Background: an optimization exercise with open tools, aiming at small area and few clock cycles per item. Do not read the settings as production practice. RTL that was checked went through simulation tests only; none was proved equivalent to the original. Not every run is shown, and edits may drop behaviour that the tests do not exercise. For runs 3 to 7 and 9, only the layout was checked, not whether the RTL still works.

==> design.v <==
`timescale 1ns/1ps
module subc_divide(
    input  logic         clk,
    input  logic         rst,
    input  logic         invalid,
    output logic         inready,
    input  logic [31:0]  a,
    input  logic [31:0]  b,
    input  logic [5:0]   nbits,
    input  logic         outready,
    output logic         outvalid,
    output logic [31:0]  z
);
    localparam int K  = 2;
    localparam int MS = (32 + K - 1) / K;      
    localparam int QW = K * MS;                
    localparam int DW = 1;                     
    localparam int CW = 5;                     
    logic [31:0]   b_r;       
    logic [31:0]   r_r;       
    logic [QW-1:0] q_r;       
    logic [DW-1:0] d_r;       
    logic [CW-1:0] cnt;       
    logic          busy;      
    logic          ov;        
    assign inready  = ~busy & (~ov | outready);
    assign outvalid = ov;
    assign z        = 32'(q_r >> d_r);
    wire acc = invalid & inready;
    logic [31:0]  rs [0:K];
    logic [K-1:0] qb;
    wire  [31:0]  bs = busy ? b_r : b;
    assign rs[0] = busy ? r_r : a;
    for (genvar i = 0; i < K; i++) begin : g_step
        wire [31:0] t  = {rs[i][30:0], 1'b0};
        wire [32:0] df = {1'b0, t} - {1'b0, bs};
        assign qb[K-1-i] = rs[i][31] | ~df[32];
        assign rs[i+1]   = qb[K-1-i] ? df[31:0] : t;
    end
    logic [CW-1:0] m_in;
    logic [DW-1:0] d_in;
    always_comb begin
        m_in = '0;
        d_in = '0;
        for (int i = 0; i <= 32; i++)
            if (nbits == 6'(i)) begin
                m_in = CW'((i + K - 1) / K);
                d_in = DW'(K * ((i + K - 1) / K) - i);
            end
    end
    always_ff @(posedge clk) begin
        r_r <= rs[K];
        b_r <= bs;
        if (acc)
            d_r <= d_in;
        if (acc)
            q_r <= (nbits == 6'd0) ? '0 : QW'(qb);
        else if (busy)
            q_r <= {q_r[QW-1-K:0], qb};
        if (~busy)
            cnt <= m_in - CW'(1);
        else
            cnt <= cnt - CW'(1);
    end
    always_ff @(posedge clk) begin
        if (rst) begin
            busy <= 1'b0;
            ov   <= 1'b0;
        end else if (busy) begin
            if (cnt == CW'(1)) begin
                busy <= 1'b0;
                ov   <= 1'b1;
            end
        end else if (acc) begin
            busy <= (m_in > CW'(1));
            ov   <= (m_in <= CW'(1));
        end else if (outready) begin
            ov   <= 1'b0;
        end
    end
endmodule
==> run.sh <==
#!/bin/bash
# synth_recipe.tcl (not shown) runs the flow's synth.tcl, then flattens the netlist and writes it again
# the make line also repeats each setting of config.mk as NAME=value (left out here)
make -C /OpenROAD-flow-scripts/flow DESIGN_CONFIG=/design/flow/config.mk WORK_HOME=/design/flow/orfs CLKGATE_MAP_FILE= SYNTH_SCRIPT=/design/flow/synth_recipe.tcl finish
==> config.mk <==
export PLATFORM = sky130hd
export DESIGN_NAME = subc_divide
export DESIGN_NICKNAME = subc_divide
export VERILOG_FILES = /design/flow/design.v
export SDC_FILE = /design/flow/constraint.sdc
export NUM_CORES = 4
export LEC_CHECK = 0
export CAP_MARGIN = 20
export CORE_MARGIN = 2
export CORE_UTILIZATION = 40
export SLEW_MARGIN = 20
==> constraint.sdc <==
create_clock -name core_clock -period 8.0 [get_ports {clk}]
set_input_delay 1.6000 -clock core_clock [delete_from_list [all_inputs] [get_ports {clk}]]
set_output_delay 1.6000 -clock core_clock [all_outputs]
set_load 0.01 [all_outputs]
Figure 1. Power grid (run 1).
Pins as bars on the die edge.
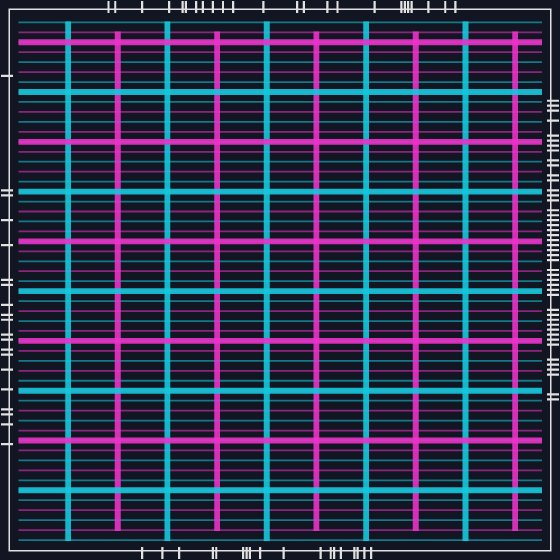
Key: VDD = magenta; VSS = cyan
108 signal pins sit on the boundary. 53 met1 rails follow the rows. 10 straps on met4. 10 straps on met5. The core has 52 rows.

Figure 2. Placed cells, one color a class (run 1).
The bar under the picture is 50 um long. Fill, decap, tap and diode cells in gray.
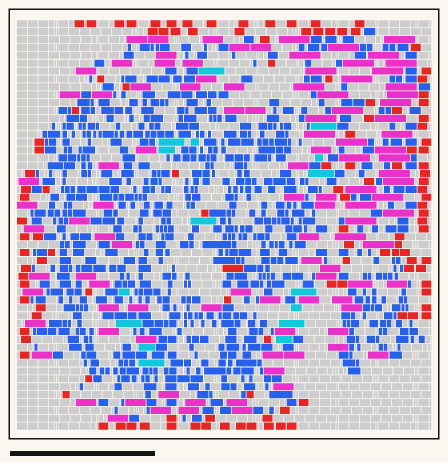
Key: remaining buffers and delay cells = red [cells 126, share of their area 13%]; registers = magenta [cells 104, share of their area 25%]; remaining logic cells = blue [cells 775, share of their area 59%]; clock drivers and dummy loads = cyan [cells 16, share of their area 3.3%]

==> metrics.md, run 1 <==
| Metric | Value |
|---|---|
| GR Util met3 | `0.02377` |
| Total Routed Length | `20230 um` |
| Final min period | `7375 ps` |
| DRT antenna net count | `0` |
| Largest cells by area after synthesis | `dfxtp_1, edfxtp_1, mux2_2` |
| Final instance area | `9987 sq um` |
| Setup repair after global routing missed its margin | `false` |
| Clk cell area share | `0.03145` |
| I/O pins | `108` |
| Layout net count | `1157` |
| Routed vias/inst | `5.294` |
| Total clock sinks | `104` |
| Max Cap Viol | `0` |
| IO buf count | `107` |
| CTS hold repair buffers | `0` |
| Clk_buf instances | `9` |
| WS Path Type | `in -> reg` |
| Top-count cell post-synth | `mux2_2` |
| Chip width | `147.5 um` |
| Main combinational cell family by area after synthesis | `compound AO/OA/AOI/OAI gates` |
| Post-route clock period utilization | `0.9219` |
| Top layer in use | `met4` |
| R2R Path Start | `busy` |
| CP max FO | `33` |
| Worst path slowest cell | `o21ai_4` |
| Synth area leader | `dfxtp_1` |
| Worst-Skew Late Latency | `370 ps` |
| Worst hold path class | `reg -> reg` |
| DR vias | `6835` |
| Reg2reg path depth | `22` |
| Bufs and invs on worst path | `3` |
| Final Hold Fails | `0` |
| Largest registers | `b_r (32), q_r (32), r_r (32)` |
| Final TNS setup | `0 ps` |
| Initial DRC count | `352` |
| Synth unique cells | `71` |
| Most common cell after layout, fill and taps aside | `clkdlybuf4s50_1` |
| Area growth, synth to finish | `21.20%` |
| FILL cells | `1924` |
| Multi-input logic area | `5459 sq um` |
| Longest Clk Path Bufs | `2` |
| Layout Cells excl Fill | `1291` |
| Clk slew on worst S/H paths | `80 ps` |
| Placement Cell Area | `9673 sq um` |
| Area fraction of the dominant cell type after synthesis | `0.1725` |
| Main flop type after synthesis | `dfxtp_1` |
| Final-report max-slew violation count | `0` |
| Worst Hold Depth | `2` |
| Post-Synth Simple-Gate Area | `0.1391` |
| Setup violators final | `0` |
| Netlist area before placement | `8240 sq um` |
| Antenna Cells | `0` |
| Synth top cells by count | `mux2_2, nand2_1, dfxtp_1` |
| Worst path cell trace | `clkdlybuf4s50_1, mux2_2, ha_1, a2111o_1, a2111o_1, a31oi_1, a21oi_1, o21ai_4, buf_4, o21ai_0, ha_1, a21o_1, a21oi_1, o21ai_0, a311o_1, o21ai_1, a21oi_1, a2111oi_4, o31ai_4, buf_12, mux2_1` |
| Invs w/o clock | `62` |
| Met3 wire len | `745 um` |
| Non-clock buffer share of cell area | `0.1228` |
| Rel. slew slack | `0.4434` |
| Hpwl dp | `15620 um` |
| Final worst slack | `625.1 ps` |
| Layout cells sized above 1 | `0.1342` |
| Synthesized area per cell | `9.065 sq um` |
| Sequential Area | `2416 sq um` |
| Post-synthesis mux area share | `0.1745` |
| Fmax | `135.6 MHz` |
| Tap Cells | `270` |
| Min Hold Slack | `474.6 ps` |
| Drt first pass iters | `5` |
| Post-CTS Setup Bufs | `0` |
| Placed cell count | `1275` |
| Synth warn | `2` |
| Util after Layout | `0.4936` |
| Register bit total from synthesis | `104` |
| First-pass GRT wire length | `33310 um` |
| WL/cell | `15.67 um` |
| Fraction of area in multi-input gates | `0.5466` |
| CP startpoint | `a[18]` |
| Post-CTS resize count | `0` |
| Crit path DAT | `7630 ps` |
| CP max stage delay | `470 ps` |
| Core area | `20230 sq um` |
| Endpoint class of the critical path | `flop` |
| Reg2reg setup slack | `1040 ps` |
| Multi-Input Combinational | `713` |
| H-tree depth | `3` |
| Initial Utilization | `0.4072` |
| Clock Tree Root | `clkbuf_16` |
| Syn nets | `1050` |
| Startpoint types | `primary input` |
| Worst Setup EP | `r_r[27]` |
| Met2 wire length | `9244 um` |
| Largest cell class | `multi-input combinational cells` |
| FFs & Latches | `104` |
| Xor-xnor portion of the synthesized cell area | `0.05633` |
| Vias in the first global route | `6591` |
| Gate Count Post-Synth | `909` |
| Die Footprint | `21770 sq um` |
| Initial antenna violation count | `0` |
| Met2 Use GR | `0.3084` |
| Most common cell on crit path | `a21oi_1` |
| Clock skew | `14.77 ps` |
| Met1 usage | `0.2602` |
| Slew of the pin with the lowest slew margin | `834.9 ps` |
| Met1 wire length | `9867 um` |
| FP Rows | `52` |
| Synth async-reset ratio | `0` |
| Fraction of area in registers | `0.2419` |
| GRT busiest layer | `met2` |
| Pre-CTS WS | `216.6 ps` |
| GRT Residual Overflow | `0` |
| Seq/Total Area, Yosys | `0.2927` |
| Commonest non-fill, non-tap cells in the layout | `clkdlybuf4s50_1, mux2_2, nand2_1` |
| Nonclk buf count | `126` |
| CTS tree | `yes` |
| Hold Path End | `ov` |
| Cts bufs inserted | `9` |
| Largest net degree at the start of global routing | `57` |
| Die height | `147.5 um` |
| Post-synth EDFFs | `33` |
| Status | `finished clean` |
| Compound-Gate Fraction of Synth Area | `0.1890` |
| CP Depth | `21` |
| RR Endpoint | `r_r[27]` |
| CP top delay family | `compound AO/OA/AOI/OAI gates` |
| GRT Util Overall | `0.1892` |
| DR DRC count | `0` |
| Hold Crit Start | `ov` |
| Placer's final routability congestion estimate | `0.8474` |
| Worst EP required | `8260 ps` |
| Adder-Cell Fraction of Synth Area | `0.1026` |
Testbench counts for the RTL of run 1, summed over its fixed seeds: cycles 27,628, items 3,200.
Figure 3. Metal layers overlaid (run 1).
Two of the layers only.
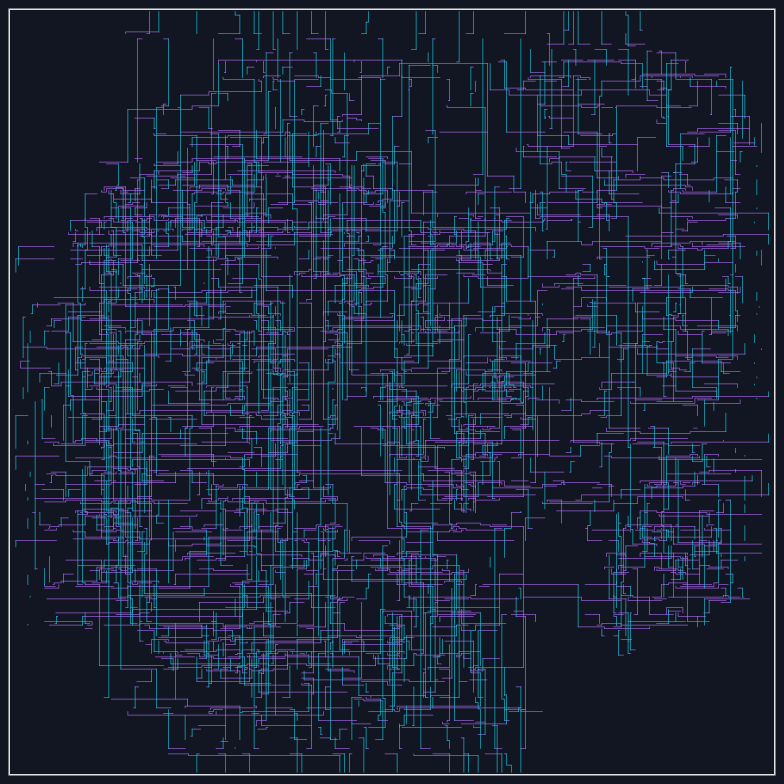
Key: M2 = cyan [wire length 9240 um]; M1 = purple [wire length 9870 um]

Figure 4. Routed clock nets over the placement (run 1).
The bar under the picture is 50 um long.
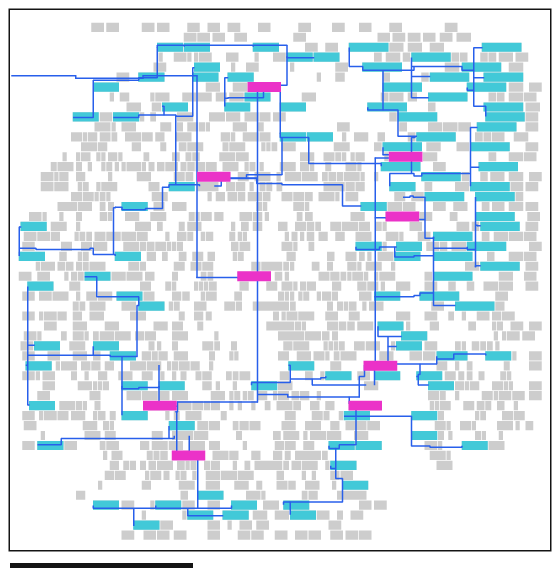
Key: clock wires = blue [length 1570 um]; flip-flops = cyan [count 104]; clock-net drivers = magenta [count 9]
There are 10 routed clock nets.

==> run 1 -> run 2 <==
--- a/config.mk
+++ b/config.mk
@@ -6,4 +6,5 @@
 export NUM_CORES = 4
 export LEC_CHECK = 0
+export ABC_CLOCK_PERIOD_IN_PS = 14000
 export CAP_MARGIN = 20
 export CORE_MARGIN = 2
Figure 5. The whole layout, all layers (run 2).
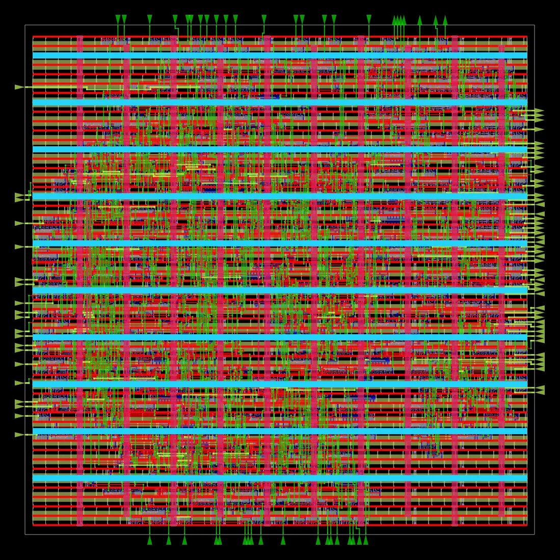
die height: 147.5 um
FP Rows: 52
I/O pins: 108

==> run 2 against run 1 <==
Net effect:
- still clean
- final cell count unchanged
- via count is the same
- utilization did not move
- cell area did not move
- non-clock buffer count stayed put
- highest routed layer unchanged
==> metrics.md, run 2 <==
| Metric | Value |
|---|---|
| Met1 wire length | `9867 um` |
| Largest net degree at the start of global routing | `57` |
| Vias in the first global route | `6591` |
| CP top delay family | `compound AO/OA/AOI/OAI gates` |
| Setup repair after global routing missed its margin | `false` |
| Most common cell after layout, fill and taps aside | `clkdlybuf4s50_1` |
| Largest registers | `b_r (32), q_r (32), r_r (32)` |
| Routed vias/inst | `5.294` |
| Final TNS setup | `0 ps` |
| Util after Layout | `0.4936` |
| Commonest non-fill, non-tap cells in the layout | `clkdlybuf4s50_1, mux2_2, nand2_1` |
| Placer's final routability congestion estimate | `0.8474` |
| Compound-Gate Fraction of Synth Area | `0.1890` |
| Total clock sinks | `104` |
| Area fraction of the dominant cell type after synthesis | `0.1725` |
| Post-synthesis mux area share | `0.1745` |
| Worst hold path class | `reg -> reg` |
| Hold Crit Start | `ov` |
| Synth async-reset ratio | `0` |
| Netlist area before placement | `8240 sq um` |
| Largest cell class | `multi-input combinational cells` |
| Post-CTS resize count | `0` |
| Status | `finished clean` |
| Clock Tree Root | `clkbuf_16` |
| Setup violators final | `0` |
| Synth unique cells | `71` |
| Most common cell on crit path | `a21oi_1` |
| Hold Path End | `ov` |
| Layout net count | `1157` |
| Post-Synth Simple-Gate Area | `0.1391` |
| Final instance area | `9987 sq um` |
| Post-CTS Setup Bufs | `0` |
| Initial antenna violation count | `0` |
| Drt first pass iters | `5` |
| Top layer in use | `met4` |
| Multi-Input Combinational | `713` |
| Synth area leader | `dfxtp_1` |
| Chip width | `147.5 um` |
| Largest cells by area after synthesis | `dfxtp_1, edfxtp_1, mux2_2` |
| Worst-Skew Late Latency | `370 ps` |
| Met1 usage | `0.2602` |
| Met2 Use GR | `0.3084` |
| Longest Clk Path Bufs | `2` |
| Total Routed Length | `20230 um` |
| Cts bufs inserted | `9` |
| H-tree depth | `3` |
| Min Hold Slack | `474.6 ps` |
| Main combinational cell family by area after synthesis | `compound AO/OA/AOI/OAI gates` |
| Initial DRC count | `352` |
| CP max stage delay | `470 ps` |
| Worst EP required | `8260 ps` |
| Layout cells sized above 1 | `0.1342` |
| Layout Cells excl Fill | `1291` |
| Max Cap Viol | `0` |
| Synth top cells by count | `mux2_2, nand2_1, dfxtp_1` |
| Worst Hold Depth | `2` |
| Top-count cell post-synth | `mux2_2` |
| Antenna Cells | `0` |
| Initial Utilization | `0.4072` |
| FFs & Latches | `104` |
| Placement Cell Area | `9673 sq um` |
| DRT antenna net count | `0` |
| DR DRC count | `0` |
| Endpoint class of the critical path | `flop` |
| GRT busiest layer | `met2` |
| IO buf count | `107` |
| GRT Util Overall | `0.1892` |
| WS Path Type | `in -> reg` |
| Worst path slowest cell | `o21ai_4` |
| Sequential Area | `2416 sq um` |
| Multi-input logic area | `5459 sq um` |
==> run 2 -> run 3 <==
--- a/design.v
+++ b/design.v
@@ -15,6 +15,6 @@
     localparam int MS = (32 + K - 1) / K;      
     localparam int QW = K * MS;                
-    localparam int DW = 1;                     
-    localparam int CW = 5;                     
+    localparam int DW = (K > 1) ? $clog2(K) : 1;
+    localparam int CW = $clog2(MS + 1);
     logic [31:0]   b_r;       
     logic [31:0]   r_r;       
--- a/config.mk
+++ b/config.mk
@@ -6,5 +6,4 @@
 export NUM_CORES = 4
 export LEC_CHECK = 0
-export ABC_CLOCK_PERIOD_IN_PS = 14000
 export CAP_MARGIN = 20
 export CORE_MARGIN = 2
==> run 3 against run 2 <==
Net effect:
- clock-buffer cell count unchanged
- global-route usage unchanged
- critical path type unchanged
- critical path depth unchanged
- non-clock buffer count did not move
- sequential cell count stayed put
- hold slack unchanged
- worst setup slack unchanged
- routed wire length unchanged
- sequential share of layout area is the same
- critical endpoint unchanged
- maximum frequency unchanged
- first-iteration DRC count is the same
==> metrics.md, run 3 <==
| Metric | Value |
|---|---|
| Chip width | `147.5 um` |
| Worst EP required | `8260 ps` |
| Met2 Use GR | `0.3084` |
| Hold Crit Start | `ov` |
| Routed vias/inst | `5.294` |
| Tap Cells | `270` |
| Reg2reg setup slack | `1040 ps` |
| Met1 usage | `0.2602` |
| Total Routed Length | `20230 um` |
| GR Util met3 | `0.02377` |
| Hold Path End | `ov` |
| Worst path cell trace | `clkdlybuf4s50_1, mux2_2, ha_1, a2111o_1, a2111o_1, a31oi_1, a21oi_1, o21ai_4, buf_4, o21ai_0, ha_1, a21o_1, a21oi_1, o21ai_0, a311o_1, o21ai_1, a21oi_1, a2111oi_4, o31ai_4, buf_12, mux2_1` |
| CP Depth | `21` |
| Initial Utilization | `0.4072` |
| Crit path DAT | `7630 ps` |
| Main combinational cell family by area after synthesis | `compound AO/OA/AOI/OAI gates` |
| Final worst slack | `625.1 ps` |
| Syn nets | `1050` |
| Placer's final routability congestion estimate | `0.8474` |
| Endpoint class of the critical path | `flop` |
| Gate Count Post-Synth | `909` |
| Final TNS setup | `0 ps` |
| Final instance area | `9987 sq um` |
| GRT busiest layer | `met2` |
| Commonest non-fill, non-tap cells in the layout | `clkdlybuf4s50_1, mux2_2, nand2_1` |
| I/O pins | `108` |
| Die Footprint | `21770 sq um` |
| Fmax | `135.6 MHz` |
| Synth async-reset ratio | `0` |
| Clk slew on worst S/H paths | `80 ps` |
| Synth unique cells | `71` |
| Most common cell on crit path | `a21oi_1` |
| IO buf count | `107` |
| Hpwl dp | `15620 um` |
| Setup violators final | `0` |
| Core area | `20230 sq um` |
| Met3 wire len | `745 um` |
| Max Cap Viol | `0` |
| WL/cell | `15.67 um` |
| Reg2reg path depth | `22` |
| Synth area leader | `dfxtp_1` |
| Placed cell count | `1275` |
| Worst path slowest cell | `o21ai_4` |
| Clk_buf instances | `9` |
| Fraction of area in multi-input gates | `0.5466` |
| Xor-xnor portion of the synthesized cell area | `0.05633` |
| Worst Hold Depth | `2` |
| CP top delay family | `compound AO/OA/AOI/OAI gates` |
| CTS hold repair buffers | `0` |
| Post-CTS resize count | `0` |
| Placement Cell Area | `9673 sq um` |
| Met1 wire length | `9867 um` |
| Main flop type after synthesis | `dfxtp_1` |
| DR vias | `6835` |
| Largest net degree at the start of global routing | `57` |
| DR DRC count | `0` |
| Clock Tree Root | `clkbuf_16` |
| Antenna Cells | `0` |
| Synthesized area per cell | `9.065 sq um` |
| R2R Path Start | `busy` |
| Area fraction of the dominant cell type after synthesis | `0.1725` |
| Post-route clock period utilization | `0.9219` |
| Initial antenna violation count | `0` |
| Nonclk buf count | `126` |
| CP max stage delay | `470 ps` |
| Largest cells by area after synthesis | `dfxtp_1, edfxtp_1, mux2_2` |
| Clk cell area share | `0.03145` |
| Final Hold Fails | `0` |
| Clock skew | `14.77 ps` |
| Status | `finished clean` |
| Util after Layout | `0.4936` |
| Invs w/o clock | `62` |
| Worst Setup EP | `r_r[27]` |
| Compound-Gate Fraction of Synth Area | `0.1890` |
| Drt first pass iters | `5` |
| Post-synthesis mux area share | `0.1745` |
| Netlist area before placement | `8240 sq um` |
| Startpoint types | `primary input` |
| Sequential Area | `2416 sq um` |
| FILL cells | `1924` |
| Cts bufs inserted | `9` |
| FP Rows | `52` |
| Post-Synth Simple-Gate Area | `0.1391` |
| Total clock sinks | `104` |
| Slew of the pin with the lowest slew margin | `834.9 ps` |
| RR Endpoint | `r_r[27]` |
| Register bit total from synthesis | `104` |
| Post-CTS Setup Bufs | `0` |
| Rel. slew slack | `0.4434` |
| Initial DRC count | `352` |
| Longest Clk Path Bufs | `2` |
| Synth top cells by count | `mux2_2, nand2_1, dfxtp_1` |
| Vias in the first global route | `6591` |
| Worst hold path class | `reg -> reg` |
| Largest registers | `b_r (32), q_r (32), r_r (32)` |
| Multi-input logic area | `5459 sq um` |
| Non-clock buffer share of cell area | `0.1228` |
| DRT antenna net count | `0` |
| Die height | `147.5 um` |
| CTS tree | `yes` |
==> run 3 -> run 4 <==
--- a/config.mk
+++ b/config.mk
@@ -6,4 +6,5 @@
 export NUM_CORES = 4
 export LEC_CHECK = 0
+export ABC_AREA = 1
 export CAP_MARGIN = 20
 export CORE_MARGIN = 2
Figure 6. The whole layout, all layers (run 4).
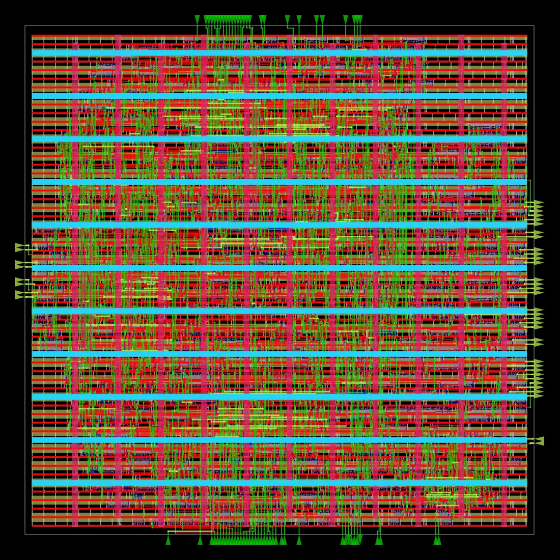
FP Rows: 57
Die Footprint: 25930 sq um
Total Routed Length: 31360 um
Layout Cells excl Fill: 2036
Util after Layout: 0.4763

Figure 7. Placed cells, one color a class (run 4).
The bar under the picture is 50 um long. Fill, decap, tap and diode cells in gray.
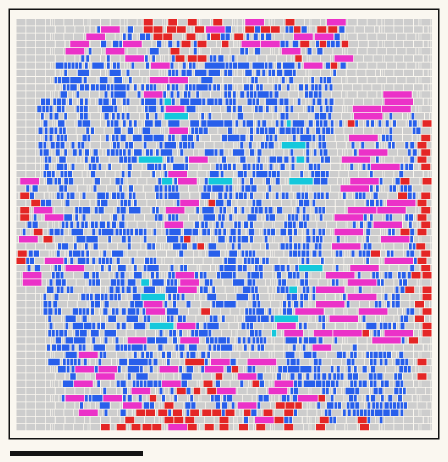
Key: remaining logic cells = blue [cells 1465, share of their area 65%]; registers = magenta [cells 104, share of their area 22%]; remaining buffers and delay cells = red [cells 127, share of their area 11%]; clock drivers and dummy loads = cyan [cells 16, share of their area 2.5%]
core area: 24250 sq um
fraction of area in registers: 0.2090
final instance area: 11550 sq um

Figure 8. Power grid (run 4).
Pins as bars on the die edge.
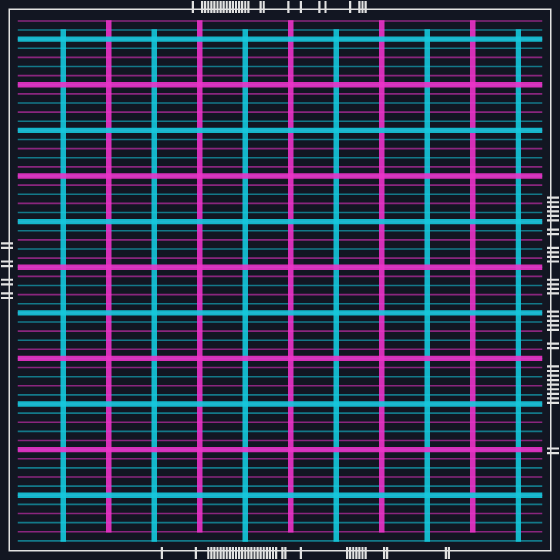
chip width: 161.0 um
die height: 161.0 um

Figure 9. Metal layers overlaid (run 4).
Two of the layers only.
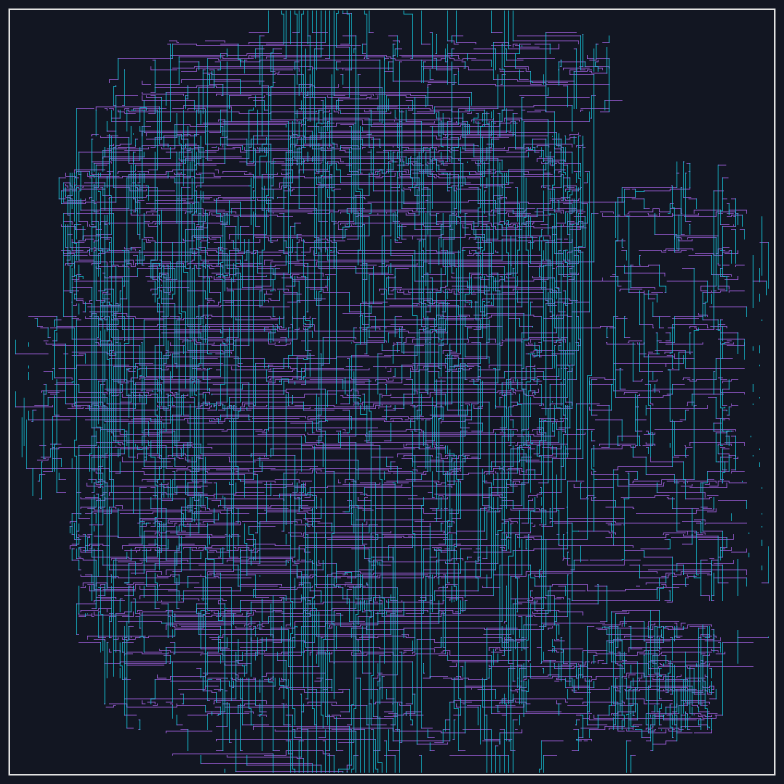
Key: M2 = cyan [wire length 14000 um]; M1 = purple [wire length 15300 um]
GRT Util Overall: 0.2399
DR vias: 10110

==> run 4 against run 3 <==
Net effect:
- critical path depth grew 4
- highest routed layer unchanged
- cell area grew 16%
- clock skew is essentially flat
- clock-buffer cell count is the same
- first-iteration DRC count grew 98%
- sequential share of layout area shrank 3.3 points
- synthesized cell count grew 77%
- global-route usage grew 5.1 points
- utilization shrank 1.7 points
- still clean on timing, DRC and antenna
- final cell count grew 58%
==> metrics.md, run 4 <==
| Metric | Value |
|---|---|
| Hpwl dp | `25470 um` |
| Compound-Gate Fraction of Synth Area | `0.1318` |
| Initial antenna violation count | `0` |
| Clk_buf instances | `9` |
| Register bit total from synthesis | `104` |
| Synthesized area per cell | `6.133 sq um` |
| Worst hold path class | `reg -> reg` |
| Multi-input logic area | `6208 sq um` |
| Rel. slew slack | `0.3654` |
| Pre-CTS WS | `968.8 ps` |
| GR Util met3 | `0.02029` |
| Commonest non-fill, non-tap cells in the layout | `nand2_1, inv_1, nor2_1` |
| Worst path slowest cell | `nor2_4` |
| Layout net count | `1848` |
| Most common cell after layout, fill and taps aside | `nand2_1` |
| DRT antenna net count | `0` |
| Antenna Cells | `0` |
| Startpoint types | `primary input` |
| First-pass GRT wire length | `49420 um` |
| Clk cell area share | `0.02427` |
| I/O pins | `108` |
| Post-synth EDFFs | `33` |
| Met2 wire length | `13970 um` |
| H-tree depth | `3` |
| Vias in the first global route | `9484` |
| Crit path DAT | `6790 ps` |
| Slew of the pin with the lowest slew margin | `948.4 ps` |
| Met1 usage | `0.3389` |
| Setup violators final | `0` |
| Reg2reg setup slack | `1970 ps` |
| GRT Residual Overflow | `0` |
| Invs w/o clock | `268` |
| Placer's final routability congestion estimate | `0.9968` |
| Main combinational cell family by area after synthesis | `simple AND/OR/NAND/NOR gates` |
| CP startpoint | `b[7]` |
| CTS tree | `yes` |
| Cts bufs inserted | `9` |
| Sequential Area | `2414 sq um` |
| Tap Cells | `324` |
| Largest registers | `b_r (32), q_r (32), r_r (32)` |
| FFs & Latches | `104` |
| Largest cells by area after synthesis | `nand2_1, dfxtp_1, inv_1` |
| Final min period | `6712 ps` |
| Final TNS setup | `0 ps` |
| Fraction of area in multi-input gates | `0.5375` |
| Final-report max-slew violation count | `0` |
| Seq/Total Area, Yosys | `0.2446` |
| CTS hold repair buffers | `0` |
| Xor-xnor portion of the synthesized cell area | `0.03730` |
| Clock skew | `14.40 ps` |
| Routed vias/inst | `4.966` |
| Adder-Cell Fraction of Synth Area | `0.08577` |
| Final worst slack | `1288 ps` |
| Post-Synth Simple-Gate Area | `0.3634` |
| Total clock sinks | `104` |
| CP top delay family | `simple AND/OR/NAND/NOR gates` |
| Non-clock buffer share of cell area | `0.1068` |
| Hold Path End | `ov` |
| CP max stage delay | `650 ps` |
| CP max FO | `33` |
| Met3 wire len | `1245 um` |
| R2R Path Start | `busy` |
| Drt first pass iters | `5` |
| FILL cells | `2592` |
| Endpoint class of the critical path | `flop` |
| Initial DRC count | `696` |
| Met2 Use GR | `0.3874` |
| Min Hold Slack | `484.1 ps` |
| IO buf count | `107` |
| Worst Hold Depth | `2` |
| GRT busiest layer | `met2` |
| Post-CTS resize count | `0` |
| Area fraction of the dominant cell type after synthesis | `0.1953` |
| Nonclk buf count | `127` |
| WS Path Type | `in -> reg` |
| Initial Utilization | `0.4067` |
| Reg2reg path depth | `27` |
| Gate Count Post-Synth | `1608` |
| Longest Clk Path Bufs | `2` |
| Netlist area before placement | `9862 sq um` |
| Synth unique cells | `50` |
| Hold Crit Start | `ov` |
| Clock Tree Root | `clkbuf_16` |
| Area growth, synth to finish | `17.11%` |
| Syn nets | `1749` |
| Post-CTS Setup Bufs | `0` |
| Met1 wire length | `15330 um` |
| Largest net degree at the start of global routing | `69` |
| Post-synthesis mux area share | `0.01129` |
| Multi-Input Combinational | `1197` |
| Main flop type after synthesis | `dfxtp_1` |
| WL/cell | `15.40 um` |
| Post-route clock period utilization | `0.8390` |
| Layout cells sized above 1 | `0.06542` |
| Placed cell count | `2019` |
| Bufs and invs on worst path | `4` |
| Largest cell class | `multi-input combinational cells` |
| Placement Cell Area | `11250 sq um` |
| Top layer in use | `met4` |
| CP Depth | `25` |
| Most common cell on crit path | `nand2_2` |
| Setup repair after global routing missed its margin | `false` |
| Final Hold Fails | `0` |
| Synth warn | `2` |
| Worst EP required | `8080 ps` |
| Synth area leader | `nand2_1` |
| Worst Setup EP | `q_r[0]` |
| Fmax | `149.0 MHz` |
| Synth top cells by count | `nand2_1, inv_1, nor2_1` |
| DR DRC count | `0` |
| Max Cap Viol | `0` |
| Synth async-reset ratio | `0` |
| RR Endpoint | `q_r[0]` |
| Clk slew on worst S/H paths | `80 ps` |
| Worst-Skew Late Latency | `370 ps` |
| Top-count cell post-synth | `nand2_1` |
| Status | `finished clean` |
==> run 4 -> run 5 <==
--- a/design.v
+++ b/design.v
@@ -51,5 +51,6 @@
     always_ff @(posedge clk) begin
         r_r <= rs[K];
-        b_r <= bs;
+        if (~busy)
+            b_r <= b;
         if (acc)
             d_r <= d_in;
--- a/config.mk
+++ b/config.mk
@@ -6,5 +6,4 @@
 export NUM_CORES = 4
 export LEC_CHECK = 0
-export ABC_AREA = 1
 export CAP_MARGIN = 20
 export CORE_MARGIN = 2
Figure 10. Metal layers overlaid (run 5).
Two of the layers only.
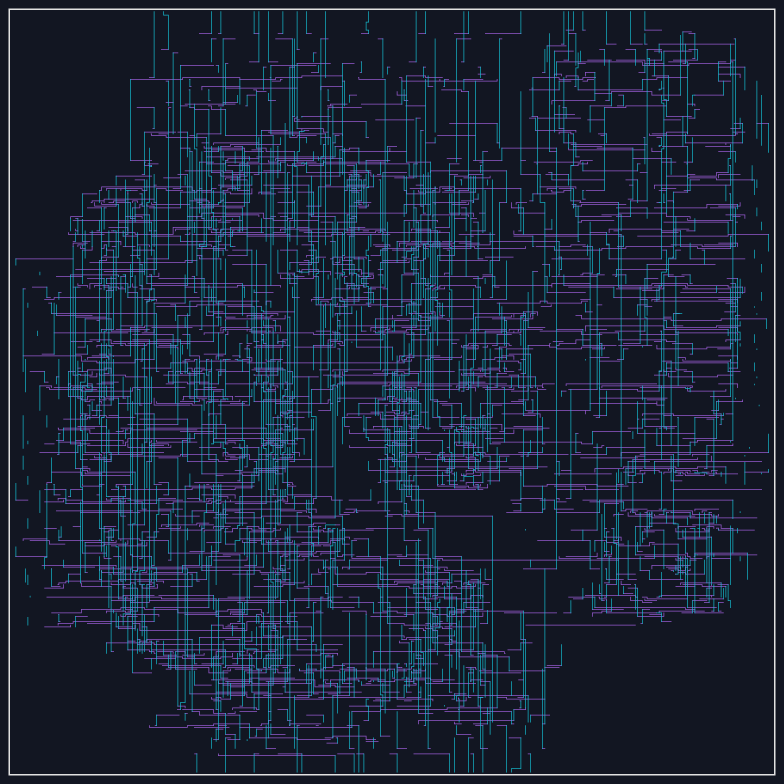
DR vias: 6915
GRT Util Overall: 0.1862
WL/cell: 15.65 um
Total Routed Length: 20280 um

Figure 11. Placed cells, one color a class (run 5).
The bar under the picture is 50 um long. Fill, decap, tap and diode cells in gray.
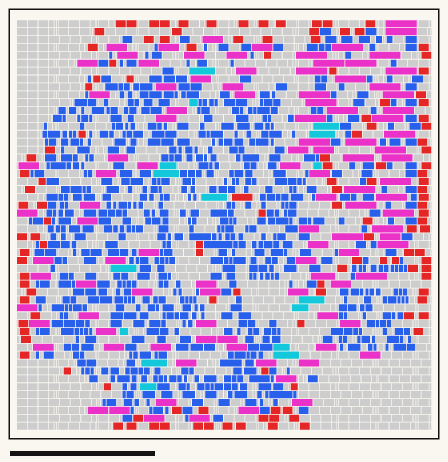
Key: remaining buffers and delay cells = red [cells 131, share of their area 13%]; registers = magenta [cells 104, share of their area 25%]; clock drivers and dummy loads = cyan [cells 16, share of their area 3.3%]; remaining logic cells = blue [cells 775, share of their area 59%]

Figure 12. The whole layout, all layers (run 5).
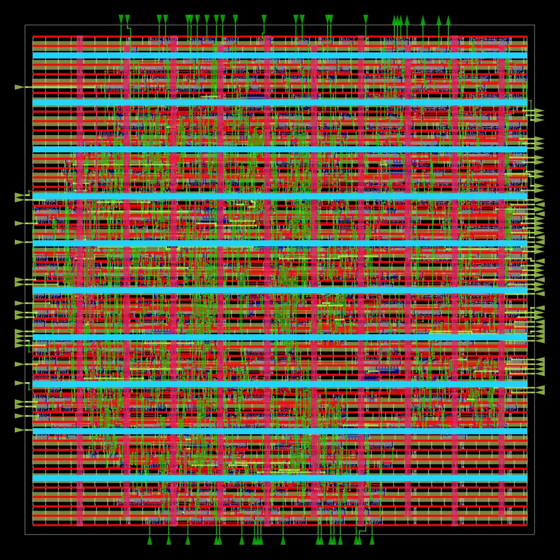
Util after Layout: 0.4955
FP Rows: 52
chip width: 147.5 um

Figure 13. Routed clock nets over the placement (run 5).
The bar under the picture is 50 um long.
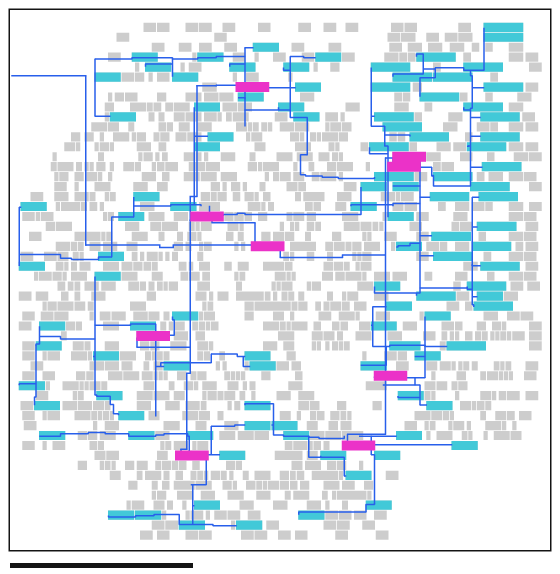
Key: clock-net drivers = magenta [count 9]; clock wires = blue [length 1650 um]; flip-flops = cyan [count 104]
There are 10 routed clock nets. Position of the flops: all over the die.
Worst-Skew Late Latency: 380 ps
clock skew: 15.91 ps

==> run 5 against run 4 <==
Net effect:
- synthesized area decreased by 16%
- utilization increased by 1.9 points
- cell area decreased by 13%
- via count decreased by 32%
- still clean on timing, DRC and antenna
- hold slack improved by 3.4 ps
- largest cell class unchanged
- first-iteration DRC count decreased by 55%
==> metrics.md, run 5 <==
| Metric | Value |
|---|---|
| Status | `finished clean` |
| Worst path cell trace | `clkdlybuf4s50_1, mux2_2, ha_1, a2111o_1, a2111o_1, a31oi_1, a21oi_1, o21ai_4, buf_4, mux2_2, ha_1, and4_1, and4_1, a311o_1, o21ai_1, a21oi_1, a2111oi_4, o31ai_4, buf_4, mux2_1` |
| Clk cell area share | `0.03157` |
| H-tree depth | `3` |
| Endpoint class of the critical path | `flop` |
| Initial Utilization | `0.4072` |
| Netlist area before placement | `8240 sq um` |
| Main combinational cell family by area after synthesis | `compound AO/OA/AOI/OAI gates` |
| Routed vias/inst | `5.336` |
| Slew of the pin with the lowest slew margin | `764.2 ps` |
| Synth top cells by count | `mux2_2, nand2_1, dfxtp_1` |
| Largest net degree at the start of global routing | `49` |
| Worst hold path class | `reg -> reg` |
| Met1 wire length | `9745 um` |
| Placer's final routability congestion estimate | `0.8840` |
| Hpwl dp | `15780 um` |
| FILL cells | `1951` |
| Xor-xnor portion of the synthesized cell area | `0.05633` |
| DR DRC count | `0` |
| FFs & Latches | `104` |
| Bufs and invs on worst path | `3` |
| Synth area leader | `dfxtp_1` |
| Synth warn | `2` |
| Pre-CTS WS | `326.9 ps` |
| I/O pins | `108` |
| Top-count cell post-synth | `mux2_2` |
| Met3 wire len | `767 um` |
| Sequential Area | `2416 sq um` |
| Fraction of area in registers | `0.2410` |
| Worst path slowest cell | `a2111o_1` |
| Syn nets | `1050` |
| Startpoint types | `primary input` |
| Synthesized area per cell | `9.065 sq um` |
| GR Util met3 | `0.02253` |
| RR Endpoint | `r_r[3]` |
| Reg2reg setup slack | `1320 ps` |
| Initial DRC count | `310` |
| Reg2reg path depth | `19` |
| Setup violators final | `0` |
| Final instance area | `10030 sq um` |
| Clock Tree Root | `clkbuf_16` |
| Longest Clk Path Bufs | `2` |
| Met2 wire length | `9361 um` |
| CP top delay family | `compound AO/OA/AOI/OAI gates` |
| Area growth, synth to finish | `21.68%` |
| Clk slew on worst S/H paths | `80 ps` |
| Post-Synth Simple-Gate Area | `0.1391` |
| Final Hold Fails | `0` |
| Largest registers | `b_r (32), q_r (32), r_r (32)` |
| Post-synthesis mux area share | `0.1745` |
| GRT Residual Overflow | `0` |
| Setup repair after global routing missed its margin | `false` |
| Layout Cells excl Fill | `1296` |
| Register bit total from synthesis | `104` |
| Most common cell after layout, fill and taps aside | `clkdlybuf4s50_1` |
| Post-CTS resize count | `0` |
| Post-CTS Setup Bufs | `0` |
| CP startpoint | `a[18]` |
| Die Footprint | `21770 sq um` |
| Final worst slack | `707.5 ps` |
| Compound-Gate Fraction of Synth Area | `0.1890` |
| Largest cells by area after synthesis | `dfxtp_1, edfxtp_1, mux2_2` |
| Crit path DAT | `7550 ps` |
| Synth async-reset ratio | `0` |
| Fraction of area in multi-input gates | `0.5444` |
| Post-route clock period utilization | `0.9116` |
| Post-synth EDFFs | `33` |
| Met2 Use GR | `0.3105` |
| DRT antenna net count | `0` |
| Fmax | `137.1 MHz` |
| Worst Hold Depth | `2` |
| R2R Path Start | `busy` |
| Gate Count Post-Synth | `909` |
| Largest cell class | `multi-input combinational cells` |
| Core area | `20230 sq um` |
| Multi-input logic area | `5459 sq um` |
| Area fraction of the dominant cell type after synthesis | `0.1725` |
| Adder-Cell Fraction of Synth Area | `0.1026` |
| Drt first pass iters | `5` |
| Commonest non-fill, non-tap cells in the layout | `clkdlybuf4s50_1, mux2_2, nand2_1` |
| CTS hold repair buffers | `0` |
| IO buf count | `107` |
| Met1 usage | `0.2518` |
| Non-clock buffer share of cell area | `0.1260` |
| Layout net count | `1162` |
| Final min period | `7293 ps` |
| Initial antenna violation count | `0` |
| Hold Path End | `ov` |
| First-pass GRT wire length | `32770 um` |
| Min Hold Slack | `487.5 ps` |
| Layout cells sized above 1 | `0.1384` |
| Placement Cell Area | `9711 sq um` |
| Nonclk buf count | `131` |
| WS Path Type | `in -> reg` |
| Placed cell count | `1280` |
| Final TNS setup | `0 ps` |
| Final-report max-slew violation count | `0` |
| CTS tree | `yes` |
| Main flop type after synthesis | `dfxtp_1` |
| Multi-Input Combinational | `713` |
| Cts bufs inserted | `9` |
| Rel. slew slack | `0.4905` |
| Seq/Total Area, Yosys | `0.2927` |
| GRT busiest layer | `met2` |
| Synth unique cells | `71` |
| Tap Cells | `270` |
| Hold Crit Start | `ov` |
| Worst Setup EP | `r_r[3]` |
| Top layer in use | `met4` |
| CP max FO | `20` |
| Max Cap Viol | `0` |
| Invs w/o clock | `62` |
| Vias in the first global route | `6645` |
| CP max stage delay | `470 ps` |
| Clk_buf instances | `9` |
| Total clock sinks | `104` |
| Worst EP required | `8260 ps` |
| CP Depth | `20` |
| Antenna Cells | `0` |
==> run 5 -> run 6 <==
--- a/design.v
+++ b/design.v
@@ -34,6 +34,6 @@
     for (genvar i = 0; i < K; i++) begin : g_step
         wire [31:0] t  = {rs[i][30:0], 1'b0};
-        wire [32:0] df = {1'b0, t} - {1'b0, bs};
-        assign qb[K-1-i] = rs[i][31] | ~df[32];
+        wire [32:0] df = {1'b0, t} + {1'b0, ~bs} + 33'd1;
+        assign qb[K-1-i] = rs[i][31] | df[32];
         assign rs[i+1]   = qb[K-1-i] ? df[31:0] : t;
     end
Figure 14. Metal layers overlaid (run 6).
Two of the layers only.
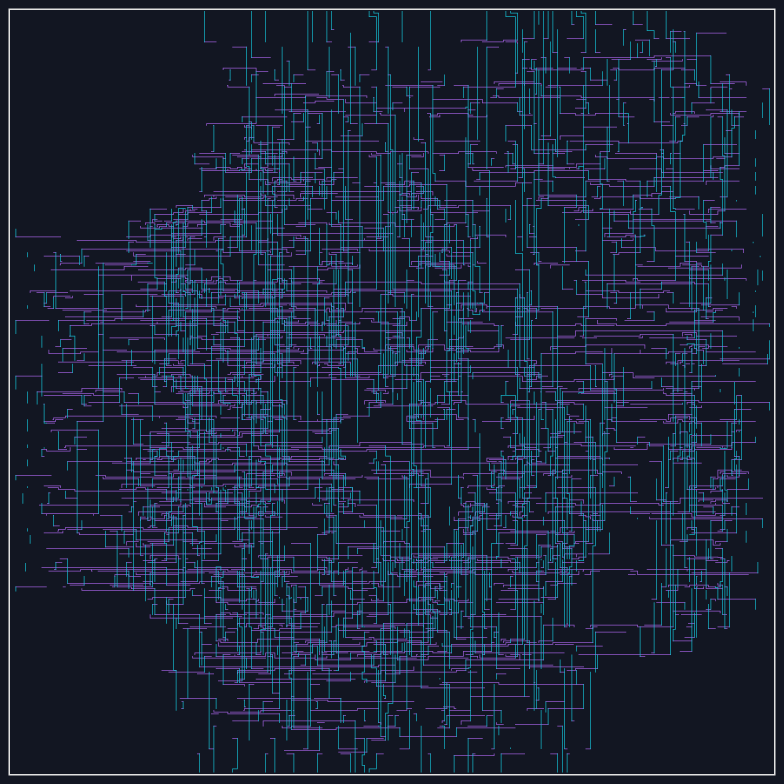
Total Routed Length: 21080 um
WL/cell: 16.44 um
GRT Util Overall: 0.1901
DR vias: 6884

Figure 15. The whole layout, all layers (run 6).
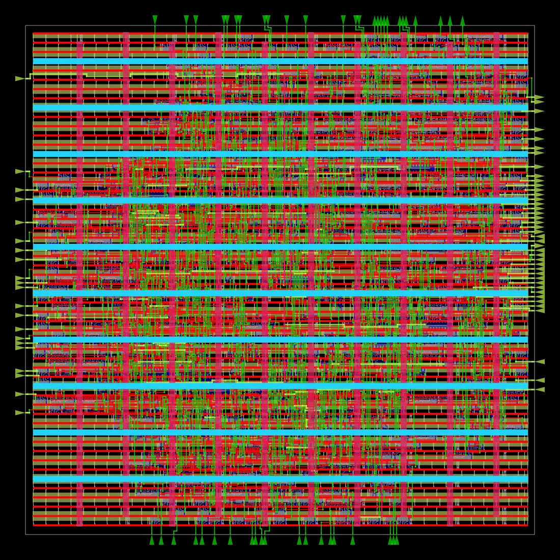
Layout Cells excl Fill: 1282
Util after Layout: 0.4866
die height: 149.2 um

Figure 16. Power grid (run 6).
Pins as bars on the die edge.
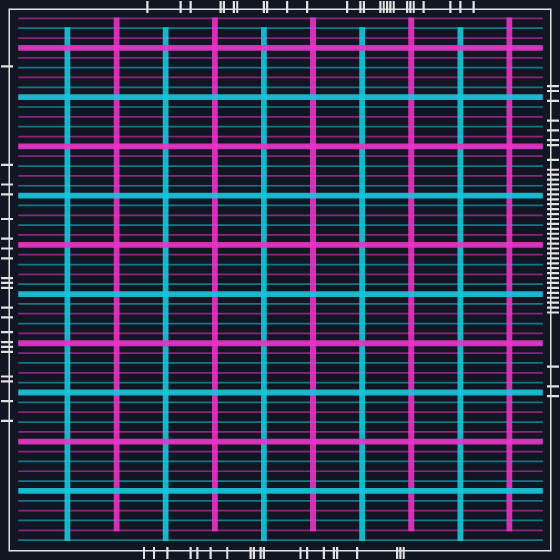
Key: VSS = cyan; VDD = magenta
54 met1 rails follow the rows. The core has 53 rows.
chip width: 149.2 um
core area: 20890 sq um

Figure 17. Placed cells, one color a class (run 6).
The bar under the picture is 50 um long. Fill, decap, tap and diode cells in gray.
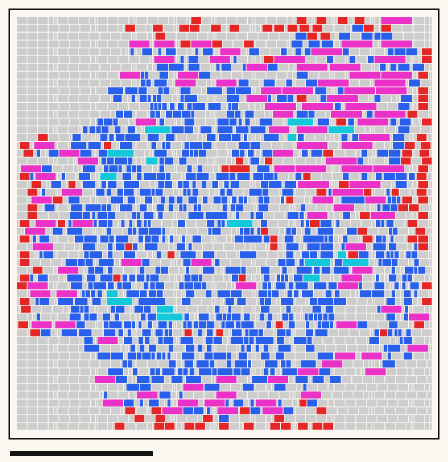
Key: remaining buffers and delay cells = red [cells 130, share of their area 13%]; clock drivers and dummy loads = cyan [cells 16, share of their area 3.2%]; registers = magenta [cells 104, share of their area 25%]; remaining logic cells = blue [cells 757, share of their area 59%]
final instance area: 10160 sq um
fraction of area in registers: 0.2377

==> run 6 against run 5 <==
Net effect:
- clock-buffer cell count unchanged
- worst setup slack got worse by 110 ps
- synthesized cell count down 1.3%
- cell area grew 1.4%
==> metrics.md, run 6 <==
| Metric | Value |
|---|---|
| Invs w/o clock | `52` |
| Slew of the pin with the lowest slew margin | `833.5 ps` |
| Hold Path End | `cnt[0]` |
| Clk_buf instances | `9` |
| Final min period | `7402 ps` |
| Tap Cells | `275` |
| Post-synth EDFFs | `33` |
| Gate Count Post-Synth | `897` |
| Initial Utilization | `0.4037` |
| H-tree depth | `3` |
| Antenna Cells | `0` |
| Placement Cell Area | `9851 sq um` |
| Clk slew on worst S/H paths | `80 ps` |
| Routed vias/inst | `5.370` |
| Final worst slack | `598.0 ps` |
| Synth async-reset ratio | `0` |
| WS Path Type | `in -> reg` |
| GRT busiest layer | `met2` |
| Largest registers | `b_r (32), q_r (32), r_r (32)` |
| Layout net count | `1143` |
| Commonest non-fill, non-tap cells in the layout | `clkdlybuf4s50_1, dfxtp_1, mux2_2, ha_1, a21oi_1` |
| Min Hold Slack | `509.2 ps` |
| Bufs and invs on worst path | `2` |
| Post-synthesis mux area share | `0.1881` |
| Register bit total from synthesis | `104` |
| Adder-Cell Fraction of Synth Area | `0.1003` |
| Placer's final routability congestion estimate | `0.8896` |
| Post-route clock period utilization | `0.9252` |
| Final TNS setup | `0 ps` |
| CTS tree | `yes` |
| Area fraction of the dominant cell type after synthesis | `0.1685` |
| Fraction of area in multi-input gates | `0.5548` |
| Area growth, synth to finish | `20.53%` |
| Met2 wire length | `9591 um` |
| Placed cell count | `1266` |
| Seq/Total Area, Yosys | `0.2861` |
| Synth area leader | `dfxtp_1` |
| CTS hold repair buffers | `0` |
| Worst EP required | `8260 ps` |
| Sequential Area | `2416 sq um` |
| Met1 wire length | `10340 um` |
| Netlist area before placement | `8433 sq um` |
| Longest Clk Path Bufs | `2` |
| Status | `finished clean` |
| R2R Path Start | `busy` |
| Clock Tree Root | `clkbuf_16` |
| Met3 wire len | `859 um` |
| Post-Synth Simple-Gate Area | `0.1316` |
| Met2 Use GR | `0.3141` |
| Multi-input logic area | `5639 sq um` |
| Multi-Input Combinational | `705` |
| Main combinational cell family by area after synthesis | `compound AO/OA/AOI/OAI gates` |
| GR Util met3 | `0.03486` |
| FP Rows | `53` |
| Reg2reg path depth | `23` |
| Crit path DAT | `7660 ps` |
| Clk cell area share | `0.03090` |
| Synth top cells by count | `dfxtp_1, ha_1, mux2_2` |
| Max Cap Viol | `0` |
| Vias in the first global route | `6679` |
| Fmax | `135.1 MHz` |
| Met1 usage | `0.2594` |
| Syn nets | `1038` |
| Synth unique cells | `80` |
| Hpwl dp | `15860 um` |
| Pre-CTS WS | `315.3 ps` |
| Total clock sinks | `104` |
| CP Depth | `24` |
| Main flop type after synthesis | `dfxtp_1` |
| Largest cell class | `multi-input combinational cells` |
| Largest net degree at the start of global routing | `52` |
| Top layer in use | `met4` |
| Worst Hold Depth | `1` |
| Initial DRC count | `422` |
| FFs & Latches | `104` |
| Post-CTS Setup Bufs | `0` |
| Nonclk buf count | `130` |
| Post-CTS resize count | `0` |
| CP startpoint | `b[0]` |
| Reg2reg setup slack | `1210 ps` |
| Xor-xnor portion of the synthesized cell area | `0.05608` |
| First-pass GRT wire length | `33800 um` |
| Layout cells sized above 1 | `0.1609` |
| Cts bufs inserted | `9` |
| Hold Crit Start | `cnt[0]` |
| Most common cell after layout, fill and taps aside | `clkdlybuf4s50_1` |
| CP max stage delay | `530 ps` |
| Worst-Skew Late Latency | `370 ps` |
| Largest cells by area after synthesis | `dfxtp_1, edfxtp_1, ha_1` |
| CP max FO | `8` |
| Endpoint class of the critical path | `flop` |
| Setup repair after global routing missed its margin | `false` |
| Drt first pass iters | `5` |
| Die Footprint | `22260 sq um` |
| Worst hold path class | `reg -> reg` |
| FILL cells | `2046` |
| Final-report max-slew violation count | `0` |
| Worst path slowest cell | `clkdlybuf4s50_1` |
| IO buf count | `107` |
| Setup violators final | `0` |
| CP top delay family | `compound AO/OA/AOI/OAI gates` |
| Rel. slew slack | `0.4443` |
| Initial antenna violation count | `0` |
| Compound-Gate Fraction of Synth Area | `0.1926` |
| DR DRC count | `0` |
| I/O pins | `108` |
| Worst Setup EP | `r_r[31]` |
| Top-count cell post-synth | `dfxtp_1` |
| Non-clock buffer share of cell area | `0.1236` |
| Clock skew | `10.49 ps` |
==> run 6 -> run 7 <==
--- a/design.v
+++ b/design.v
@@ -12,5 +12,5 @@
     output logic [31:0]  z
 );
-    localparam int K  = 2;
+    localparam int K  = 3;
     localparam int MS = (32 + K - 1) / K;      
     localparam int QW = K * MS;                
Figure 18. Power grid (run 7).
Pins as bars on the die edge.
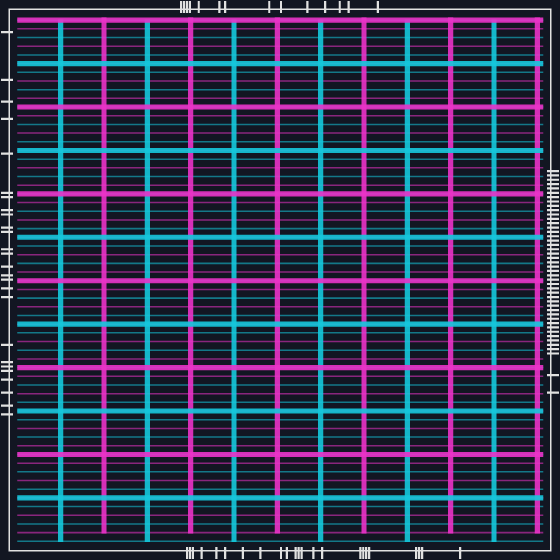
Key: VSS = cyan; VDD = magenta
The core has 60 rows. 61 met1 rails follow the rows. 12 straps on met4. 12 straps on met5. 108 signal pins sit on the boundary.
core area: 26880 sq um
die height: 169.1 um
chip width: 169.1 um

Figure 19. Metal layers overlaid (run 7).
Two of the layers only.
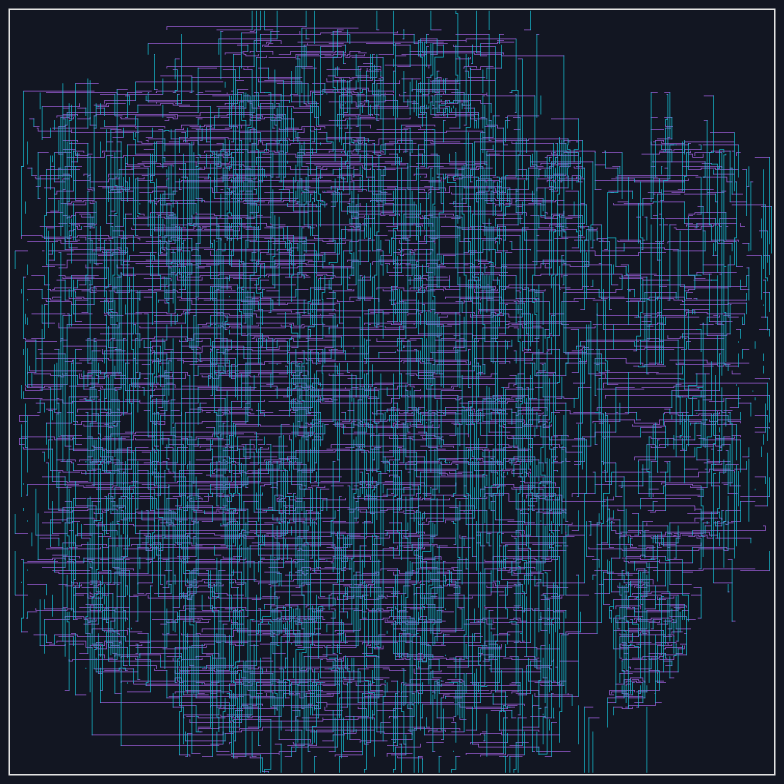
Key: M1 = purple [wire length 17700 um]; M2 = cyan [wire length 19900 um]
DR vias: 12143
Total Routed Length: 40760 um
GRT Util Overall: 0.2703
WL/cell: 18.56 um

Figure 20. Placed cells, one color a class (run 7).
The bar under the picture is 50 um long. Fill, decap, tap and diode cells in gray.
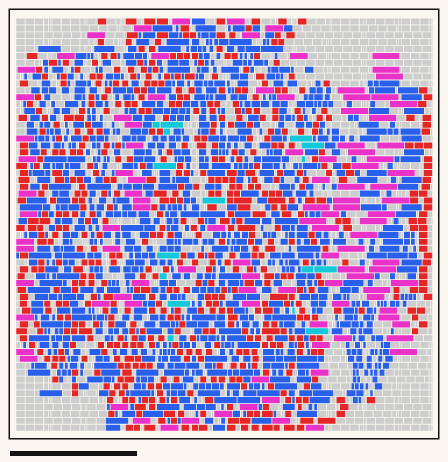
Util after Layout: 0.6737
FP Rows: 60
fraction of area in registers: 0.1357

Figure 21. The whole layout, all layers (run 7).
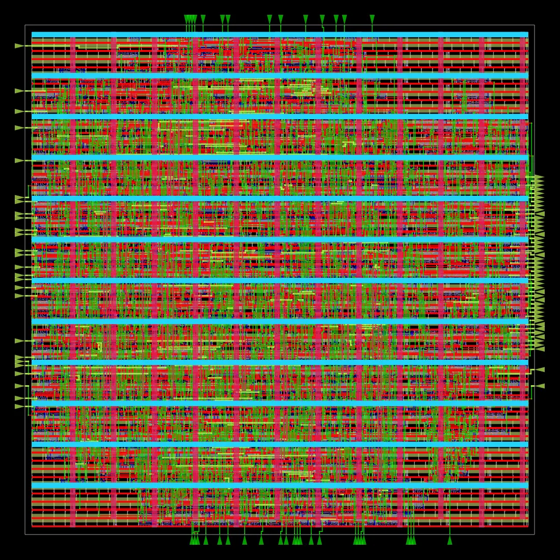
final instance area: 18100 sq um
Die Footprint: 28600 sq um

==> run 7 against run 6 <==
Net effect:
- now fails the layout checks on setup timing
- register-to-register slack worse by 1500 ps
- maximum frequency is 15% lower
- highest routed layer unchanged
- largest cell class unchanged
- critical path depth rose by 14
==> metrics.md, run 7 <==
| Metric | Value |
|---|---|
| Status | `finished with violations` |
| Violated checks | `setup timing` |
| WS Path Type | `in -> reg` |
| Gate Count Post-Synth | `1260` |
| I/O pins | `108` |
| Max Cap Viol | `0` |
| CTS tree | `yes` |
| Commonest non-fill, non-tap cells in the layout | `buf_4, a21oi_1, nor2_1` |
| Worst-Skew Late Latency | `370 ps` |
| DRT antenna net count | `0` |
| Hpwl dp | `30120 um` |
| CP max FO | `8` |
| Worst Hold Depth | `1` |
| Worst Setup EP | `r_r[15]` |
| Hold Crit Start | `cnt[0]` |
| H-tree depth | `3` |
| Min Hold Slack | `526.4 ps` |
| Bufs and invs on worst path | `8` |
| Hold Path End | `cnt[0]` |
| Clk_buf instances | `11` |
| Netlist area before placement | `10900 sq um` |
| First-pass GRT wire length | `61570 um` |
| Adder-Cell Fraction of Synth Area | `0.1131` |
| Clk slew on worst S/H paths | `80 ps` |
| Post-synthesis mux area share | `0.1594` |
| Invs w/o clock | `78` |
| Placement Cell Area | `15670 sq um` |
| Nonclk buf count | `626` |
| Final Hold Fails | `0` |
| GRT busiest layer | `met2` |
| Met1 usage | `0.3463` |
| Endpoint class of the critical path | `flop` |
| Synth async-reset ratio | `0` |
| Clk cell area share | `0.01548` |
| Worst path slowest cell | `a221oi_4` |
| Clock Tree Root | `clkbuf_16` |
| GR Util met3 | `0.02572` |
| Startpoint types | `primary input` |
| Layout cells sized above 1 | `0.4431` |
| Final-report max-slew violation count | `0` |
| Post-route clock period utilization | `1.086` |
| Reg2reg setup slack | `-310 ps` |
| Multi-input logic area | `9438 sq um` |
| Setup violators final | `33` |
| Slew of the pin with the lowest slew margin | `915.2 ps` |
| CP startpoint | `a[3]` |
| Multi-Input Combinational | `1030` |
| Largest registers | `q_r (33), b_r (32), r_r (32)` |
| Synth top cells by count | `a21oi_1, ha_1, nor2_1` |
| Most common cell on crit path | `buf_6` |
| Rel. slew slack | `0.3851` |
| Seq/Total Area, Yosys | `0.2249` |
| Fraction of area in multi-input gates | `0.5213` |
| Final min period | `8688 ps` |
| Synth area leader | `dfxtp_1` |
| Placed cell count | `2089` |
| CP top delay family | `compound AO/OA/AOI/OAI gates` |
| Initial Utilization | `0.4057` |
| Cts bufs inserted | `9` |
| Top layer in use | `met4` |
| CTS hold repair buffers | `0` |
| Reg2reg path depth | `38` |
| Synthesized area per cell | `8.654 sq um` |
| Largest cells by area after synthesis | `dfxtp_1, ha_1, edfxtp_1` |
| Initial DRC count | `825` |
| Crit path DAT | `8940 ps` |
| Compound-Gate Fraction of Synth Area | `0.2433` |
| GRT Residual Overflow | `0` |
| FILL cells | `2130` |
| Setup repair after global routing missed its margin | `true` |
| Clock skew | `12.73 ps` |
| Area fraction of the dominant cell type after synthesis | `0.1285` |
| Synth warn | `2` |
| Met3 wire len | `1576 um` |
| Post-CTS resize count | `159` |
| Placer's final routability congestion estimate | `0.8974` |
| Syn nets | `1432` |
| Non-clock buffer share of cell area | `0.2877` |
| Register bit total from synthesis | `105` |
| Total clock sinks | `105` |
| Post-synth EDFFs | `35` |
| Main flop type after synthesis | `dfxtp_1` |
| Largest net degree at the start of global routing | `35` |
| Top-count cell post-synth | `a21oi_1` |
| CP max stage delay | `340 ps` |
| Final worst slack | `-687.5 ps` |
| Pre-CTS WS | `-1604 ps` |
| Tap Cells | `341` |
| Antenna Cells | `0` |
| Routed vias/inst | `5.530` |
| Area growth, synth to finish | `66.04%` |
| Worst EP required | `8250 ps` |
| Longest Clk Path Bufs | `2` |
| Initial antenna violation count | `0` |
| DR DRC count | `0` |
| Sequential Area | `2456 sq um` |
| Largest cell class | `multi-input combinational cells` |
| IO buf count | `107` |
| Layout Cells excl Fill | `2196` |
==> run 7 -> run 8 <==
--- a/design.v
+++ b/design.v
@@ -12,9 +12,9 @@
     output logic [31:0]  z
 );
-    localparam int K  = 3;
+    localparam int K  = 2;
     localparam int MS = (32 + K - 1) / K;      
     localparam int QW = K * MS;                
-    localparam int DW = (K > 1) ? $clog2(K) : 1;
-    localparam int CW = $clog2(MS + 1);
+    localparam int DW = 1;                     
+    localparam int CW = 5;                     
     logic [31:0]   b_r;       
     logic [31:0]   r_r;       
@@ -34,6 +34,6 @@
     for (genvar i = 0; i < K; i++) begin : g_step
         wire [31:0] t  = {rs[i][30:0], 1'b0};
-        wire [32:0] df = {1'b0, t} + {1'b0, ~bs} + 33'd1;
-        assign qb[K-1-i] = rs[i][31] | df[32];
+        wire [32:0] df = {1'b0, t} - {1'b0, bs};
+        assign qb[K-1-i] = rs[i][31] | ~df[32];
         assign rs[i+1]   = qb[K-1-i] ? df[31:0] : t;
     end
@@ -51,6 +51,5 @@
     always_ff @(posedge clk) begin
         r_r <= rs[K];
-        if (~busy)
-            b_r <= b;
+        b_r <= bs;
         if (acc)
             d_r <= d_in;
==> flow/run.sh (new file) <==
#!/bin/bash
# The standard layout, with the port buffers made of the smallest buffer cell
# (buf_1) instead of the delay buffer buffer_ports picks by default. Every
# input and output port still gets its own buffer.
set -euo pipefail
export BUFFER_PORTS_ARGS="-buffer_cell sky130_fd_sc_hd__buf_1"
bash standard.sh finish > standard_flow.log 2>&1
==> standard.sh (new file) <==
#!/bin/bash
# synth_recipe.tcl (not shown) runs the flow's synth.tcl, then flattens the netlist and writes it again
# the make line also repeats each setting of config.mk as NAME=value (left out here)
make -C /OpenROAD-flow-scripts/flow DESIGN_CONFIG=/design/flow/config.mk WORK_HOME=/design/flow/orfs CLKGATE_MAP_FILE= SYNTH_SCRIPT=/design/flow/synth_recipe.tcl "${@:-finish}"
removed: run.sh
Figure 22. The whole layout, all layers (run 8).
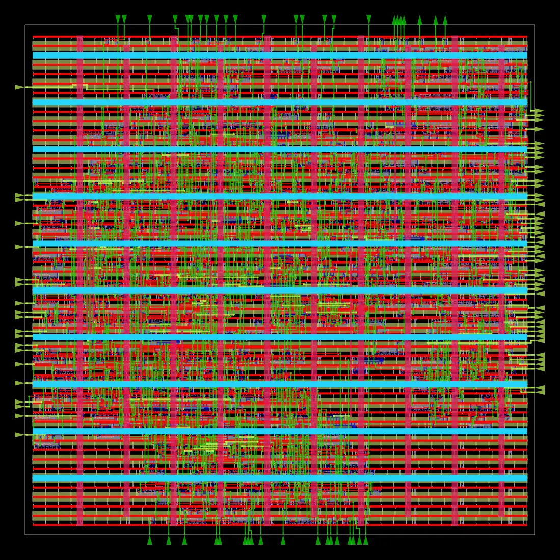
chip width: 147.5 um
final instance area: 9285 sq um
FP Rows: 52

Figure 23. Routed clock nets over the placement (run 8).
The bar under the picture is 50 um long.
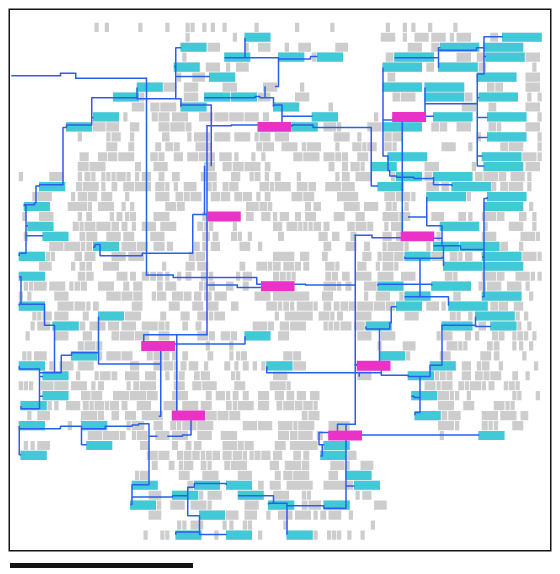
Key: clock-net drivers = magenta [count 9]; flip-flops = cyan [count 104]; clock wires = blue [length 1580 um]
There are 10 routed clock nets. Position of the flops: all over the die.

Figure 24. Metal layers overlaid (run 8).
Two of the layers only.
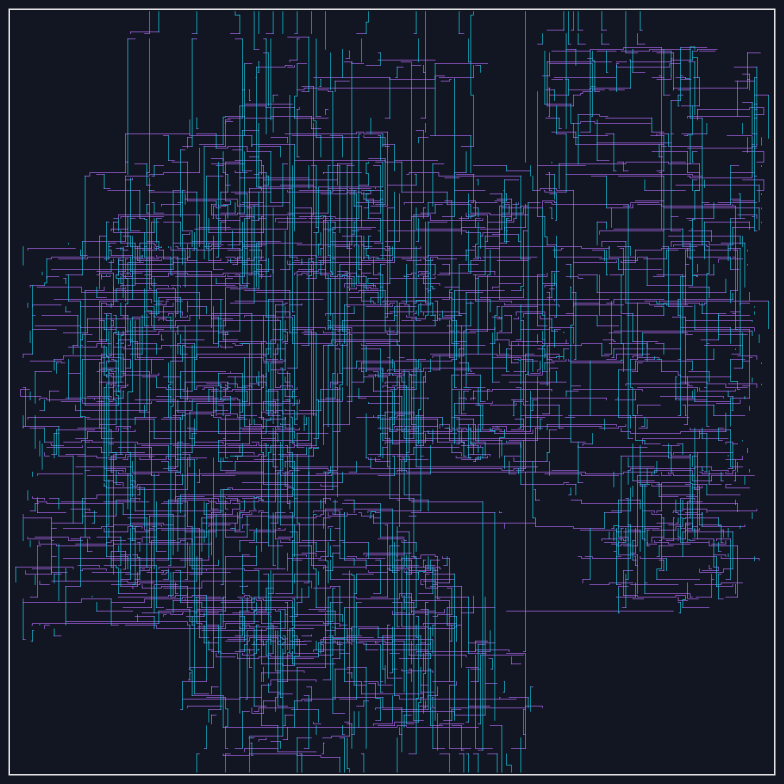
Key: M2 = cyan [wire length 9160 um]; M1 = purple [wire length 9560 um]

Figure 25. Placed cells, one color a class (run 8).
The bar under the picture is 50 um long. Fill, decap, tap and diode cells in gray.
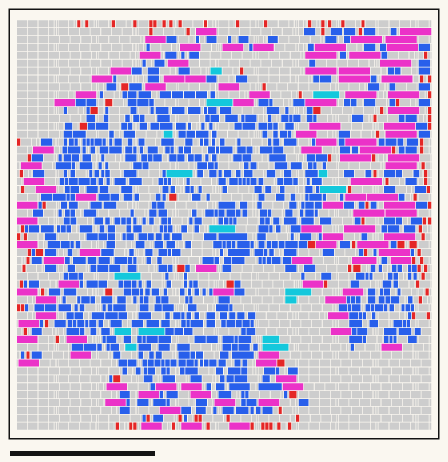
Key: clock drivers and dummy loads = cyan [cells 16, share of their area 3.5%]; registers = magenta [cells 104, share of their area 27%]; remaining logic cells = blue [cells 775, share of their area 64%]; remaining buffers and delay cells = red [cells 124, share of their area 5.9%]
fraction of area in registers: 0.2602
Util after Layout: 0.4589
core area: 20230 sq um

==> run 8 against run 7 <==
Net effect:
- the run now finishes clean
- clock skew grew 4.5 ps
- cell area shrank 49%
- critical path depth shrank 17
- sequential share of layout area grew 12 points
- maximum frequency grew 17%
- clock-buffer cell count shrank 2
- worst setup slack gained 1200 ps
==> metrics.md, run 8 <==
| Metric | Value |
|---|---|
| Post-synth EDFFs | `33` |
| Clk slew on worst S/H paths | `70 ps` |
| Seq/Total Area, Yosys | `0.2927` |
| CP startpoint | `a[12]` |
| Reg2reg setup slack | `700 ps` |
| Post-CTS Setup Bufs | `0` |
| Largest net degree at the start of global routing | `60` |
| FFs & Latches | `104` |
| Status | `finished clean` |
| Met1 wire length | `9558 um` |
| Synth unique cells | `71` |
| Bufs and invs on worst path | `3` |
| Total clock sinks | `104` |
| Synth area leader | `dfxtp_1` |
| Pre-CTS WS | `332.0 ps` |
| Most common cell after layout, fill and taps aside | `buf_1` |
| Top layer in use | `met4` |
| Commonest non-fill, non-tap cells in the layout | `buf_1, mux2_2, nand2_1` |
| DR vias | `6904` |
| Netlist area before placement | `8240 sq um` |
| Xor-xnor portion of the synthesized cell area | `0.05633` |
| CTS hold repair buffers | `0` |
| Register bit total from synthesis | `104` |
| Final min period | `7449 ps` |
| Tap Cells | `270` |
| Setup repair after global routing missed its margin | `false` |
| Synthesized area per cell | `9.065 sq um` |
| Final worst slack | `551.3 ps` |
| Met2 wire length | `9155 um` |
| R2R Path Start | `busy` |
| Rel. slew slack | `0.3202` |
| Placed cell count | `1273` |
| Main combinational cell family by area after synthesis | `compound AO/OA/AOI/OAI gates` |
| Fmax | `134.3 MHz` |
| Clock skew | `17.27 ps` |
| Synth async-reset ratio | `0` |
| Final Hold Fails | `0` |
| Adder-Cell Fraction of Synth Area | `0.1026` |
| Hpwl dp | `15460 um` |
| Post-synthesis mux area share | `0.1745` |
| Endpoint class of the critical path | `flop` |
| Cts bufs inserted | `9` |
| DRT antenna net count | `0` |
| Nonclk buf count | `124` |
| Largest cell class | `multi-input combinational cells` |
| GRT Util Overall | `0.1854` |
| Max Cap Viol | `0` |
| CP Depth | `21` |
| WL/cell | `15.41 um` |
| Top-count cell post-synth | `mux2_2` |
| Worst hold path class | `reg -> reg` |
| GRT Residual Overflow | `0` |
| Met3 wire len | `778 um` |
| H-tree depth | `3` |
| FILL cells | `2042` |
| Fraction of area in multi-input gates | `0.5879` |
| Worst path slowest cell | `a2111o_1` |
| Placement Cell Area | `8976 sq um` |
| Min Hold Slack | `478.7 ps` |
| Syn nets | `1050` |
| CTS tree | `yes` |
| Longest Clk Path Bufs | `2` |
| Non-clock buffer share of cell area | `0.05700` |
| IO buf count | `107` |
| Layout cells sized above 1 | `0.1325` |
| Final-report max-slew violation count | `0` |
| Initial Utilization | `0.4072` |
| Compound-Gate Fraction of Synth Area | `0.1890` |
| RR Endpoint | `r_r[27]` |
| Crit path DAT | `7690 ps` |
| Hold Path End | `ov` |
| Antenna Cells | `0` |
| Reg2reg path depth | `20` |
| Hold Crit Start | `ov` |
| Area growth, synth to finish | `12.68%` |
| CP top delay family | `compound AO/OA/AOI/OAI gates` |
| Slew of the pin with the lowest slew margin | `1020 ps` |
| Clk_buf instances | `9` |
| Drt first pass iters | `5` |
| Worst EP required | `8250 ps` |
| Met1 usage | `0.2465` |
| Final TNS setup | `0 ps` |
| Setup violators final | `0` |
| Layout net count | `1155` |
| Layout Cells excl Fill | `1289` |
| Routed vias/inst | `5.356` |
| Main flop type after synthesis | `dfxtp_1` |
| Startpoint types | `primary input` |
| Worst Setup EP | `r_r[27]` |
| Multi-input logic area | `5459 sq um` |
| Post-Synth Simple-Gate Area | `0.1391` |
| CP max FO | `20` |
| CP max stage delay | `430 ps` |
| Vias in the first global route | `6642` |
| Synth top cells by count | `mux2_2, nand2_1, dfxtp_1` |
| Gate Count Post-Synth | `909` |
| Post-route clock period utilization | `0.9311` |
| Sequential Area | `2416 sq um` |
| Initial DRC count | `335` |
| Total Routed Length | `19860 um` |
| Largest cells by area after synthesis | `dfxtp_1, edfxtp_1, mux2_2` |
| Worst path cell trace | `buf_1, mux2_2, ha_1, a21oi_1, o21ai_1, a2111o_1, a31oi_1, a21oi_1, o21ai_4, buf_4, mux2_2, ha_1, and4_1, and4_1, a311o_1, o21ai_1, a21oi_1, a2111oi_4, o31ai_4, buf_4, mux2_1` |
| Initial antenna violation count | `0` |
| Invs w/o clock | `62` |
| Clock Tree Root | `clkbuf_16` |
| Placer's final routability congestion estimate | `0.8991` |
| Area fraction of the dominant cell type after synthesis | `0.1725` |
| GRT busiest layer | `met2` |
| WS Path Type | `in -> reg` |
| Met2 Use GR | `0.3137` |
| I/O pins | `108` |
| DR DRC count | `0` |
| GR Util met3 | `0.02407` |
| First-pass GRT wire length | `32860 um` |
| Worst Hold Depth | `2` |
| Multi-Input Combinational | `713` |
| Synth warn | `2` |
| Die Footprint | `21770 sq um` |
| Worst-Skew Late Latency | `370 ps` |
| Clk cell area share | `0.03328` |
| Post-CTS resize count | `0` |
| Largest registers | `b_r (32), q_r (32), r_r (32)` |
Testbench counts for the RTL of run 8, summed over its fixed seeds: cycles 27,628, items 3,200.
==> run 8 -> run 9 <==
--- a/design.v
+++ b/design.v
@@ -28,13 +28,35 @@
     assign z        = 32'(q_r >> d_r);
     wire acc = invalid & inready;
+    function automatic logic [32:0] step(input logic [31:0] ri, input logic [31:0] bi);
+        logic [31:0] t, p, g, c, gg, pp, gn, pn;
+        logic        qb;
+        t  = {ri[30:0], 1'b0};
+        p  = t ^ ~bi;
+        g  = t & ~bi;
+        gg = {g[31:1], g[0] | p[0]};        
+        pp = p;
+        for (int l = 0; l < 5; l++) begin
+            gn = gg;
+            pn = pp;
+            for (int i = 0; i < 32; i++)
+                if (((i >> l) & 1) == 1) begin
+                    gn[i] = gg[i] | (pp[i] & gg[((i >> l) << l) - 1]);
+                    pn[i] = pp[i] & pp[((i >> l) << l) - 1];
+                end
+            gg = gn;
+            pp = pn;
+        end
+        c  = {gg[30:0], 1'b1};              
+        qb = ri[31] | gg[31];
+        step = {qb, qb ? (p ^ c) : t};
+    endfunction
     logic [31:0]  rs [0:K];
     logic [K-1:0] qb;
-    wire  [31:0]  bs = busy ? b_r : b;
+    wire  [31:0]  bs = (b_r & {32{busy}}) | (b & {32{~busy}});
     assign rs[0] = busy ? r_r : a;
     for (genvar i = 0; i < K; i++) begin : g_step
-        wire [31:0] t  = {rs[i][30:0], 1'b0};
-        wire [32:0] df = {1'b0, t} - {1'b0, bs};
-        assign qb[K-1-i] = rs[i][31] | ~df[32];
-        assign rs[i+1]   = qb[K-1-i] ? df[31:0] : t;
+        wire [32:0] st = step(rs[i], bs);
+        assign qb[K-1-i] = st[32];
+        assign rs[i+1]   = st[31:0];
     end
     logic [CW-1:0] m_in;
Figure 26. The whole layout, all layers (run 9).
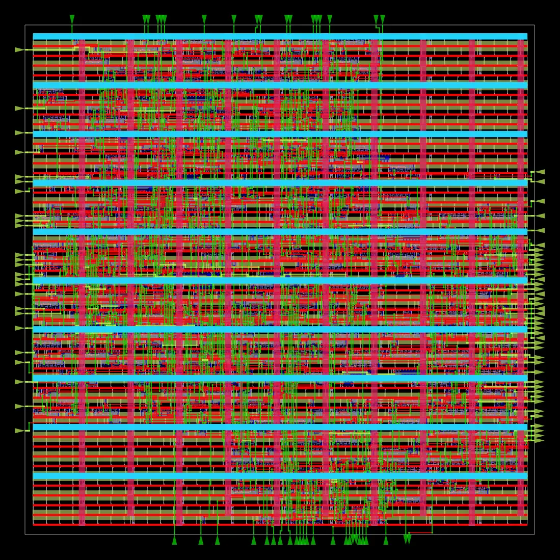
chip width: 141.9 um
final instance area: 8616 sq um
Layout Cells excl Fill: 1099

Figure 27. Metal layers overlaid (run 9).
Two of the layers only.
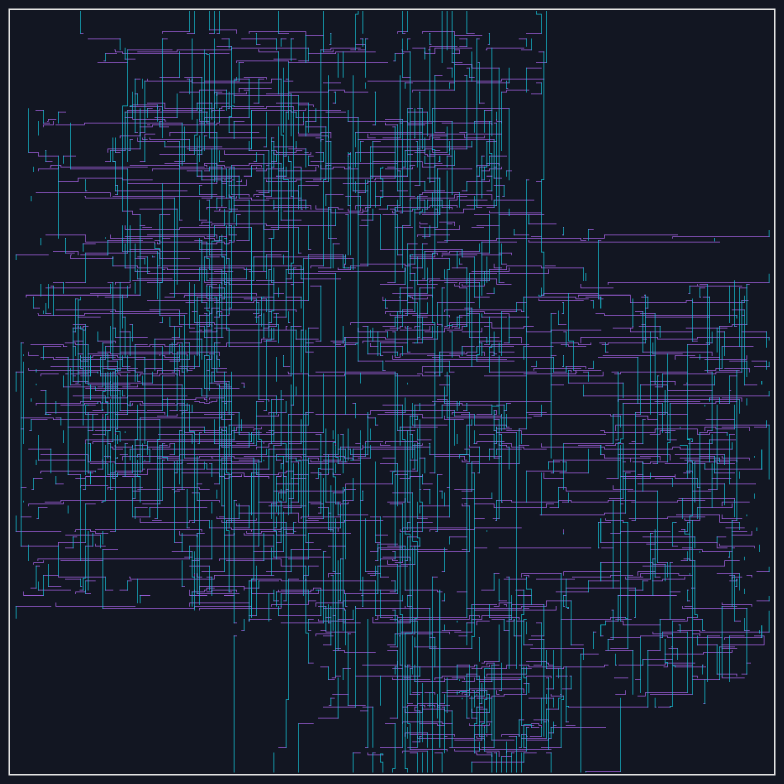
Key: M2 = cyan [wire length 7570 um]; M1 = purple [wire length 8400 um]
Total Routed Length: 16820 um
DR vias: 5701

Figure 28. Routed clock nets over the placement (run 9).
The bar under the picture is 50 um long.
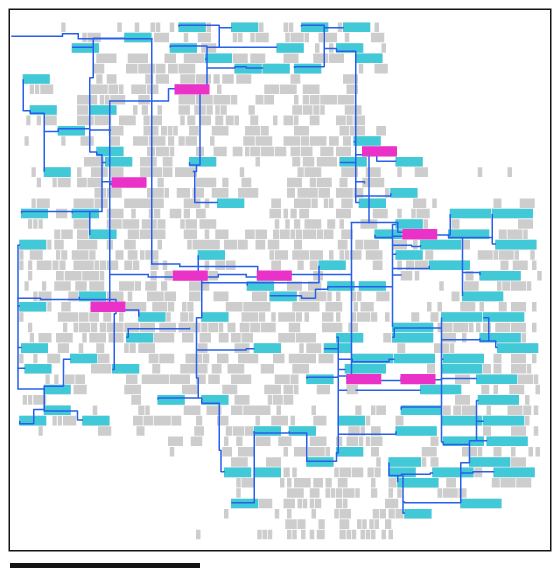
Key: flip-flops = cyan [count 104]; clock wires = blue [length 1540 um]; clock-net drivers = magenta [count 9]
Position of the flops: all over the die.
Worst-Skew Late Latency: 360 ps
clock skew: 12.60 ps

Figure 29. Power grid (run 9).
Pins as bars on the die edge.
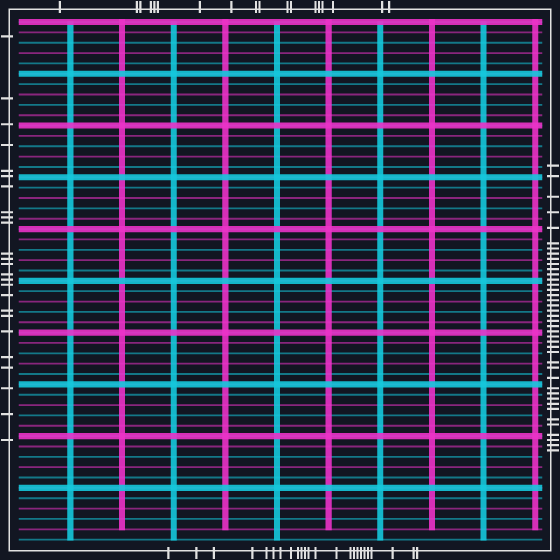
Key: VSS = cyan; VDD = magenta
The core has 50 rows. 108 signal pins sit on the boundary. 10 straps on met5. 51 met1 rails follow the rows.
core area: 18710 sq um

==> run 9 against run 8 <==
Net effect:
- utilization increased by 0.17 points
- still clean
- critical path type unchanged
- die area decreased by 7.5%
- sequential share of layout area increased by 2.0 points
- synthesized area decreased by 7.7%
==> metrics.md, run 9 <==
| Metric | Value |
|---|---|
| Status | `finished clean` |
| Clk_buf instances | `9` |
| Top layer in use | `met4` |
| I/O pins | `108` |
| FFs & Latches | `104` |
| Setup violators final | `0` |
| CTS hold repair buffers | `0` |
| Reg2reg setup slack | `990 ps` |
| Bufs and invs on worst path | `3` |
| Tap Cells | `234` |
| Setup repair after global routing missed its margin | `false` |
| Clock Tree Root | `clkbuf_16` |
| Netlist area before placement | `7605 sq um` |
| Met1 usage | `0.2290` |
| CTS tree | `yes` |
| Worst path slowest cell | `a2111oi_2` |
| Syn nets | `899` |
| Post-synthesis mux area share | `0.2134` |
| GRT Residual Overflow | `0` |
| Longest Clk Path Bufs | `2` |
| Area fraction of the dominant cell type after synthesis | `0.1869` |
| Antenna Cells | `0` |
| RR Endpoint | `r_r[21]` |
| Worst EP required | `8240 ps` |
| R2R Path Start | `busy` |
| Final min period | `7268 ps` |
| Die Footprint | `20130 sq um` |
| IO buf count | `107` |
| Endpoint class of the critical path | `flop` |
| Gate Count Post-Synth | `751` |
| Post-CTS Setup Bufs | `0` |
| Met1 wire length | `8403 um` |
| H-tree depth | `3` |
| Most common cell after layout, fill and taps aside | `buf_1` |
| Register bit total from synthesis | `104` |
| Pre-CTS WS | `364.3 ps` |
| First-pass GRT wire length | `27050 um` |
| Synth unique cells | `62` |
| Max Cap Viol | `0` |
| Synth top cells by count | `mux2_2, dfxtp_1, ha_1` |
| Commonest non-fill, non-tap cells in the layout | `buf_1, mux2_2, dfxtp_1` |
| GRT busiest layer | `met2` |
| Initial Utilization | `0.4066` |
| Vias in the first global route | `5463` |
| Reg2reg path depth | `20` |
| Drt first pass iters | `4` |
| Main flop type after synthesis | `dfxtp_1` |
| Met3 wire len | `590 um` |
| Total clock sinks | `104` |
| Area growth, synth to finish | `13.29%` |
| Xor-xnor portion of the synthesized cell area | `0.05758` |
| Met2 wire length | `7570 um` |
| Cts bufs inserted | `9` |
| Final TNS setup | `0 ps` |
| Startpoint types | `primary input` |
| Post-CTS resize count | `0` |
| Final Hold Fails | `0` |
| Largest net degree at the start of global routing | `50` |
| Util after Layout | `0.4606` |
| Placement Cell Area | `8302 sq um` |
| Crit path DAT | `7510 ps` |
| Worst Setup EP | `r_r[21]` |
| WS Path Type | `in -> reg` |
| Invs w/o clock | `56` |
| Synth warn | `2` |
| Clk cell area share | `0.03645` |
| Worst Hold Depth | `1` |
| Seq/Total Area, Yosys | `0.3172` |
| CP top delay family | `compound AO/OA/AOI/OAI gates` |
| Layout cells sized above 1 | `0.1618` |
| Min Hold Slack | `511.0 ps` |
| Initial DRC count | `177` |
| FP Rows | `50` |
| Main combinational cell family by area after synthesis | `multiplexers` |
| Fraction of area in registers | `0.2804` |
| Hold Crit Start | `cnt[0]` |
| Met2 Use GR | `0.2770` |
| Adder-Cell Fraction of Synth Area | `0.1306` |
| Slew of the pin with the lowest slew margin | `888.4 ps` |
| CP startpoint | `b[0]` |
| Worst hold path class | `reg -> reg` |
| Sequential Area | `2416 sq um` |
| Final-report max-slew violation count | `0` |
| Nonclk buf count | `123` |
| DR DRC count | `0` |
| Rel. slew slack | `0.4063` |
| Layout net count | `1008` |
| GR Util met3 | `0.03004` |
| CP max FO | `16` |
| Placer's final routability congestion estimate | `0.8173` |
| Clk slew on worst S/H paths | `80 ps` |
| Fraction of area in multi-input gates | `0.5642` |
| DRT antenna net count | `0` |
| Non-clock buffer share of cell area | `0.06056` |
| CP Depth | `22` |
| Placed cell count | `1083` |
| Synthesized area per cell | `10.13 sq um` |
| Synth area leader | `dfxtp_1` |
| Post-route clock period utilization | `0.9085` |
| GRT Util Overall | `0.1695` |
| Largest cells by area after synthesis | `dfxtp_1, edfxtp_1, mux2_2` |
| Post-Synth Simple-Gate Area | `0.1076` |
| FILL cells | `1839` |
| Initial antenna violation count | `0` |
| CP max stage delay | `570 ps` |
| Fmax | `137.6 MHz` |
| Multi-Input Combinational | `566` |
| Largest registers | `b_r (32), q_r (32), r_r (32)` |
| Multi-input logic area | `4861 sq um` |
| Largest cell class | `multi-input combinational cells` |
| WL/cell | `15.30 um` |
| Hpwl dp | `13010 um` |
| Routed vias/inst | `5.187` |
| Worst path cell trace | `buf_1, mux2i_1, inv_1, fa_1, nor2b_1, o31ai_1, a211o_1, a2111oi_2, o21ai_1, nand3_1, mux2_2, ha_1, or3_1, a211oi_1, o211ai_1, a2111oi_2, o31ai_2, nand4_1, o21ai_1, a21o_1, buf_4, mux2_4` |
| Post-synth EDFFs | `33` |
| Top-count cell post-synth | `mux2_2` |
| Hold Path End | `cnt[0]` |
| Final worst slack | `731.8 ps` |
| Synth async-reset ratio | `0` |
| Compound-Gate Fraction of Synth Area | `0.1300` |
==> run 9 -> run 10 <==
--- a/design.v
+++ b/design.v
@@ -53,5 +53,5 @@
     logic [31:0]  rs [0:K];
     logic [K-1:0] qb;
-    wire  [31:0]  bs = (b_r & {32{busy}}) | (b & {32{~busy}});
+    wire  [31:0]  bs = busy ? b_r : b;
     assign rs[0] = busy ? r_r : a;
     for (genvar i = 0; i < K; i++) begin : g_step
Figure 30. Power grid (run 10).
Pins as bars on the die edge.
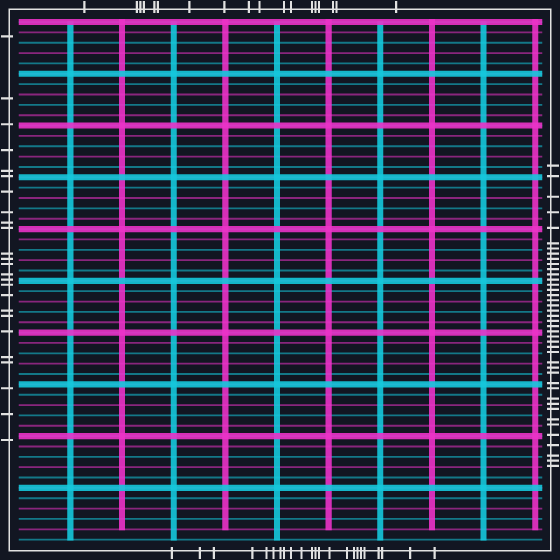
Key: VDD = magenta; VSS = cyan
10 straps on met5. 108 signal pins sit on the boundary. The core has 50 rows.

Figure 31. The whole layout, all layers (run 10).
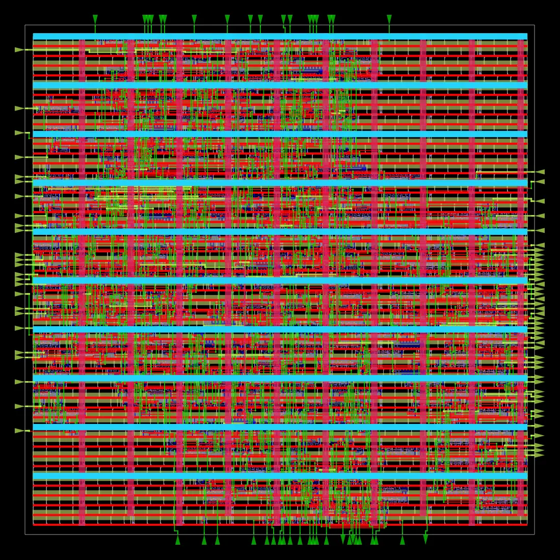
Total Routed Length: 16710 um
Util after Layout: 0.4589

Figure 32. Routed clock nets over the placement (run 10).
The bar under the picture is 50 um long.
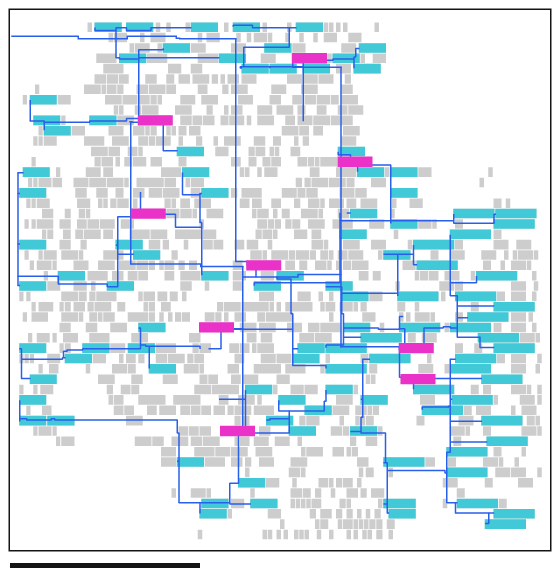
Key: clock wires = blue [length 1560 um]; clock-net drivers = magenta [count 9]; flip-flops = cyan [count 104]
There are 10 routed clock nets.

Figure 33. Metal layers overlaid (run 10).
Two of the layers only.
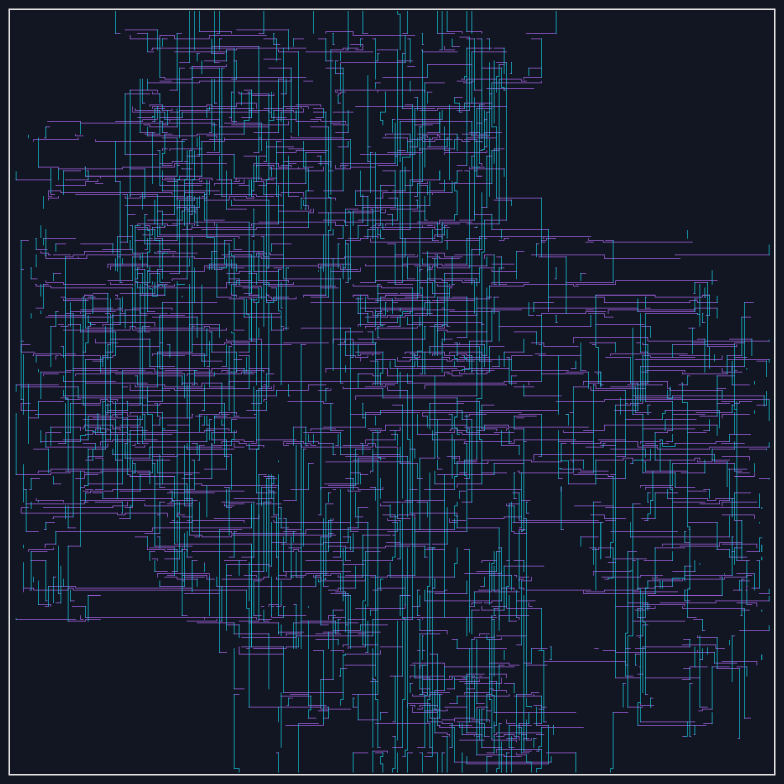
Key: M1 = purple [wire length 8470 um]; M2 = cyan [wire length 7280 um]
DR vias: 5644
GRT Util Overall: 0.1716
WL/cell: 15.20 um

==> run 10 against run 9 <==
Net effect:
- still clean
- worst setup slack worse by 52 ps
- synthesized area unchanged
- register-to-register slack lost 50 ps
- non-clock buffer count unchanged
- hold slack got worse by 12 ps
- maximum frequency decreased by 0.71%
- sequential cell count did not move
- first-iteration DRC count is 37% higher
- sequential share of layout area is 0.10 points higher
- final cell count unchanged
- critical endpoint is now r_r[8]
==> metrics.md, run 10 <==
| Metric | Value |
|---|---|
| I/O pins | `108` |
| Post-synthesis mux area share | `0.2134` |
| Hold Path End | `cnt[0]` |
| Antenna Cells | `0` |
| Placed cell count | `1083` |
| Placer's final routability congestion estimate | `0.8512` |
| Final-report max-slew violation count | `0` |
| DRT antenna net count | `0` |
| Max Cap Viol | `0` |
| Gate Count Post-Synth | `751` |
| Fraction of area in registers | `0.2814` |
| Synth area leader | `dfxtp_1` |
| Cts bufs inserted | `9` |
| Startpoint types | `primary input` |
| Commonest non-fill, non-tap cells in the layout | `buf_1, mux2_2, dfxtp_1` |
| Largest cell class | `multi-input combinational cells` |
| Status | `finished clean` |
| Setup violators final | `0` |
| Slew of the pin with the lowest slew margin | `897.6 ps` |
| Met3 wire len | `723 um` |
| Placement Cell Area | `8302 sq um` |
| Clock skew | `12.21 ps` |
| Endpoint class of the critical path | `flop` |
| Worst hold path class | `reg -> reg` |
| Post-CTS resize count | `0` |
| FILL cells | `1800` |
| First-pass GRT wire length | `27520 um` |
| Area fraction of the dominant cell type after synthesis | `0.1869` |
| RR Endpoint | `r_r[8]` |
| Hold Crit Start | `cnt[0]` |
| R2R Path Start | `busy` |
| FFs & Latches | `104` |
| Vias in the first global route | `5419` |
| Final worst slack | `679.9 ps` |
| Met1 wire length | `8472 um` |
| Met2 wire length | `7276 um` |
| Reg2reg setup slack | `940 ps` |
| Core area | `18710 sq um` |
| Worst Setup EP | `r_r[8]` |
| Post-Synth Simple-Gate Area | `0.1076` |
| Syn nets | `899` |
| Met2 Use GR | `0.2703` |
| Compound-Gate Fraction of Synth Area | `0.1300` |
| WS Path Type | `in -> reg` |
| Rel. slew slack | `0.3940` |
| Non-clock buffer share of cell area | `0.06078` |
| CP top delay family | `compound AO/OA/AOI/OAI gates` |
| GR Util met3 | `0.02936` |
| Synth unique cells | `62` |
| Post-synth EDFFs | `33` |
| Pre-CTS WS | `256.3 ps` |
| Post-route clock period utilization | `0.9150` |
| CTS hold repair buffers | `0` |
| Tap Cells | `234` |
| Register bit total from synthesis | `104` |
| Clk slew on worst S/H paths | `80 ps` |
| Final min period | `7320 ps` |
| Xor-xnor portion of the synthesized cell area | `0.05758` |
| Layout net count | `1008` |
| Largest registers | `b_r (32), q_r (32), r_r (32)` |
| DR DRC count | `0` |
| Worst path cell trace | `buf_1, mux2i_1, ha_1, nand4_1, o21bai_1, o311ai_0, a2111oi_2, o21ai_1, nand3_1, mux2_2, ha_1, or3_1, a211oi_1, o211ai_1, a2111oi_2, o31ai_2, nand4_1, o21ai_1, a21oi_2, mux2_2` |
| Sequential Area | `2416 sq um` |
| Top-count cell post-synth | `mux2_2` |
Testbench counts for the RTL of run 10, summed over its fixed seeds: cycles 27,628, items 3,200.
==> run 10 -> run 11 <==
--- a/config.mk
+++ b/config.mk
@@ -6,4 +6,5 @@
 export NUM_CORES = 4
 export LEC_CHECK = 0
+export ABC_AREA = 1
 export CAP_MARGIN = 20
 export CORE_MARGIN = 2
Figure 34. Routed clock nets over the placement (run 11).
The bar under the picture is 50 um long.
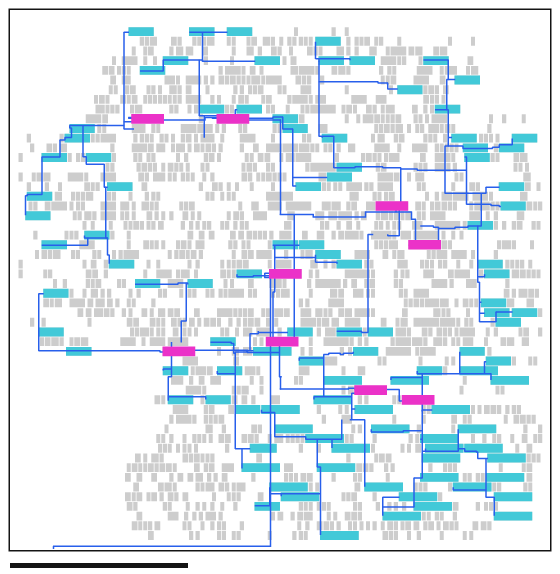
clock skew: 10.65 ps
Worst-Skew Late Latency: 370 ps

Figure 35. Power grid (run 11).
Pins as bars on the die edge.
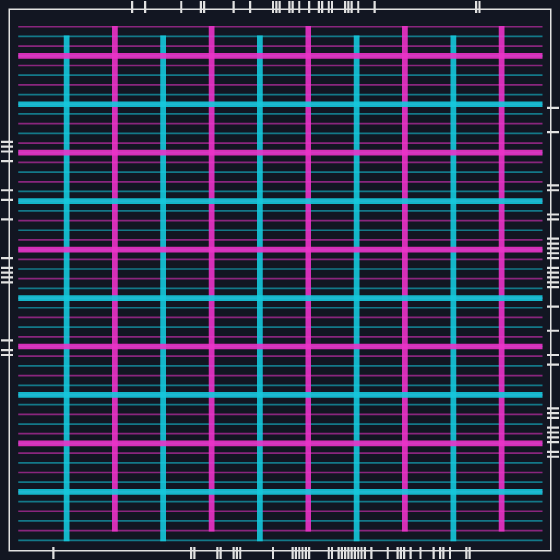
Key: VSS = cyan; VDD = magenta
10 straps on met5. 10 straps on met4. 54 met1 rails follow the rows.

Figure 36. Placed cells, one color a class (run 11).
The bar under the picture is 50 um long. Fill, decap, tap and diode cells in gray.
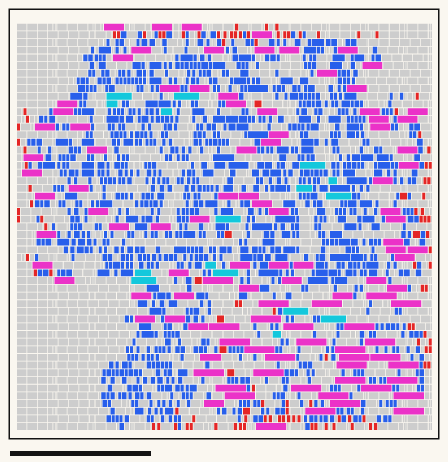
final instance area: 9633 sq um
Util after Layout: 0.4540
FP Rows: 53
core area: 21220 sq um

Figure 37. Metal layers overlaid (run 11).
Two of the layers only.
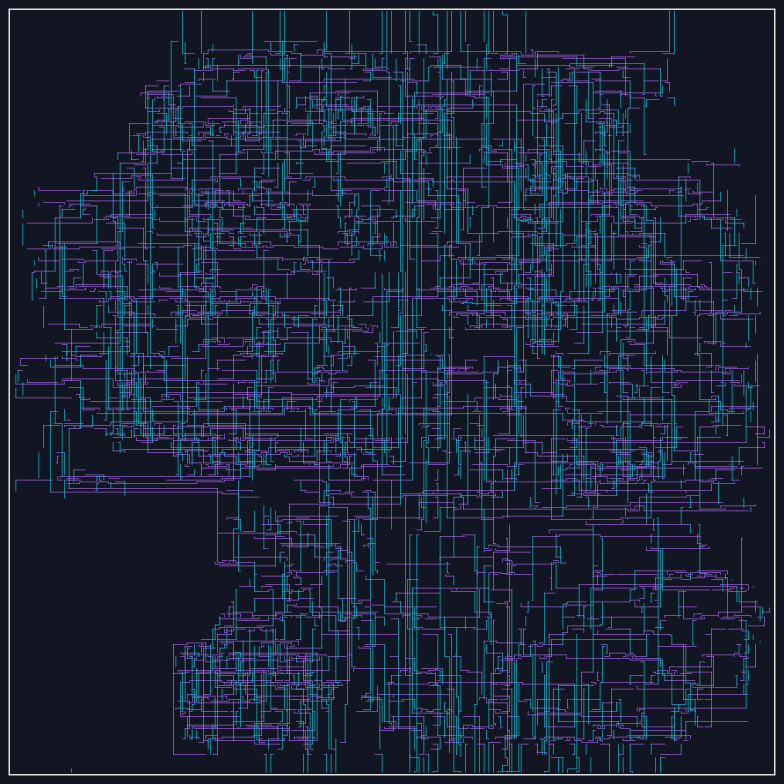
DR vias: 8179
Total Routed Length: 20860 um

==> run 11 against run 10 <==
Net effect:
- first-iteration DRC count up 95%
- still clean
- clock skew down 1.6 ps
- critical path depth up 3
- hold slack better by 8.5 ps
- cell area up 12%
- clock-buffer cell count down 1
==> metrics.md, run 11 <==
| Metric | Value |
|---|---|
| Status | `finished clean` |
| Hold Crit Start | `ov` |
| Final Hold Fails | `0` |
| Startpoint types | `primary input` |
| Drt first pass iters | `5` |
| Fmax | `167.9 MHz` |
| Synthesized area per cell | `6.378 sq um` |
| Adder-Cell Fraction of Synth Area | `0.1140` |
| Synth area leader | `nand2_1` |
| Synth async-reset ratio | `0` |
| Placer's final routability congestion estimate | `0.8720` |
| Post-synth EDFFs | `33` |
| Layout net count | `1601` |
| Crit path DAT | `6060 ps` |
| First-pass GRT wire length | `34510 um` |
| Cts bufs inserted | `9` |
| Met3 wire len | `562 um` |
| GR Util met3 | `0.03084` |
| Sequential Area | `2414 sq um` |
| Main combinational cell family by area after synthesis | `simple AND/OR/NAND/NOR gates` |
| Chip width | `151.6 um` |
| DRT antenna net count | `0` |
| Synth warn | `2` |
| Reg2reg setup slack | `2240 ps` |
| Initial antenna violation count | `0` |
| Hpwl dp | `15520 um` |
| Hold Path End | `ov` |
| CTS hold repair buffers | `0` |
| Met2 wire length | `9747 um` |
| WS Path Type | `in -> reg` |
| Synth unique cells | `42` |
| Final worst slack | `2043 ps` |
| Register bit total from synthesis | `104` |
| Nonclk buf count | `116` |
| Reg2reg path depth | `25` |
| Syn nets | `1514` |
| Clk slew on worst S/H paths | `80 ps` |
| Worst Hold Depth | `2` |
| IO buf count | `107` |
| R2R Path Start | `busy` |
| Setup violators final | `0` |
| CP Depth | `23` |
| WL/cell | `12.04 um` |
| Post-synthesis mux area share | `0.004596` |
| Initial Utilization | `0.4106` |
| Setup repair after global routing missed its margin | `false` |
| Antenna Cells | `0` |
| Clk_buf instances | `9` |
| Post-CTS Setup Bufs | `0` |
| GRT Residual Overflow | `0` |
| H-tree depth | `3` |
| Endpoint class of the critical path | `flop` |
| Placed cell count | `1717` |
| Main flop type after synthesis | `dfxtp_1` |
| Netlist area before placement | `8712 sq um` |
| Tap Cells | `275` |
| CP max stage delay | `520 ps` |
| Slew of the pin with the lowest slew margin | `927.9 ps` |
| Post-Synth Simple-Gate Area | `0.3649` |
| RR Endpoint | `q_r[0]` |
| Fraction of area in registers | `0.2506` |
| Worst path cell trace | `buf_1, o21ai_0, ha_1, nand2_1, nor2_1, nand2_1, nand2_2, nand2_1, nand2_1, buf_4, nand2_1, nand3_2, inv_2, o21ai_0, ha_1, a21oi_1, o21ai_0, a21oi_1, nand2_4, nand2_4, nand2_4, nor2_8, a21oi_2` |
| Synth top cells by count | `nand2_1, inv_1, nor2_1` |
| Multi-input logic area | `5320 sq um` |
| Layout cells sized above 1 | `0.06447` |
| Met1 wire length | `10330 um` |
| Max Cap Viol | `0` |
| GRT busiest layer | `met2` |
| Final TNS setup | `0 ps` |
| Routed vias/inst | `4.720` |
| Area growth, synth to finish | `10.57%` |
| Min Hold Slack | `507.4 ps` |
| Largest cells by area after synthesis | `nand2_1, dfxtp_1, edfxtp_1` |
| DR DRC count | `0` |
| Post-route clock period utilization | `0.7446` |
| Worst hold path class | `reg -> reg` |
| Largest net degree at the start of global routing | `71` |
| Seq/Total Area, Yosys | `0.2769` |
| GRT Util Overall | `0.1859` |
| CTS tree | `yes` |
| Final-report max-slew violation count | `0` |
| CP top delay family | `compound AO/OA/AOI/OAI gates` |
| Area fraction of the dominant cell type after synthesis | `0.2120` |
| CP startpoint | `b[4]` |
| Commonest non-fill, non-tap cells in the layout | `nand2_1, inv_1, buf_1` |
| Clk cell area share | `0.03208` |
| Most common cell on crit path | `nand2_1` |
| Initial DRC count | `471` |
| Largest cell class | `multi-input combinational cells` |
| Layout Cells excl Fill | `1733` |
| Top-count cell post-synth | `nand2_1` |
| CP max FO | `34` |
| Fraction of area in multi-input gates | `0.5523` |
| Largest registers | `b_r (32), q_r (32), r_r (32)` |
| Top layer in use | `met4` |
| Vias in the first global route | `7459` |
| Longest Clk Path Bufs | `2` |
| Total clock sinks | `104` |
| Clock Tree Root | `clkbuf_16` |
| Placement Cell Area | `9324 sq um` |
| FILL cells | `2296` |
| Pre-CTS WS | `1651 ps` |
==> run 11 -> run 12 <==
--- a/config.mk
+++ b/config.mk
@@ -6,7 +6,7 @@
 export NUM_CORES = 4
 export LEC_CHECK = 0
-export ABC_AREA = 1
 export CAP_MARGIN = 20
 export CORE_MARGIN = 2
 export CORE_UTILIZATION = 40
+export GPL_TIMING_DRIVEN = 0
 export SLEW_MARGIN = 20
Figure 38. Metal layers overlaid (run 12).
Two of the layers only.
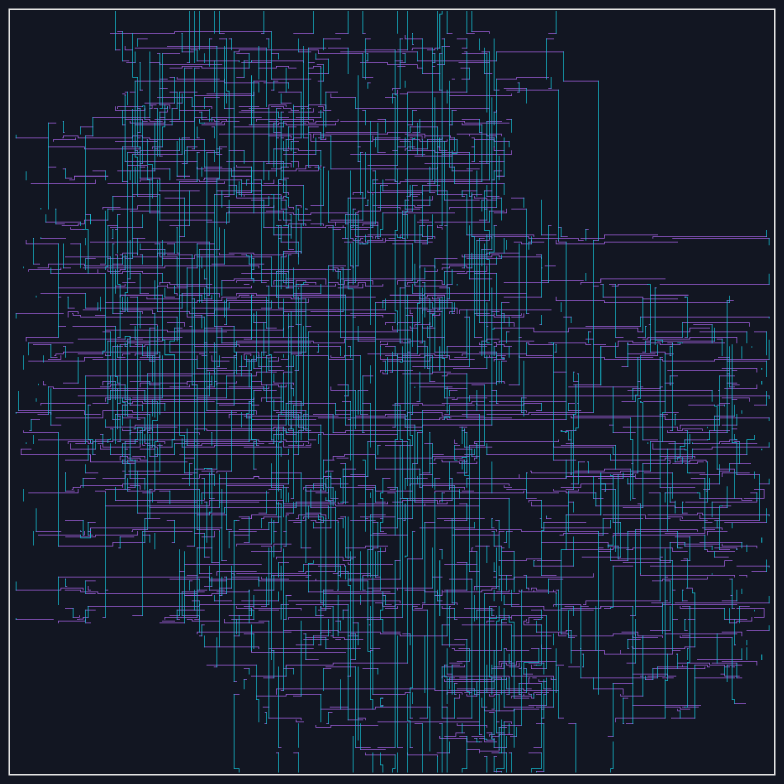
Key: M1 = purple [wire length 9050 um]; M2 = cyan [wire length 7870 um]

Figure 39. Routed clock nets over the placement (run 12).
The bar under the picture is 50 um long.
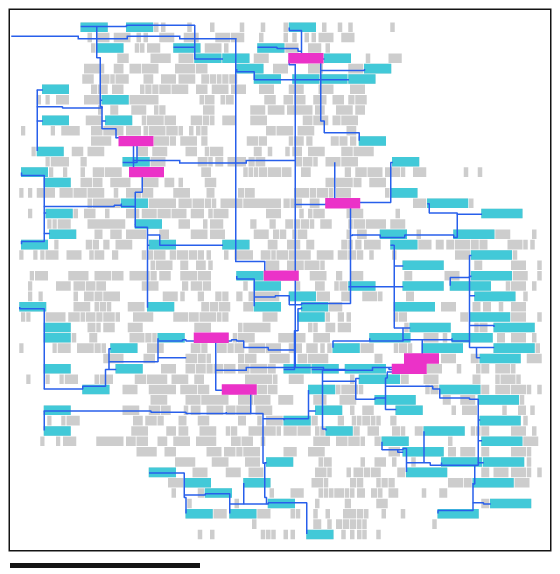
clock skew: 10.86 ps
Worst-Skew Late Latency: 360 ps

Figure 40. The whole layout, all layers (run 12).
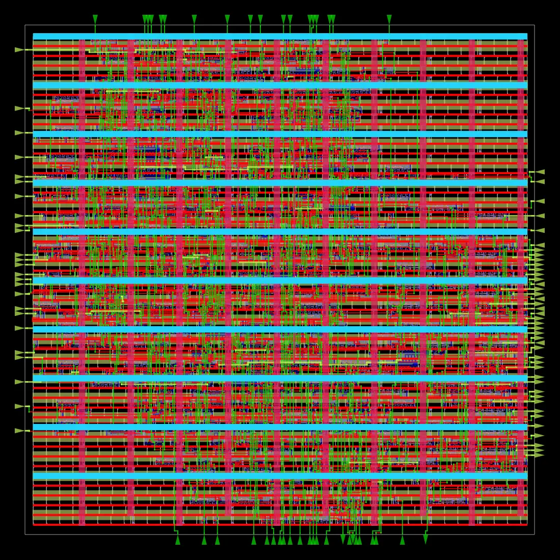
final instance area: 8711 sq um
Layout Cells excl Fill: 1108
Die Footprint: 20130 sq um
Total Routed Length: 17620 um

Figure 41. Placed cells, one color a class (run 12).
The bar under the picture is 50 um long. Fill, decap, tap and diode cells in gray.
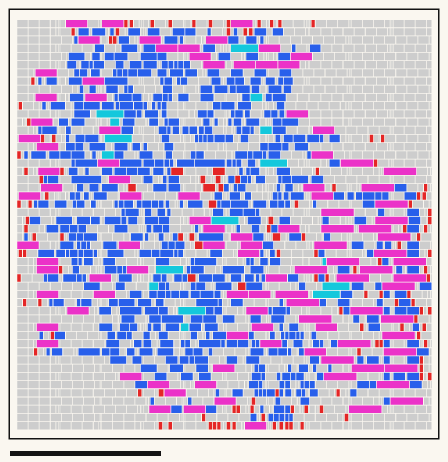
Key: clock drivers and dummy loads = cyan [cells 16, share of their area 3.4%]; registers = magenta [cells 104, share of their area 29%]; remaining buffers and delay cells = red [cells 132, share of their area 6.5%]; remaining logic cells = blue [cells 622, share of their area 61%]
Util after Layout: 0.4657
FP Rows: 50
core area: 18710 sq um
fraction of area in registers: 0.2769

==> run 12 against run 11 <==
Net effect:
- worst setup slack worse by 1700 ps
- register-to-register slack got worse by 1900 ps
- via count is 29% lower
- first-iteration DRC count decreased by 30%
- synthesized cell count fell by 45%
- global-route usage fell by 0.91 points
- sequential share of layout area rose by 2.6 points
- sequential cell count unchanged
- hold slack worse by 7.3 ps
- critical path type is now reg -> reg
- critical endpoint is now r_r[18]
==> metrics.md, run 12 <==
| Metric | Value |
|---|---|
| Status | `finished clean` |
| Met3 wire len | `563 um` |
| Multi-input logic area | `4957 sq um` |
| Synthesized area per cell | `10.13 sq um` |
| Final min period | `7669 ps` |
| Chip width | `141.9 um` |
| WS Path Type | `reg -> reg` |
| Rel. slew slack | `0.4918` |
| Total clock sinks | `104` |
| Met1 usage | `0.2506` |
| Placement Cell Area | `8298 sq um` |
| Seq/Total Area, Yosys | `0.3172` |
| Post-CTS resize count | `19` |
| Main flop type after synthesis | `dfxtp_1` |
| Met2 wire length | `7866 um` |
| Largest cell class | `multi-input combinational cells` |
| Worst path slowest cell | `a2111oi_4` |
| CTS hold repair buffers | `0` |
| FILL cells | `1794` |
| Met2 Use GR | `0.2841` |
| GRT Util Overall | `0.1768` |
| Setup violators final | `0` |
| Crit path DAT | `7920 ps` |
| Placed cell count | `1091` |
| Synth top cells by count | `mux2_2, dfxtp_1, ha_1` |
| DRT antenna net count | `0` |
| Final worst slack | `330.6 ps` |
| Xor-xnor portion of the synthesized cell area | `0.05758` |
| CP top delay family | `compound AO/OA/AOI/OAI gates` |
| Synth area leader | `dfxtp_1` |
| Worst hold path class | `reg -> reg` |
| Layout cells sized above 1 | `0.1716` |
| Hold Crit Start | `b_r[19]` |
| Post-synth EDFFs | `33` |
| Synth warn | `2` |
| Initial antenna violation count | `0` |
| Met1 wire length | `9051 um` |
| Endpoint class of the critical path | `flop` |
| Placer's final routability congestion estimate | `0.7933` |
| Worst EP required | `8250 ps` |
| Synth unique cells | `62` |
| Post-CTS Setup Bufs | `0` |
| Non-clock buffer share of cell area | `0.06320` |
| Nonclk buf count | `132` |
| Largest registers | `b_r (32), q_r (32), r_r (32)` |
| Multi-Input Combinational | `566` |
| Most common cell after layout, fill and taps aside | `buf_1` |
| Post-Synth Simple-Gate Area | `0.1076` |
| Compound-Gate Fraction of Synth Area | `0.1300` |
| CP startpoint | `busy` |
| Startpoint types | `flop` |
| First-pass GRT wire length | `28010 um` |
| Fmax | `130.4 MHz` |
| CTS tree | `yes` |
| Final-report max-slew violation count | `0` |
| Final TNS setup | `0 ps` |
| Reg2reg path depth | `27` |
| R2R Path Start | `busy` |
==> run 12 -> run 13 <==
--- a/config.mk
+++ b/config.mk
@@ -8,5 +8,5 @@
 export CAP_MARGIN = 20
 export CORE_MARGIN = 2
-export CORE_UTILIZATION = 40
-export GPL_TIMING_DRIVEN = 0
+export CORE_UTILIZATION = 60
+export CTS_BUF_LIST = sky130_fd_sc_hd__clkbuf_4 sky130_fd_sc_hd__clkbuf_8
 export SLEW_MARGIN = 20
Figure 42. Power grid (run 13).
Pins as bars on the die edge.
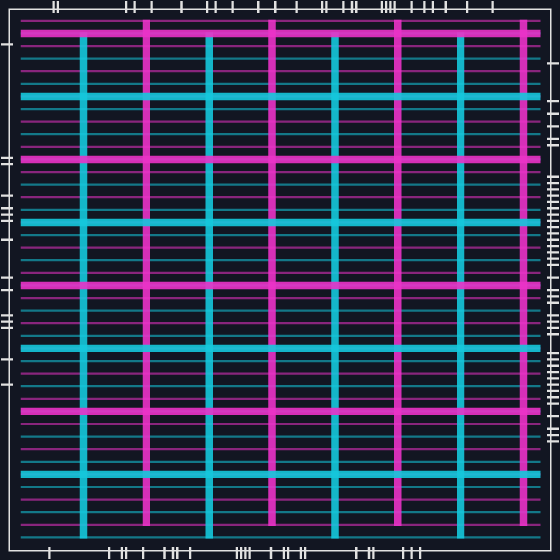
chip width: 116.6 um
core area: 12520 sq um
die height: 116.6 um

Figure 43. The whole layout, all layers (run 13).
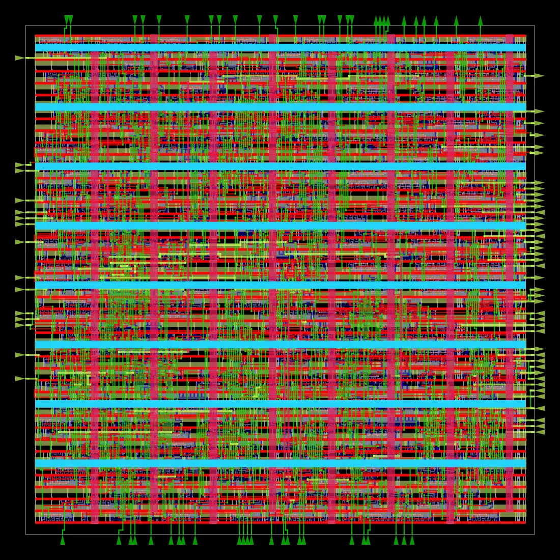
Util after Layout: 0.6725
FP Rows: 41
Layout Cells excl Fill: 1033
Total Routed Length: 16320 um

Figure 44. Metal layers overlaid (run 13).
Two of the layers only.
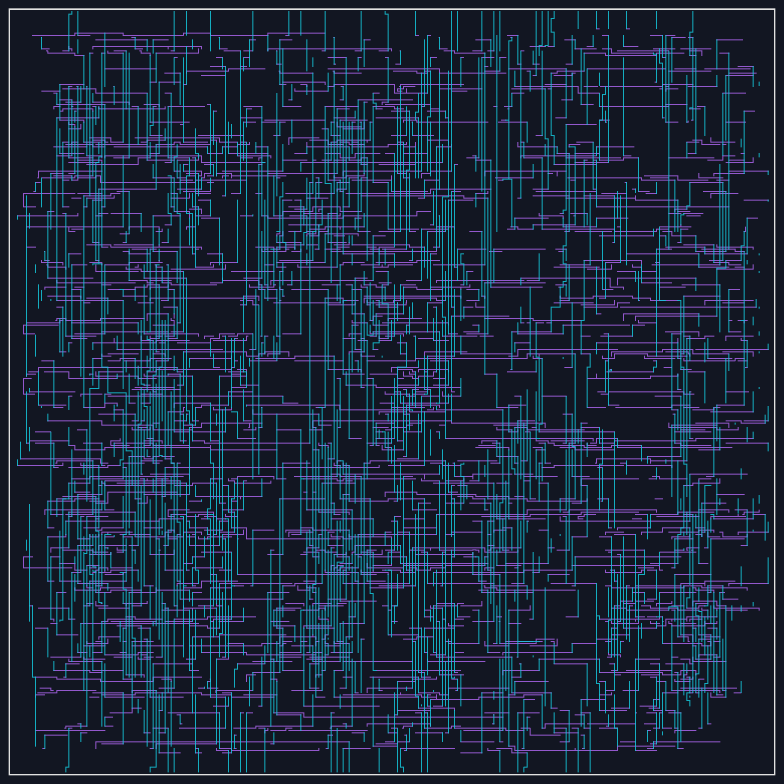
Key: M1 = purple [wire length 7260 um]; M2 = cyan [wire length 8100 um]
WL/cell: 15.79 um
DR vias: 5777
GRT Util Overall: 0.2448

Figure 45. Routed clock nets over the placement (run 13).
The bar under the picture is 20 um long.
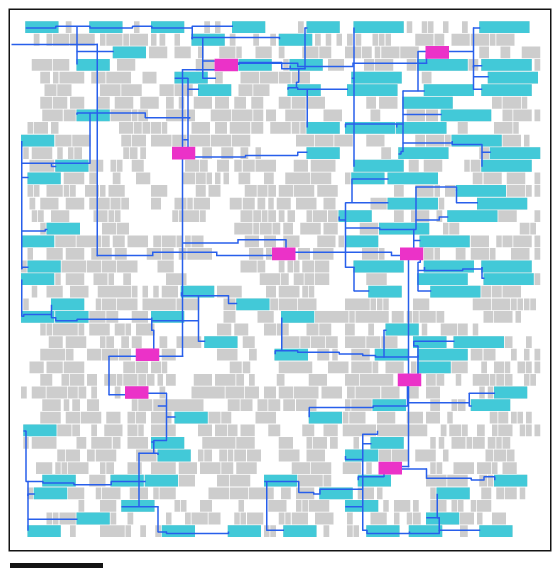
Key: clock wires = blue [length 1410 um]; flip-flops = cyan [count 104]; clock-net drivers = magenta [count 9]
Position of the flops: all over the die.

==> run 13 against run 12 <==
Net effect:
- largest cell class unchanged
- routed wire length shrank 7.4%
- hold slack better by 5.0 ps
- critical path depth decreased by 7
- global-route usage rose by 6.8 points
- non-clock buffer count down 13
- cell area is 3.4% lower
==> metrics.md, run 13 <==
| Metric | Value |
|---|---|
| Hpwl dp | `12470 um` |
| Netlist area before placement | `7605 sq um` |
| Fmax | `136.5 MHz` |
| Setup repair after global routing missed its margin | `false` |
| R2R Path Start | `busy` |
| Clk slew on worst S/H paths | `100 ps` |
| Worst Hold Depth | `1` |
| Endpoint class of the critical path | `flop` |
| Compound-Gate Fraction of Synth Area | `0.1300` |
| Slew of the pin with the lowest slew margin | `856.6 ps` |
| Final instance area | `8418 sq um` |
| Met2 Use GR | `0.4345` |
| Placed cell count | `1017` |
| CP max stage delay | `640 ps` |
| CP max FO | `7` |
| Main combinational cell family by area after synthesis | `multiplexers` |
| Most common cell after layout, fill and taps aside | `buf_1` |
| GR Util met3 | `0.04359` |
| Final TNS setup | `0 ps` |
| Largest net degree at the start of global routing | `53` |
| Vias in the first global route | `5621` |
| DRT antenna net count | `0` |
| Post-synth EDFFs | `33` |
| Worst hold path class | `reg -> reg` |
| Worst-Skew Late Latency | `390 ps` |
| Clk cell area share | `0.02661` |
| Final Hold Fails | `0` |
| Top-count cell post-synth | `mux2_2` |
| Layout net count | `1004` |
| Placement Cell Area | `8194 sq um` |
| Final-report max-slew violation count | `0` |
| Synth warn | `2` |
| Min Hold Slack | `505.1 ps` |
| Most common cell on crit path | `mux2_2` |
| Synth top cells by count | `mux2_2, dfxtp_1, ha_1` |
| Post-CTS resize count | `0` |
| Synth async-reset ratio | `0` |
| I/O pins | `108` |
| Rel. slew slack | `0.4275` |
| Largest cell class | `multi-input combinational cells` |
| Drt first pass iters | `4` |
| Adder-Cell Fraction of Synth Area | `0.1306` |
| Xor-xnor portion of the synthesized cell area | `0.05758` |
| Initial Utilization | `0.6076` |
| Largest cells by area after synthesis | `dfxtp_1, edfxtp_1, mux2_2` |
| Met3 wire len | `651 um` |
| Worst path cell trace | `buf_1, mux2_2, ha_1, nand4_1, o21bai_1, o311ai_0, a2111oi_2, o21ai_1, nand3_1, mux2_2, ha_1, or3_1, a211oi_1, o211ai_1, a2111oi_2, o31ai_2, nand4_1, o21ai_1, a21oi_2, mux2_2` |
| Area fraction of the dominant cell type after synthesis | `0.1869` |
| Syn nets | `899` |
| Seq/Total Area, Yosys | `0.3172` |
| GRT Residual Overflow | `0` |
| Nonclk buf count | `119` |
| Gate Count Post-Synth | `751` |
| Clk_buf instances | `10` |
| Worst path slowest cell | `a2111oi_2` |
| Antenna Cells | `0` |
| Non-clock buffer share of cell area | `0.05841` |
| Register bit total from synthesis | `104` |
| Initial DRC count | `268` |
| Worst Setup EP | `r_r[8]` |
| CP startpoint | `a[12]` |
| FILL cells | `1064` |
| CTS tree | `yes` |
| Fraction of area in registers | `0.2870` |
| Post-synthesis mux area share | `0.2134` |
| Post-route clock period utilization | `0.9156` |
| Commonest non-fill, non-tap cells in the layout | `buf_1, mux2_2, dfxtp_1` |
| Top layer in use | `met4` |
| Total clock sinks | `104` |
| Multi-input logic area | `4861 sq um` |
| DR DRC count | `0` |
| Initial antenna violation count | `0` |
| Startpoint types | `primary input` |
| CP Depth | `20` |
| Invs w/o clock | `56` |
| Area growth, synth to finish | `10.69%` |
| Post-CTS Setup Bufs | `0` |
| Sequential Area | `2416 sq um` |
| Hold Crit Start | `cnt[0]` |
| Status | `finished clean` |
| Hold Path End | `cnt[0]` |
| Met1 usage | `0.2987` |
| IO buf count | `107` |
| Multi-Input Combinational | `566` |
| Final min period | `7324 ps` |
| Pre-CTS WS | `247.4 ps` |
| Die Footprint | `13590 sq um` |
| CTS hold repair buffers | `0` |
| GRT busiest layer | `met2` |
| WS Path Type | `in -> reg` |
| Routed vias/inst | `5.592` |
| First-pass GRT wire length | `26150 um` |
| Layout cells sized above 1 | `0.1580` |
| Synth unique cells | `62` |
| Fraction of area in multi-input gates | `0.5774` |
| Post-Synth Simple-Gate Area | `0.1076` |
| Clock Tree Root | `clkbuf_8` |
| Longest Clk Path Bufs | `2` |
| CP top delay family | `compound AO/OA/AOI/OAI gates` |
| Largest registers | `b_r (32), q_r (32), r_r (32)` |
| FFs & Latches | `104` |
| Reg2reg setup slack | `850 ps` |
| Cts bufs inserted | `9` |
| Setup violators final | `0` |
| Max Cap Viol | `0` |
| Synthesized area per cell | `10.13 sq um` |
| Worst EP required | `8290 ps` |
| Synth area leader | `dfxtp_1` |

-- static timing again, ports no longer ideal --
No port has a modelled driver above. Below, the same layouts with a new extraction and two added sets of constraints. Step 1 (the two cells are an assumption about what drives the block):
set clk [get_ports {clk}]
set_driving_cell -lib_cell sky130_fd_sc_hd__clkbuf_16 $clk
set_driving_cell -lib_cell sky130_fd_sc_hd__buf_2 [delete_from_list [all_inputs] $clk]
Step 2 moves the port delays by t, midway between the first and last clock arrival at a register: inputs arrive t later, outputs are due t later. That takes back most of the time a late clock gives input paths. Slacks: ideal ports / drivers / drivers and shift; pairs: ideal ports / drivers.
run	t, ns	slack for setup (ns)	latest minus earliest clock arrival (ns)	worst register clock-pin slew, ns
run 1	0.407	0.625 / 0.644 / 0.236	0.015 / 0.015	0.09 / 0.09
run 2	0.407	0.625 / 0.644 / 0.236	0.015 / 0.015	0.09 / 0.09
run 3	0.407	0.625 / 0.644 / 0.236	0.015 / 0.015	0.09 / 0.09
run 4	0.407	1.288 / 1.308 / 0.901	0.016 / 0.016	0.08 / 0.08
run 5	0.410	0.707 / 0.725 / 0.315	0.016 / 0.016	0.09 / 0.09
run 6	0.409	0.598 / 0.604 / 0.195	0.010 / 0.011	0.09 / 0.09
run 7	0.407	-0.688 / -0.668 / -1.075	0.014 / 0.014	0.09 / 0.09
run 8	0.407	0.551 / 0.571 / 0.163	0.017 / 0.017	0.09 / 0.09
run 9	0.401	0.732 / 0.740 / 0.339	0.013 / 0.012	0.09 / 0.09
run 10	0.404	0.680 / 0.689 / 0.285	0.012 / 0.012	0.08 / 0.08
run 11	0.403	2.043 / 2.065 / 1.662	0.011 / 0.011	0.09 / 0.09
run 12	0.397	0.331 / 0.331 / 0.052	0.013 / 0.013	0.08 / 0.08
run 13	0.423	0.676 / 0.689 / 0.266	0.010 / 0.011	0.10 / 0.10
For run 13, which loses most, drivers alone change the setup slack by +0.013 ns; drivers and shift together by -0.410 ns.
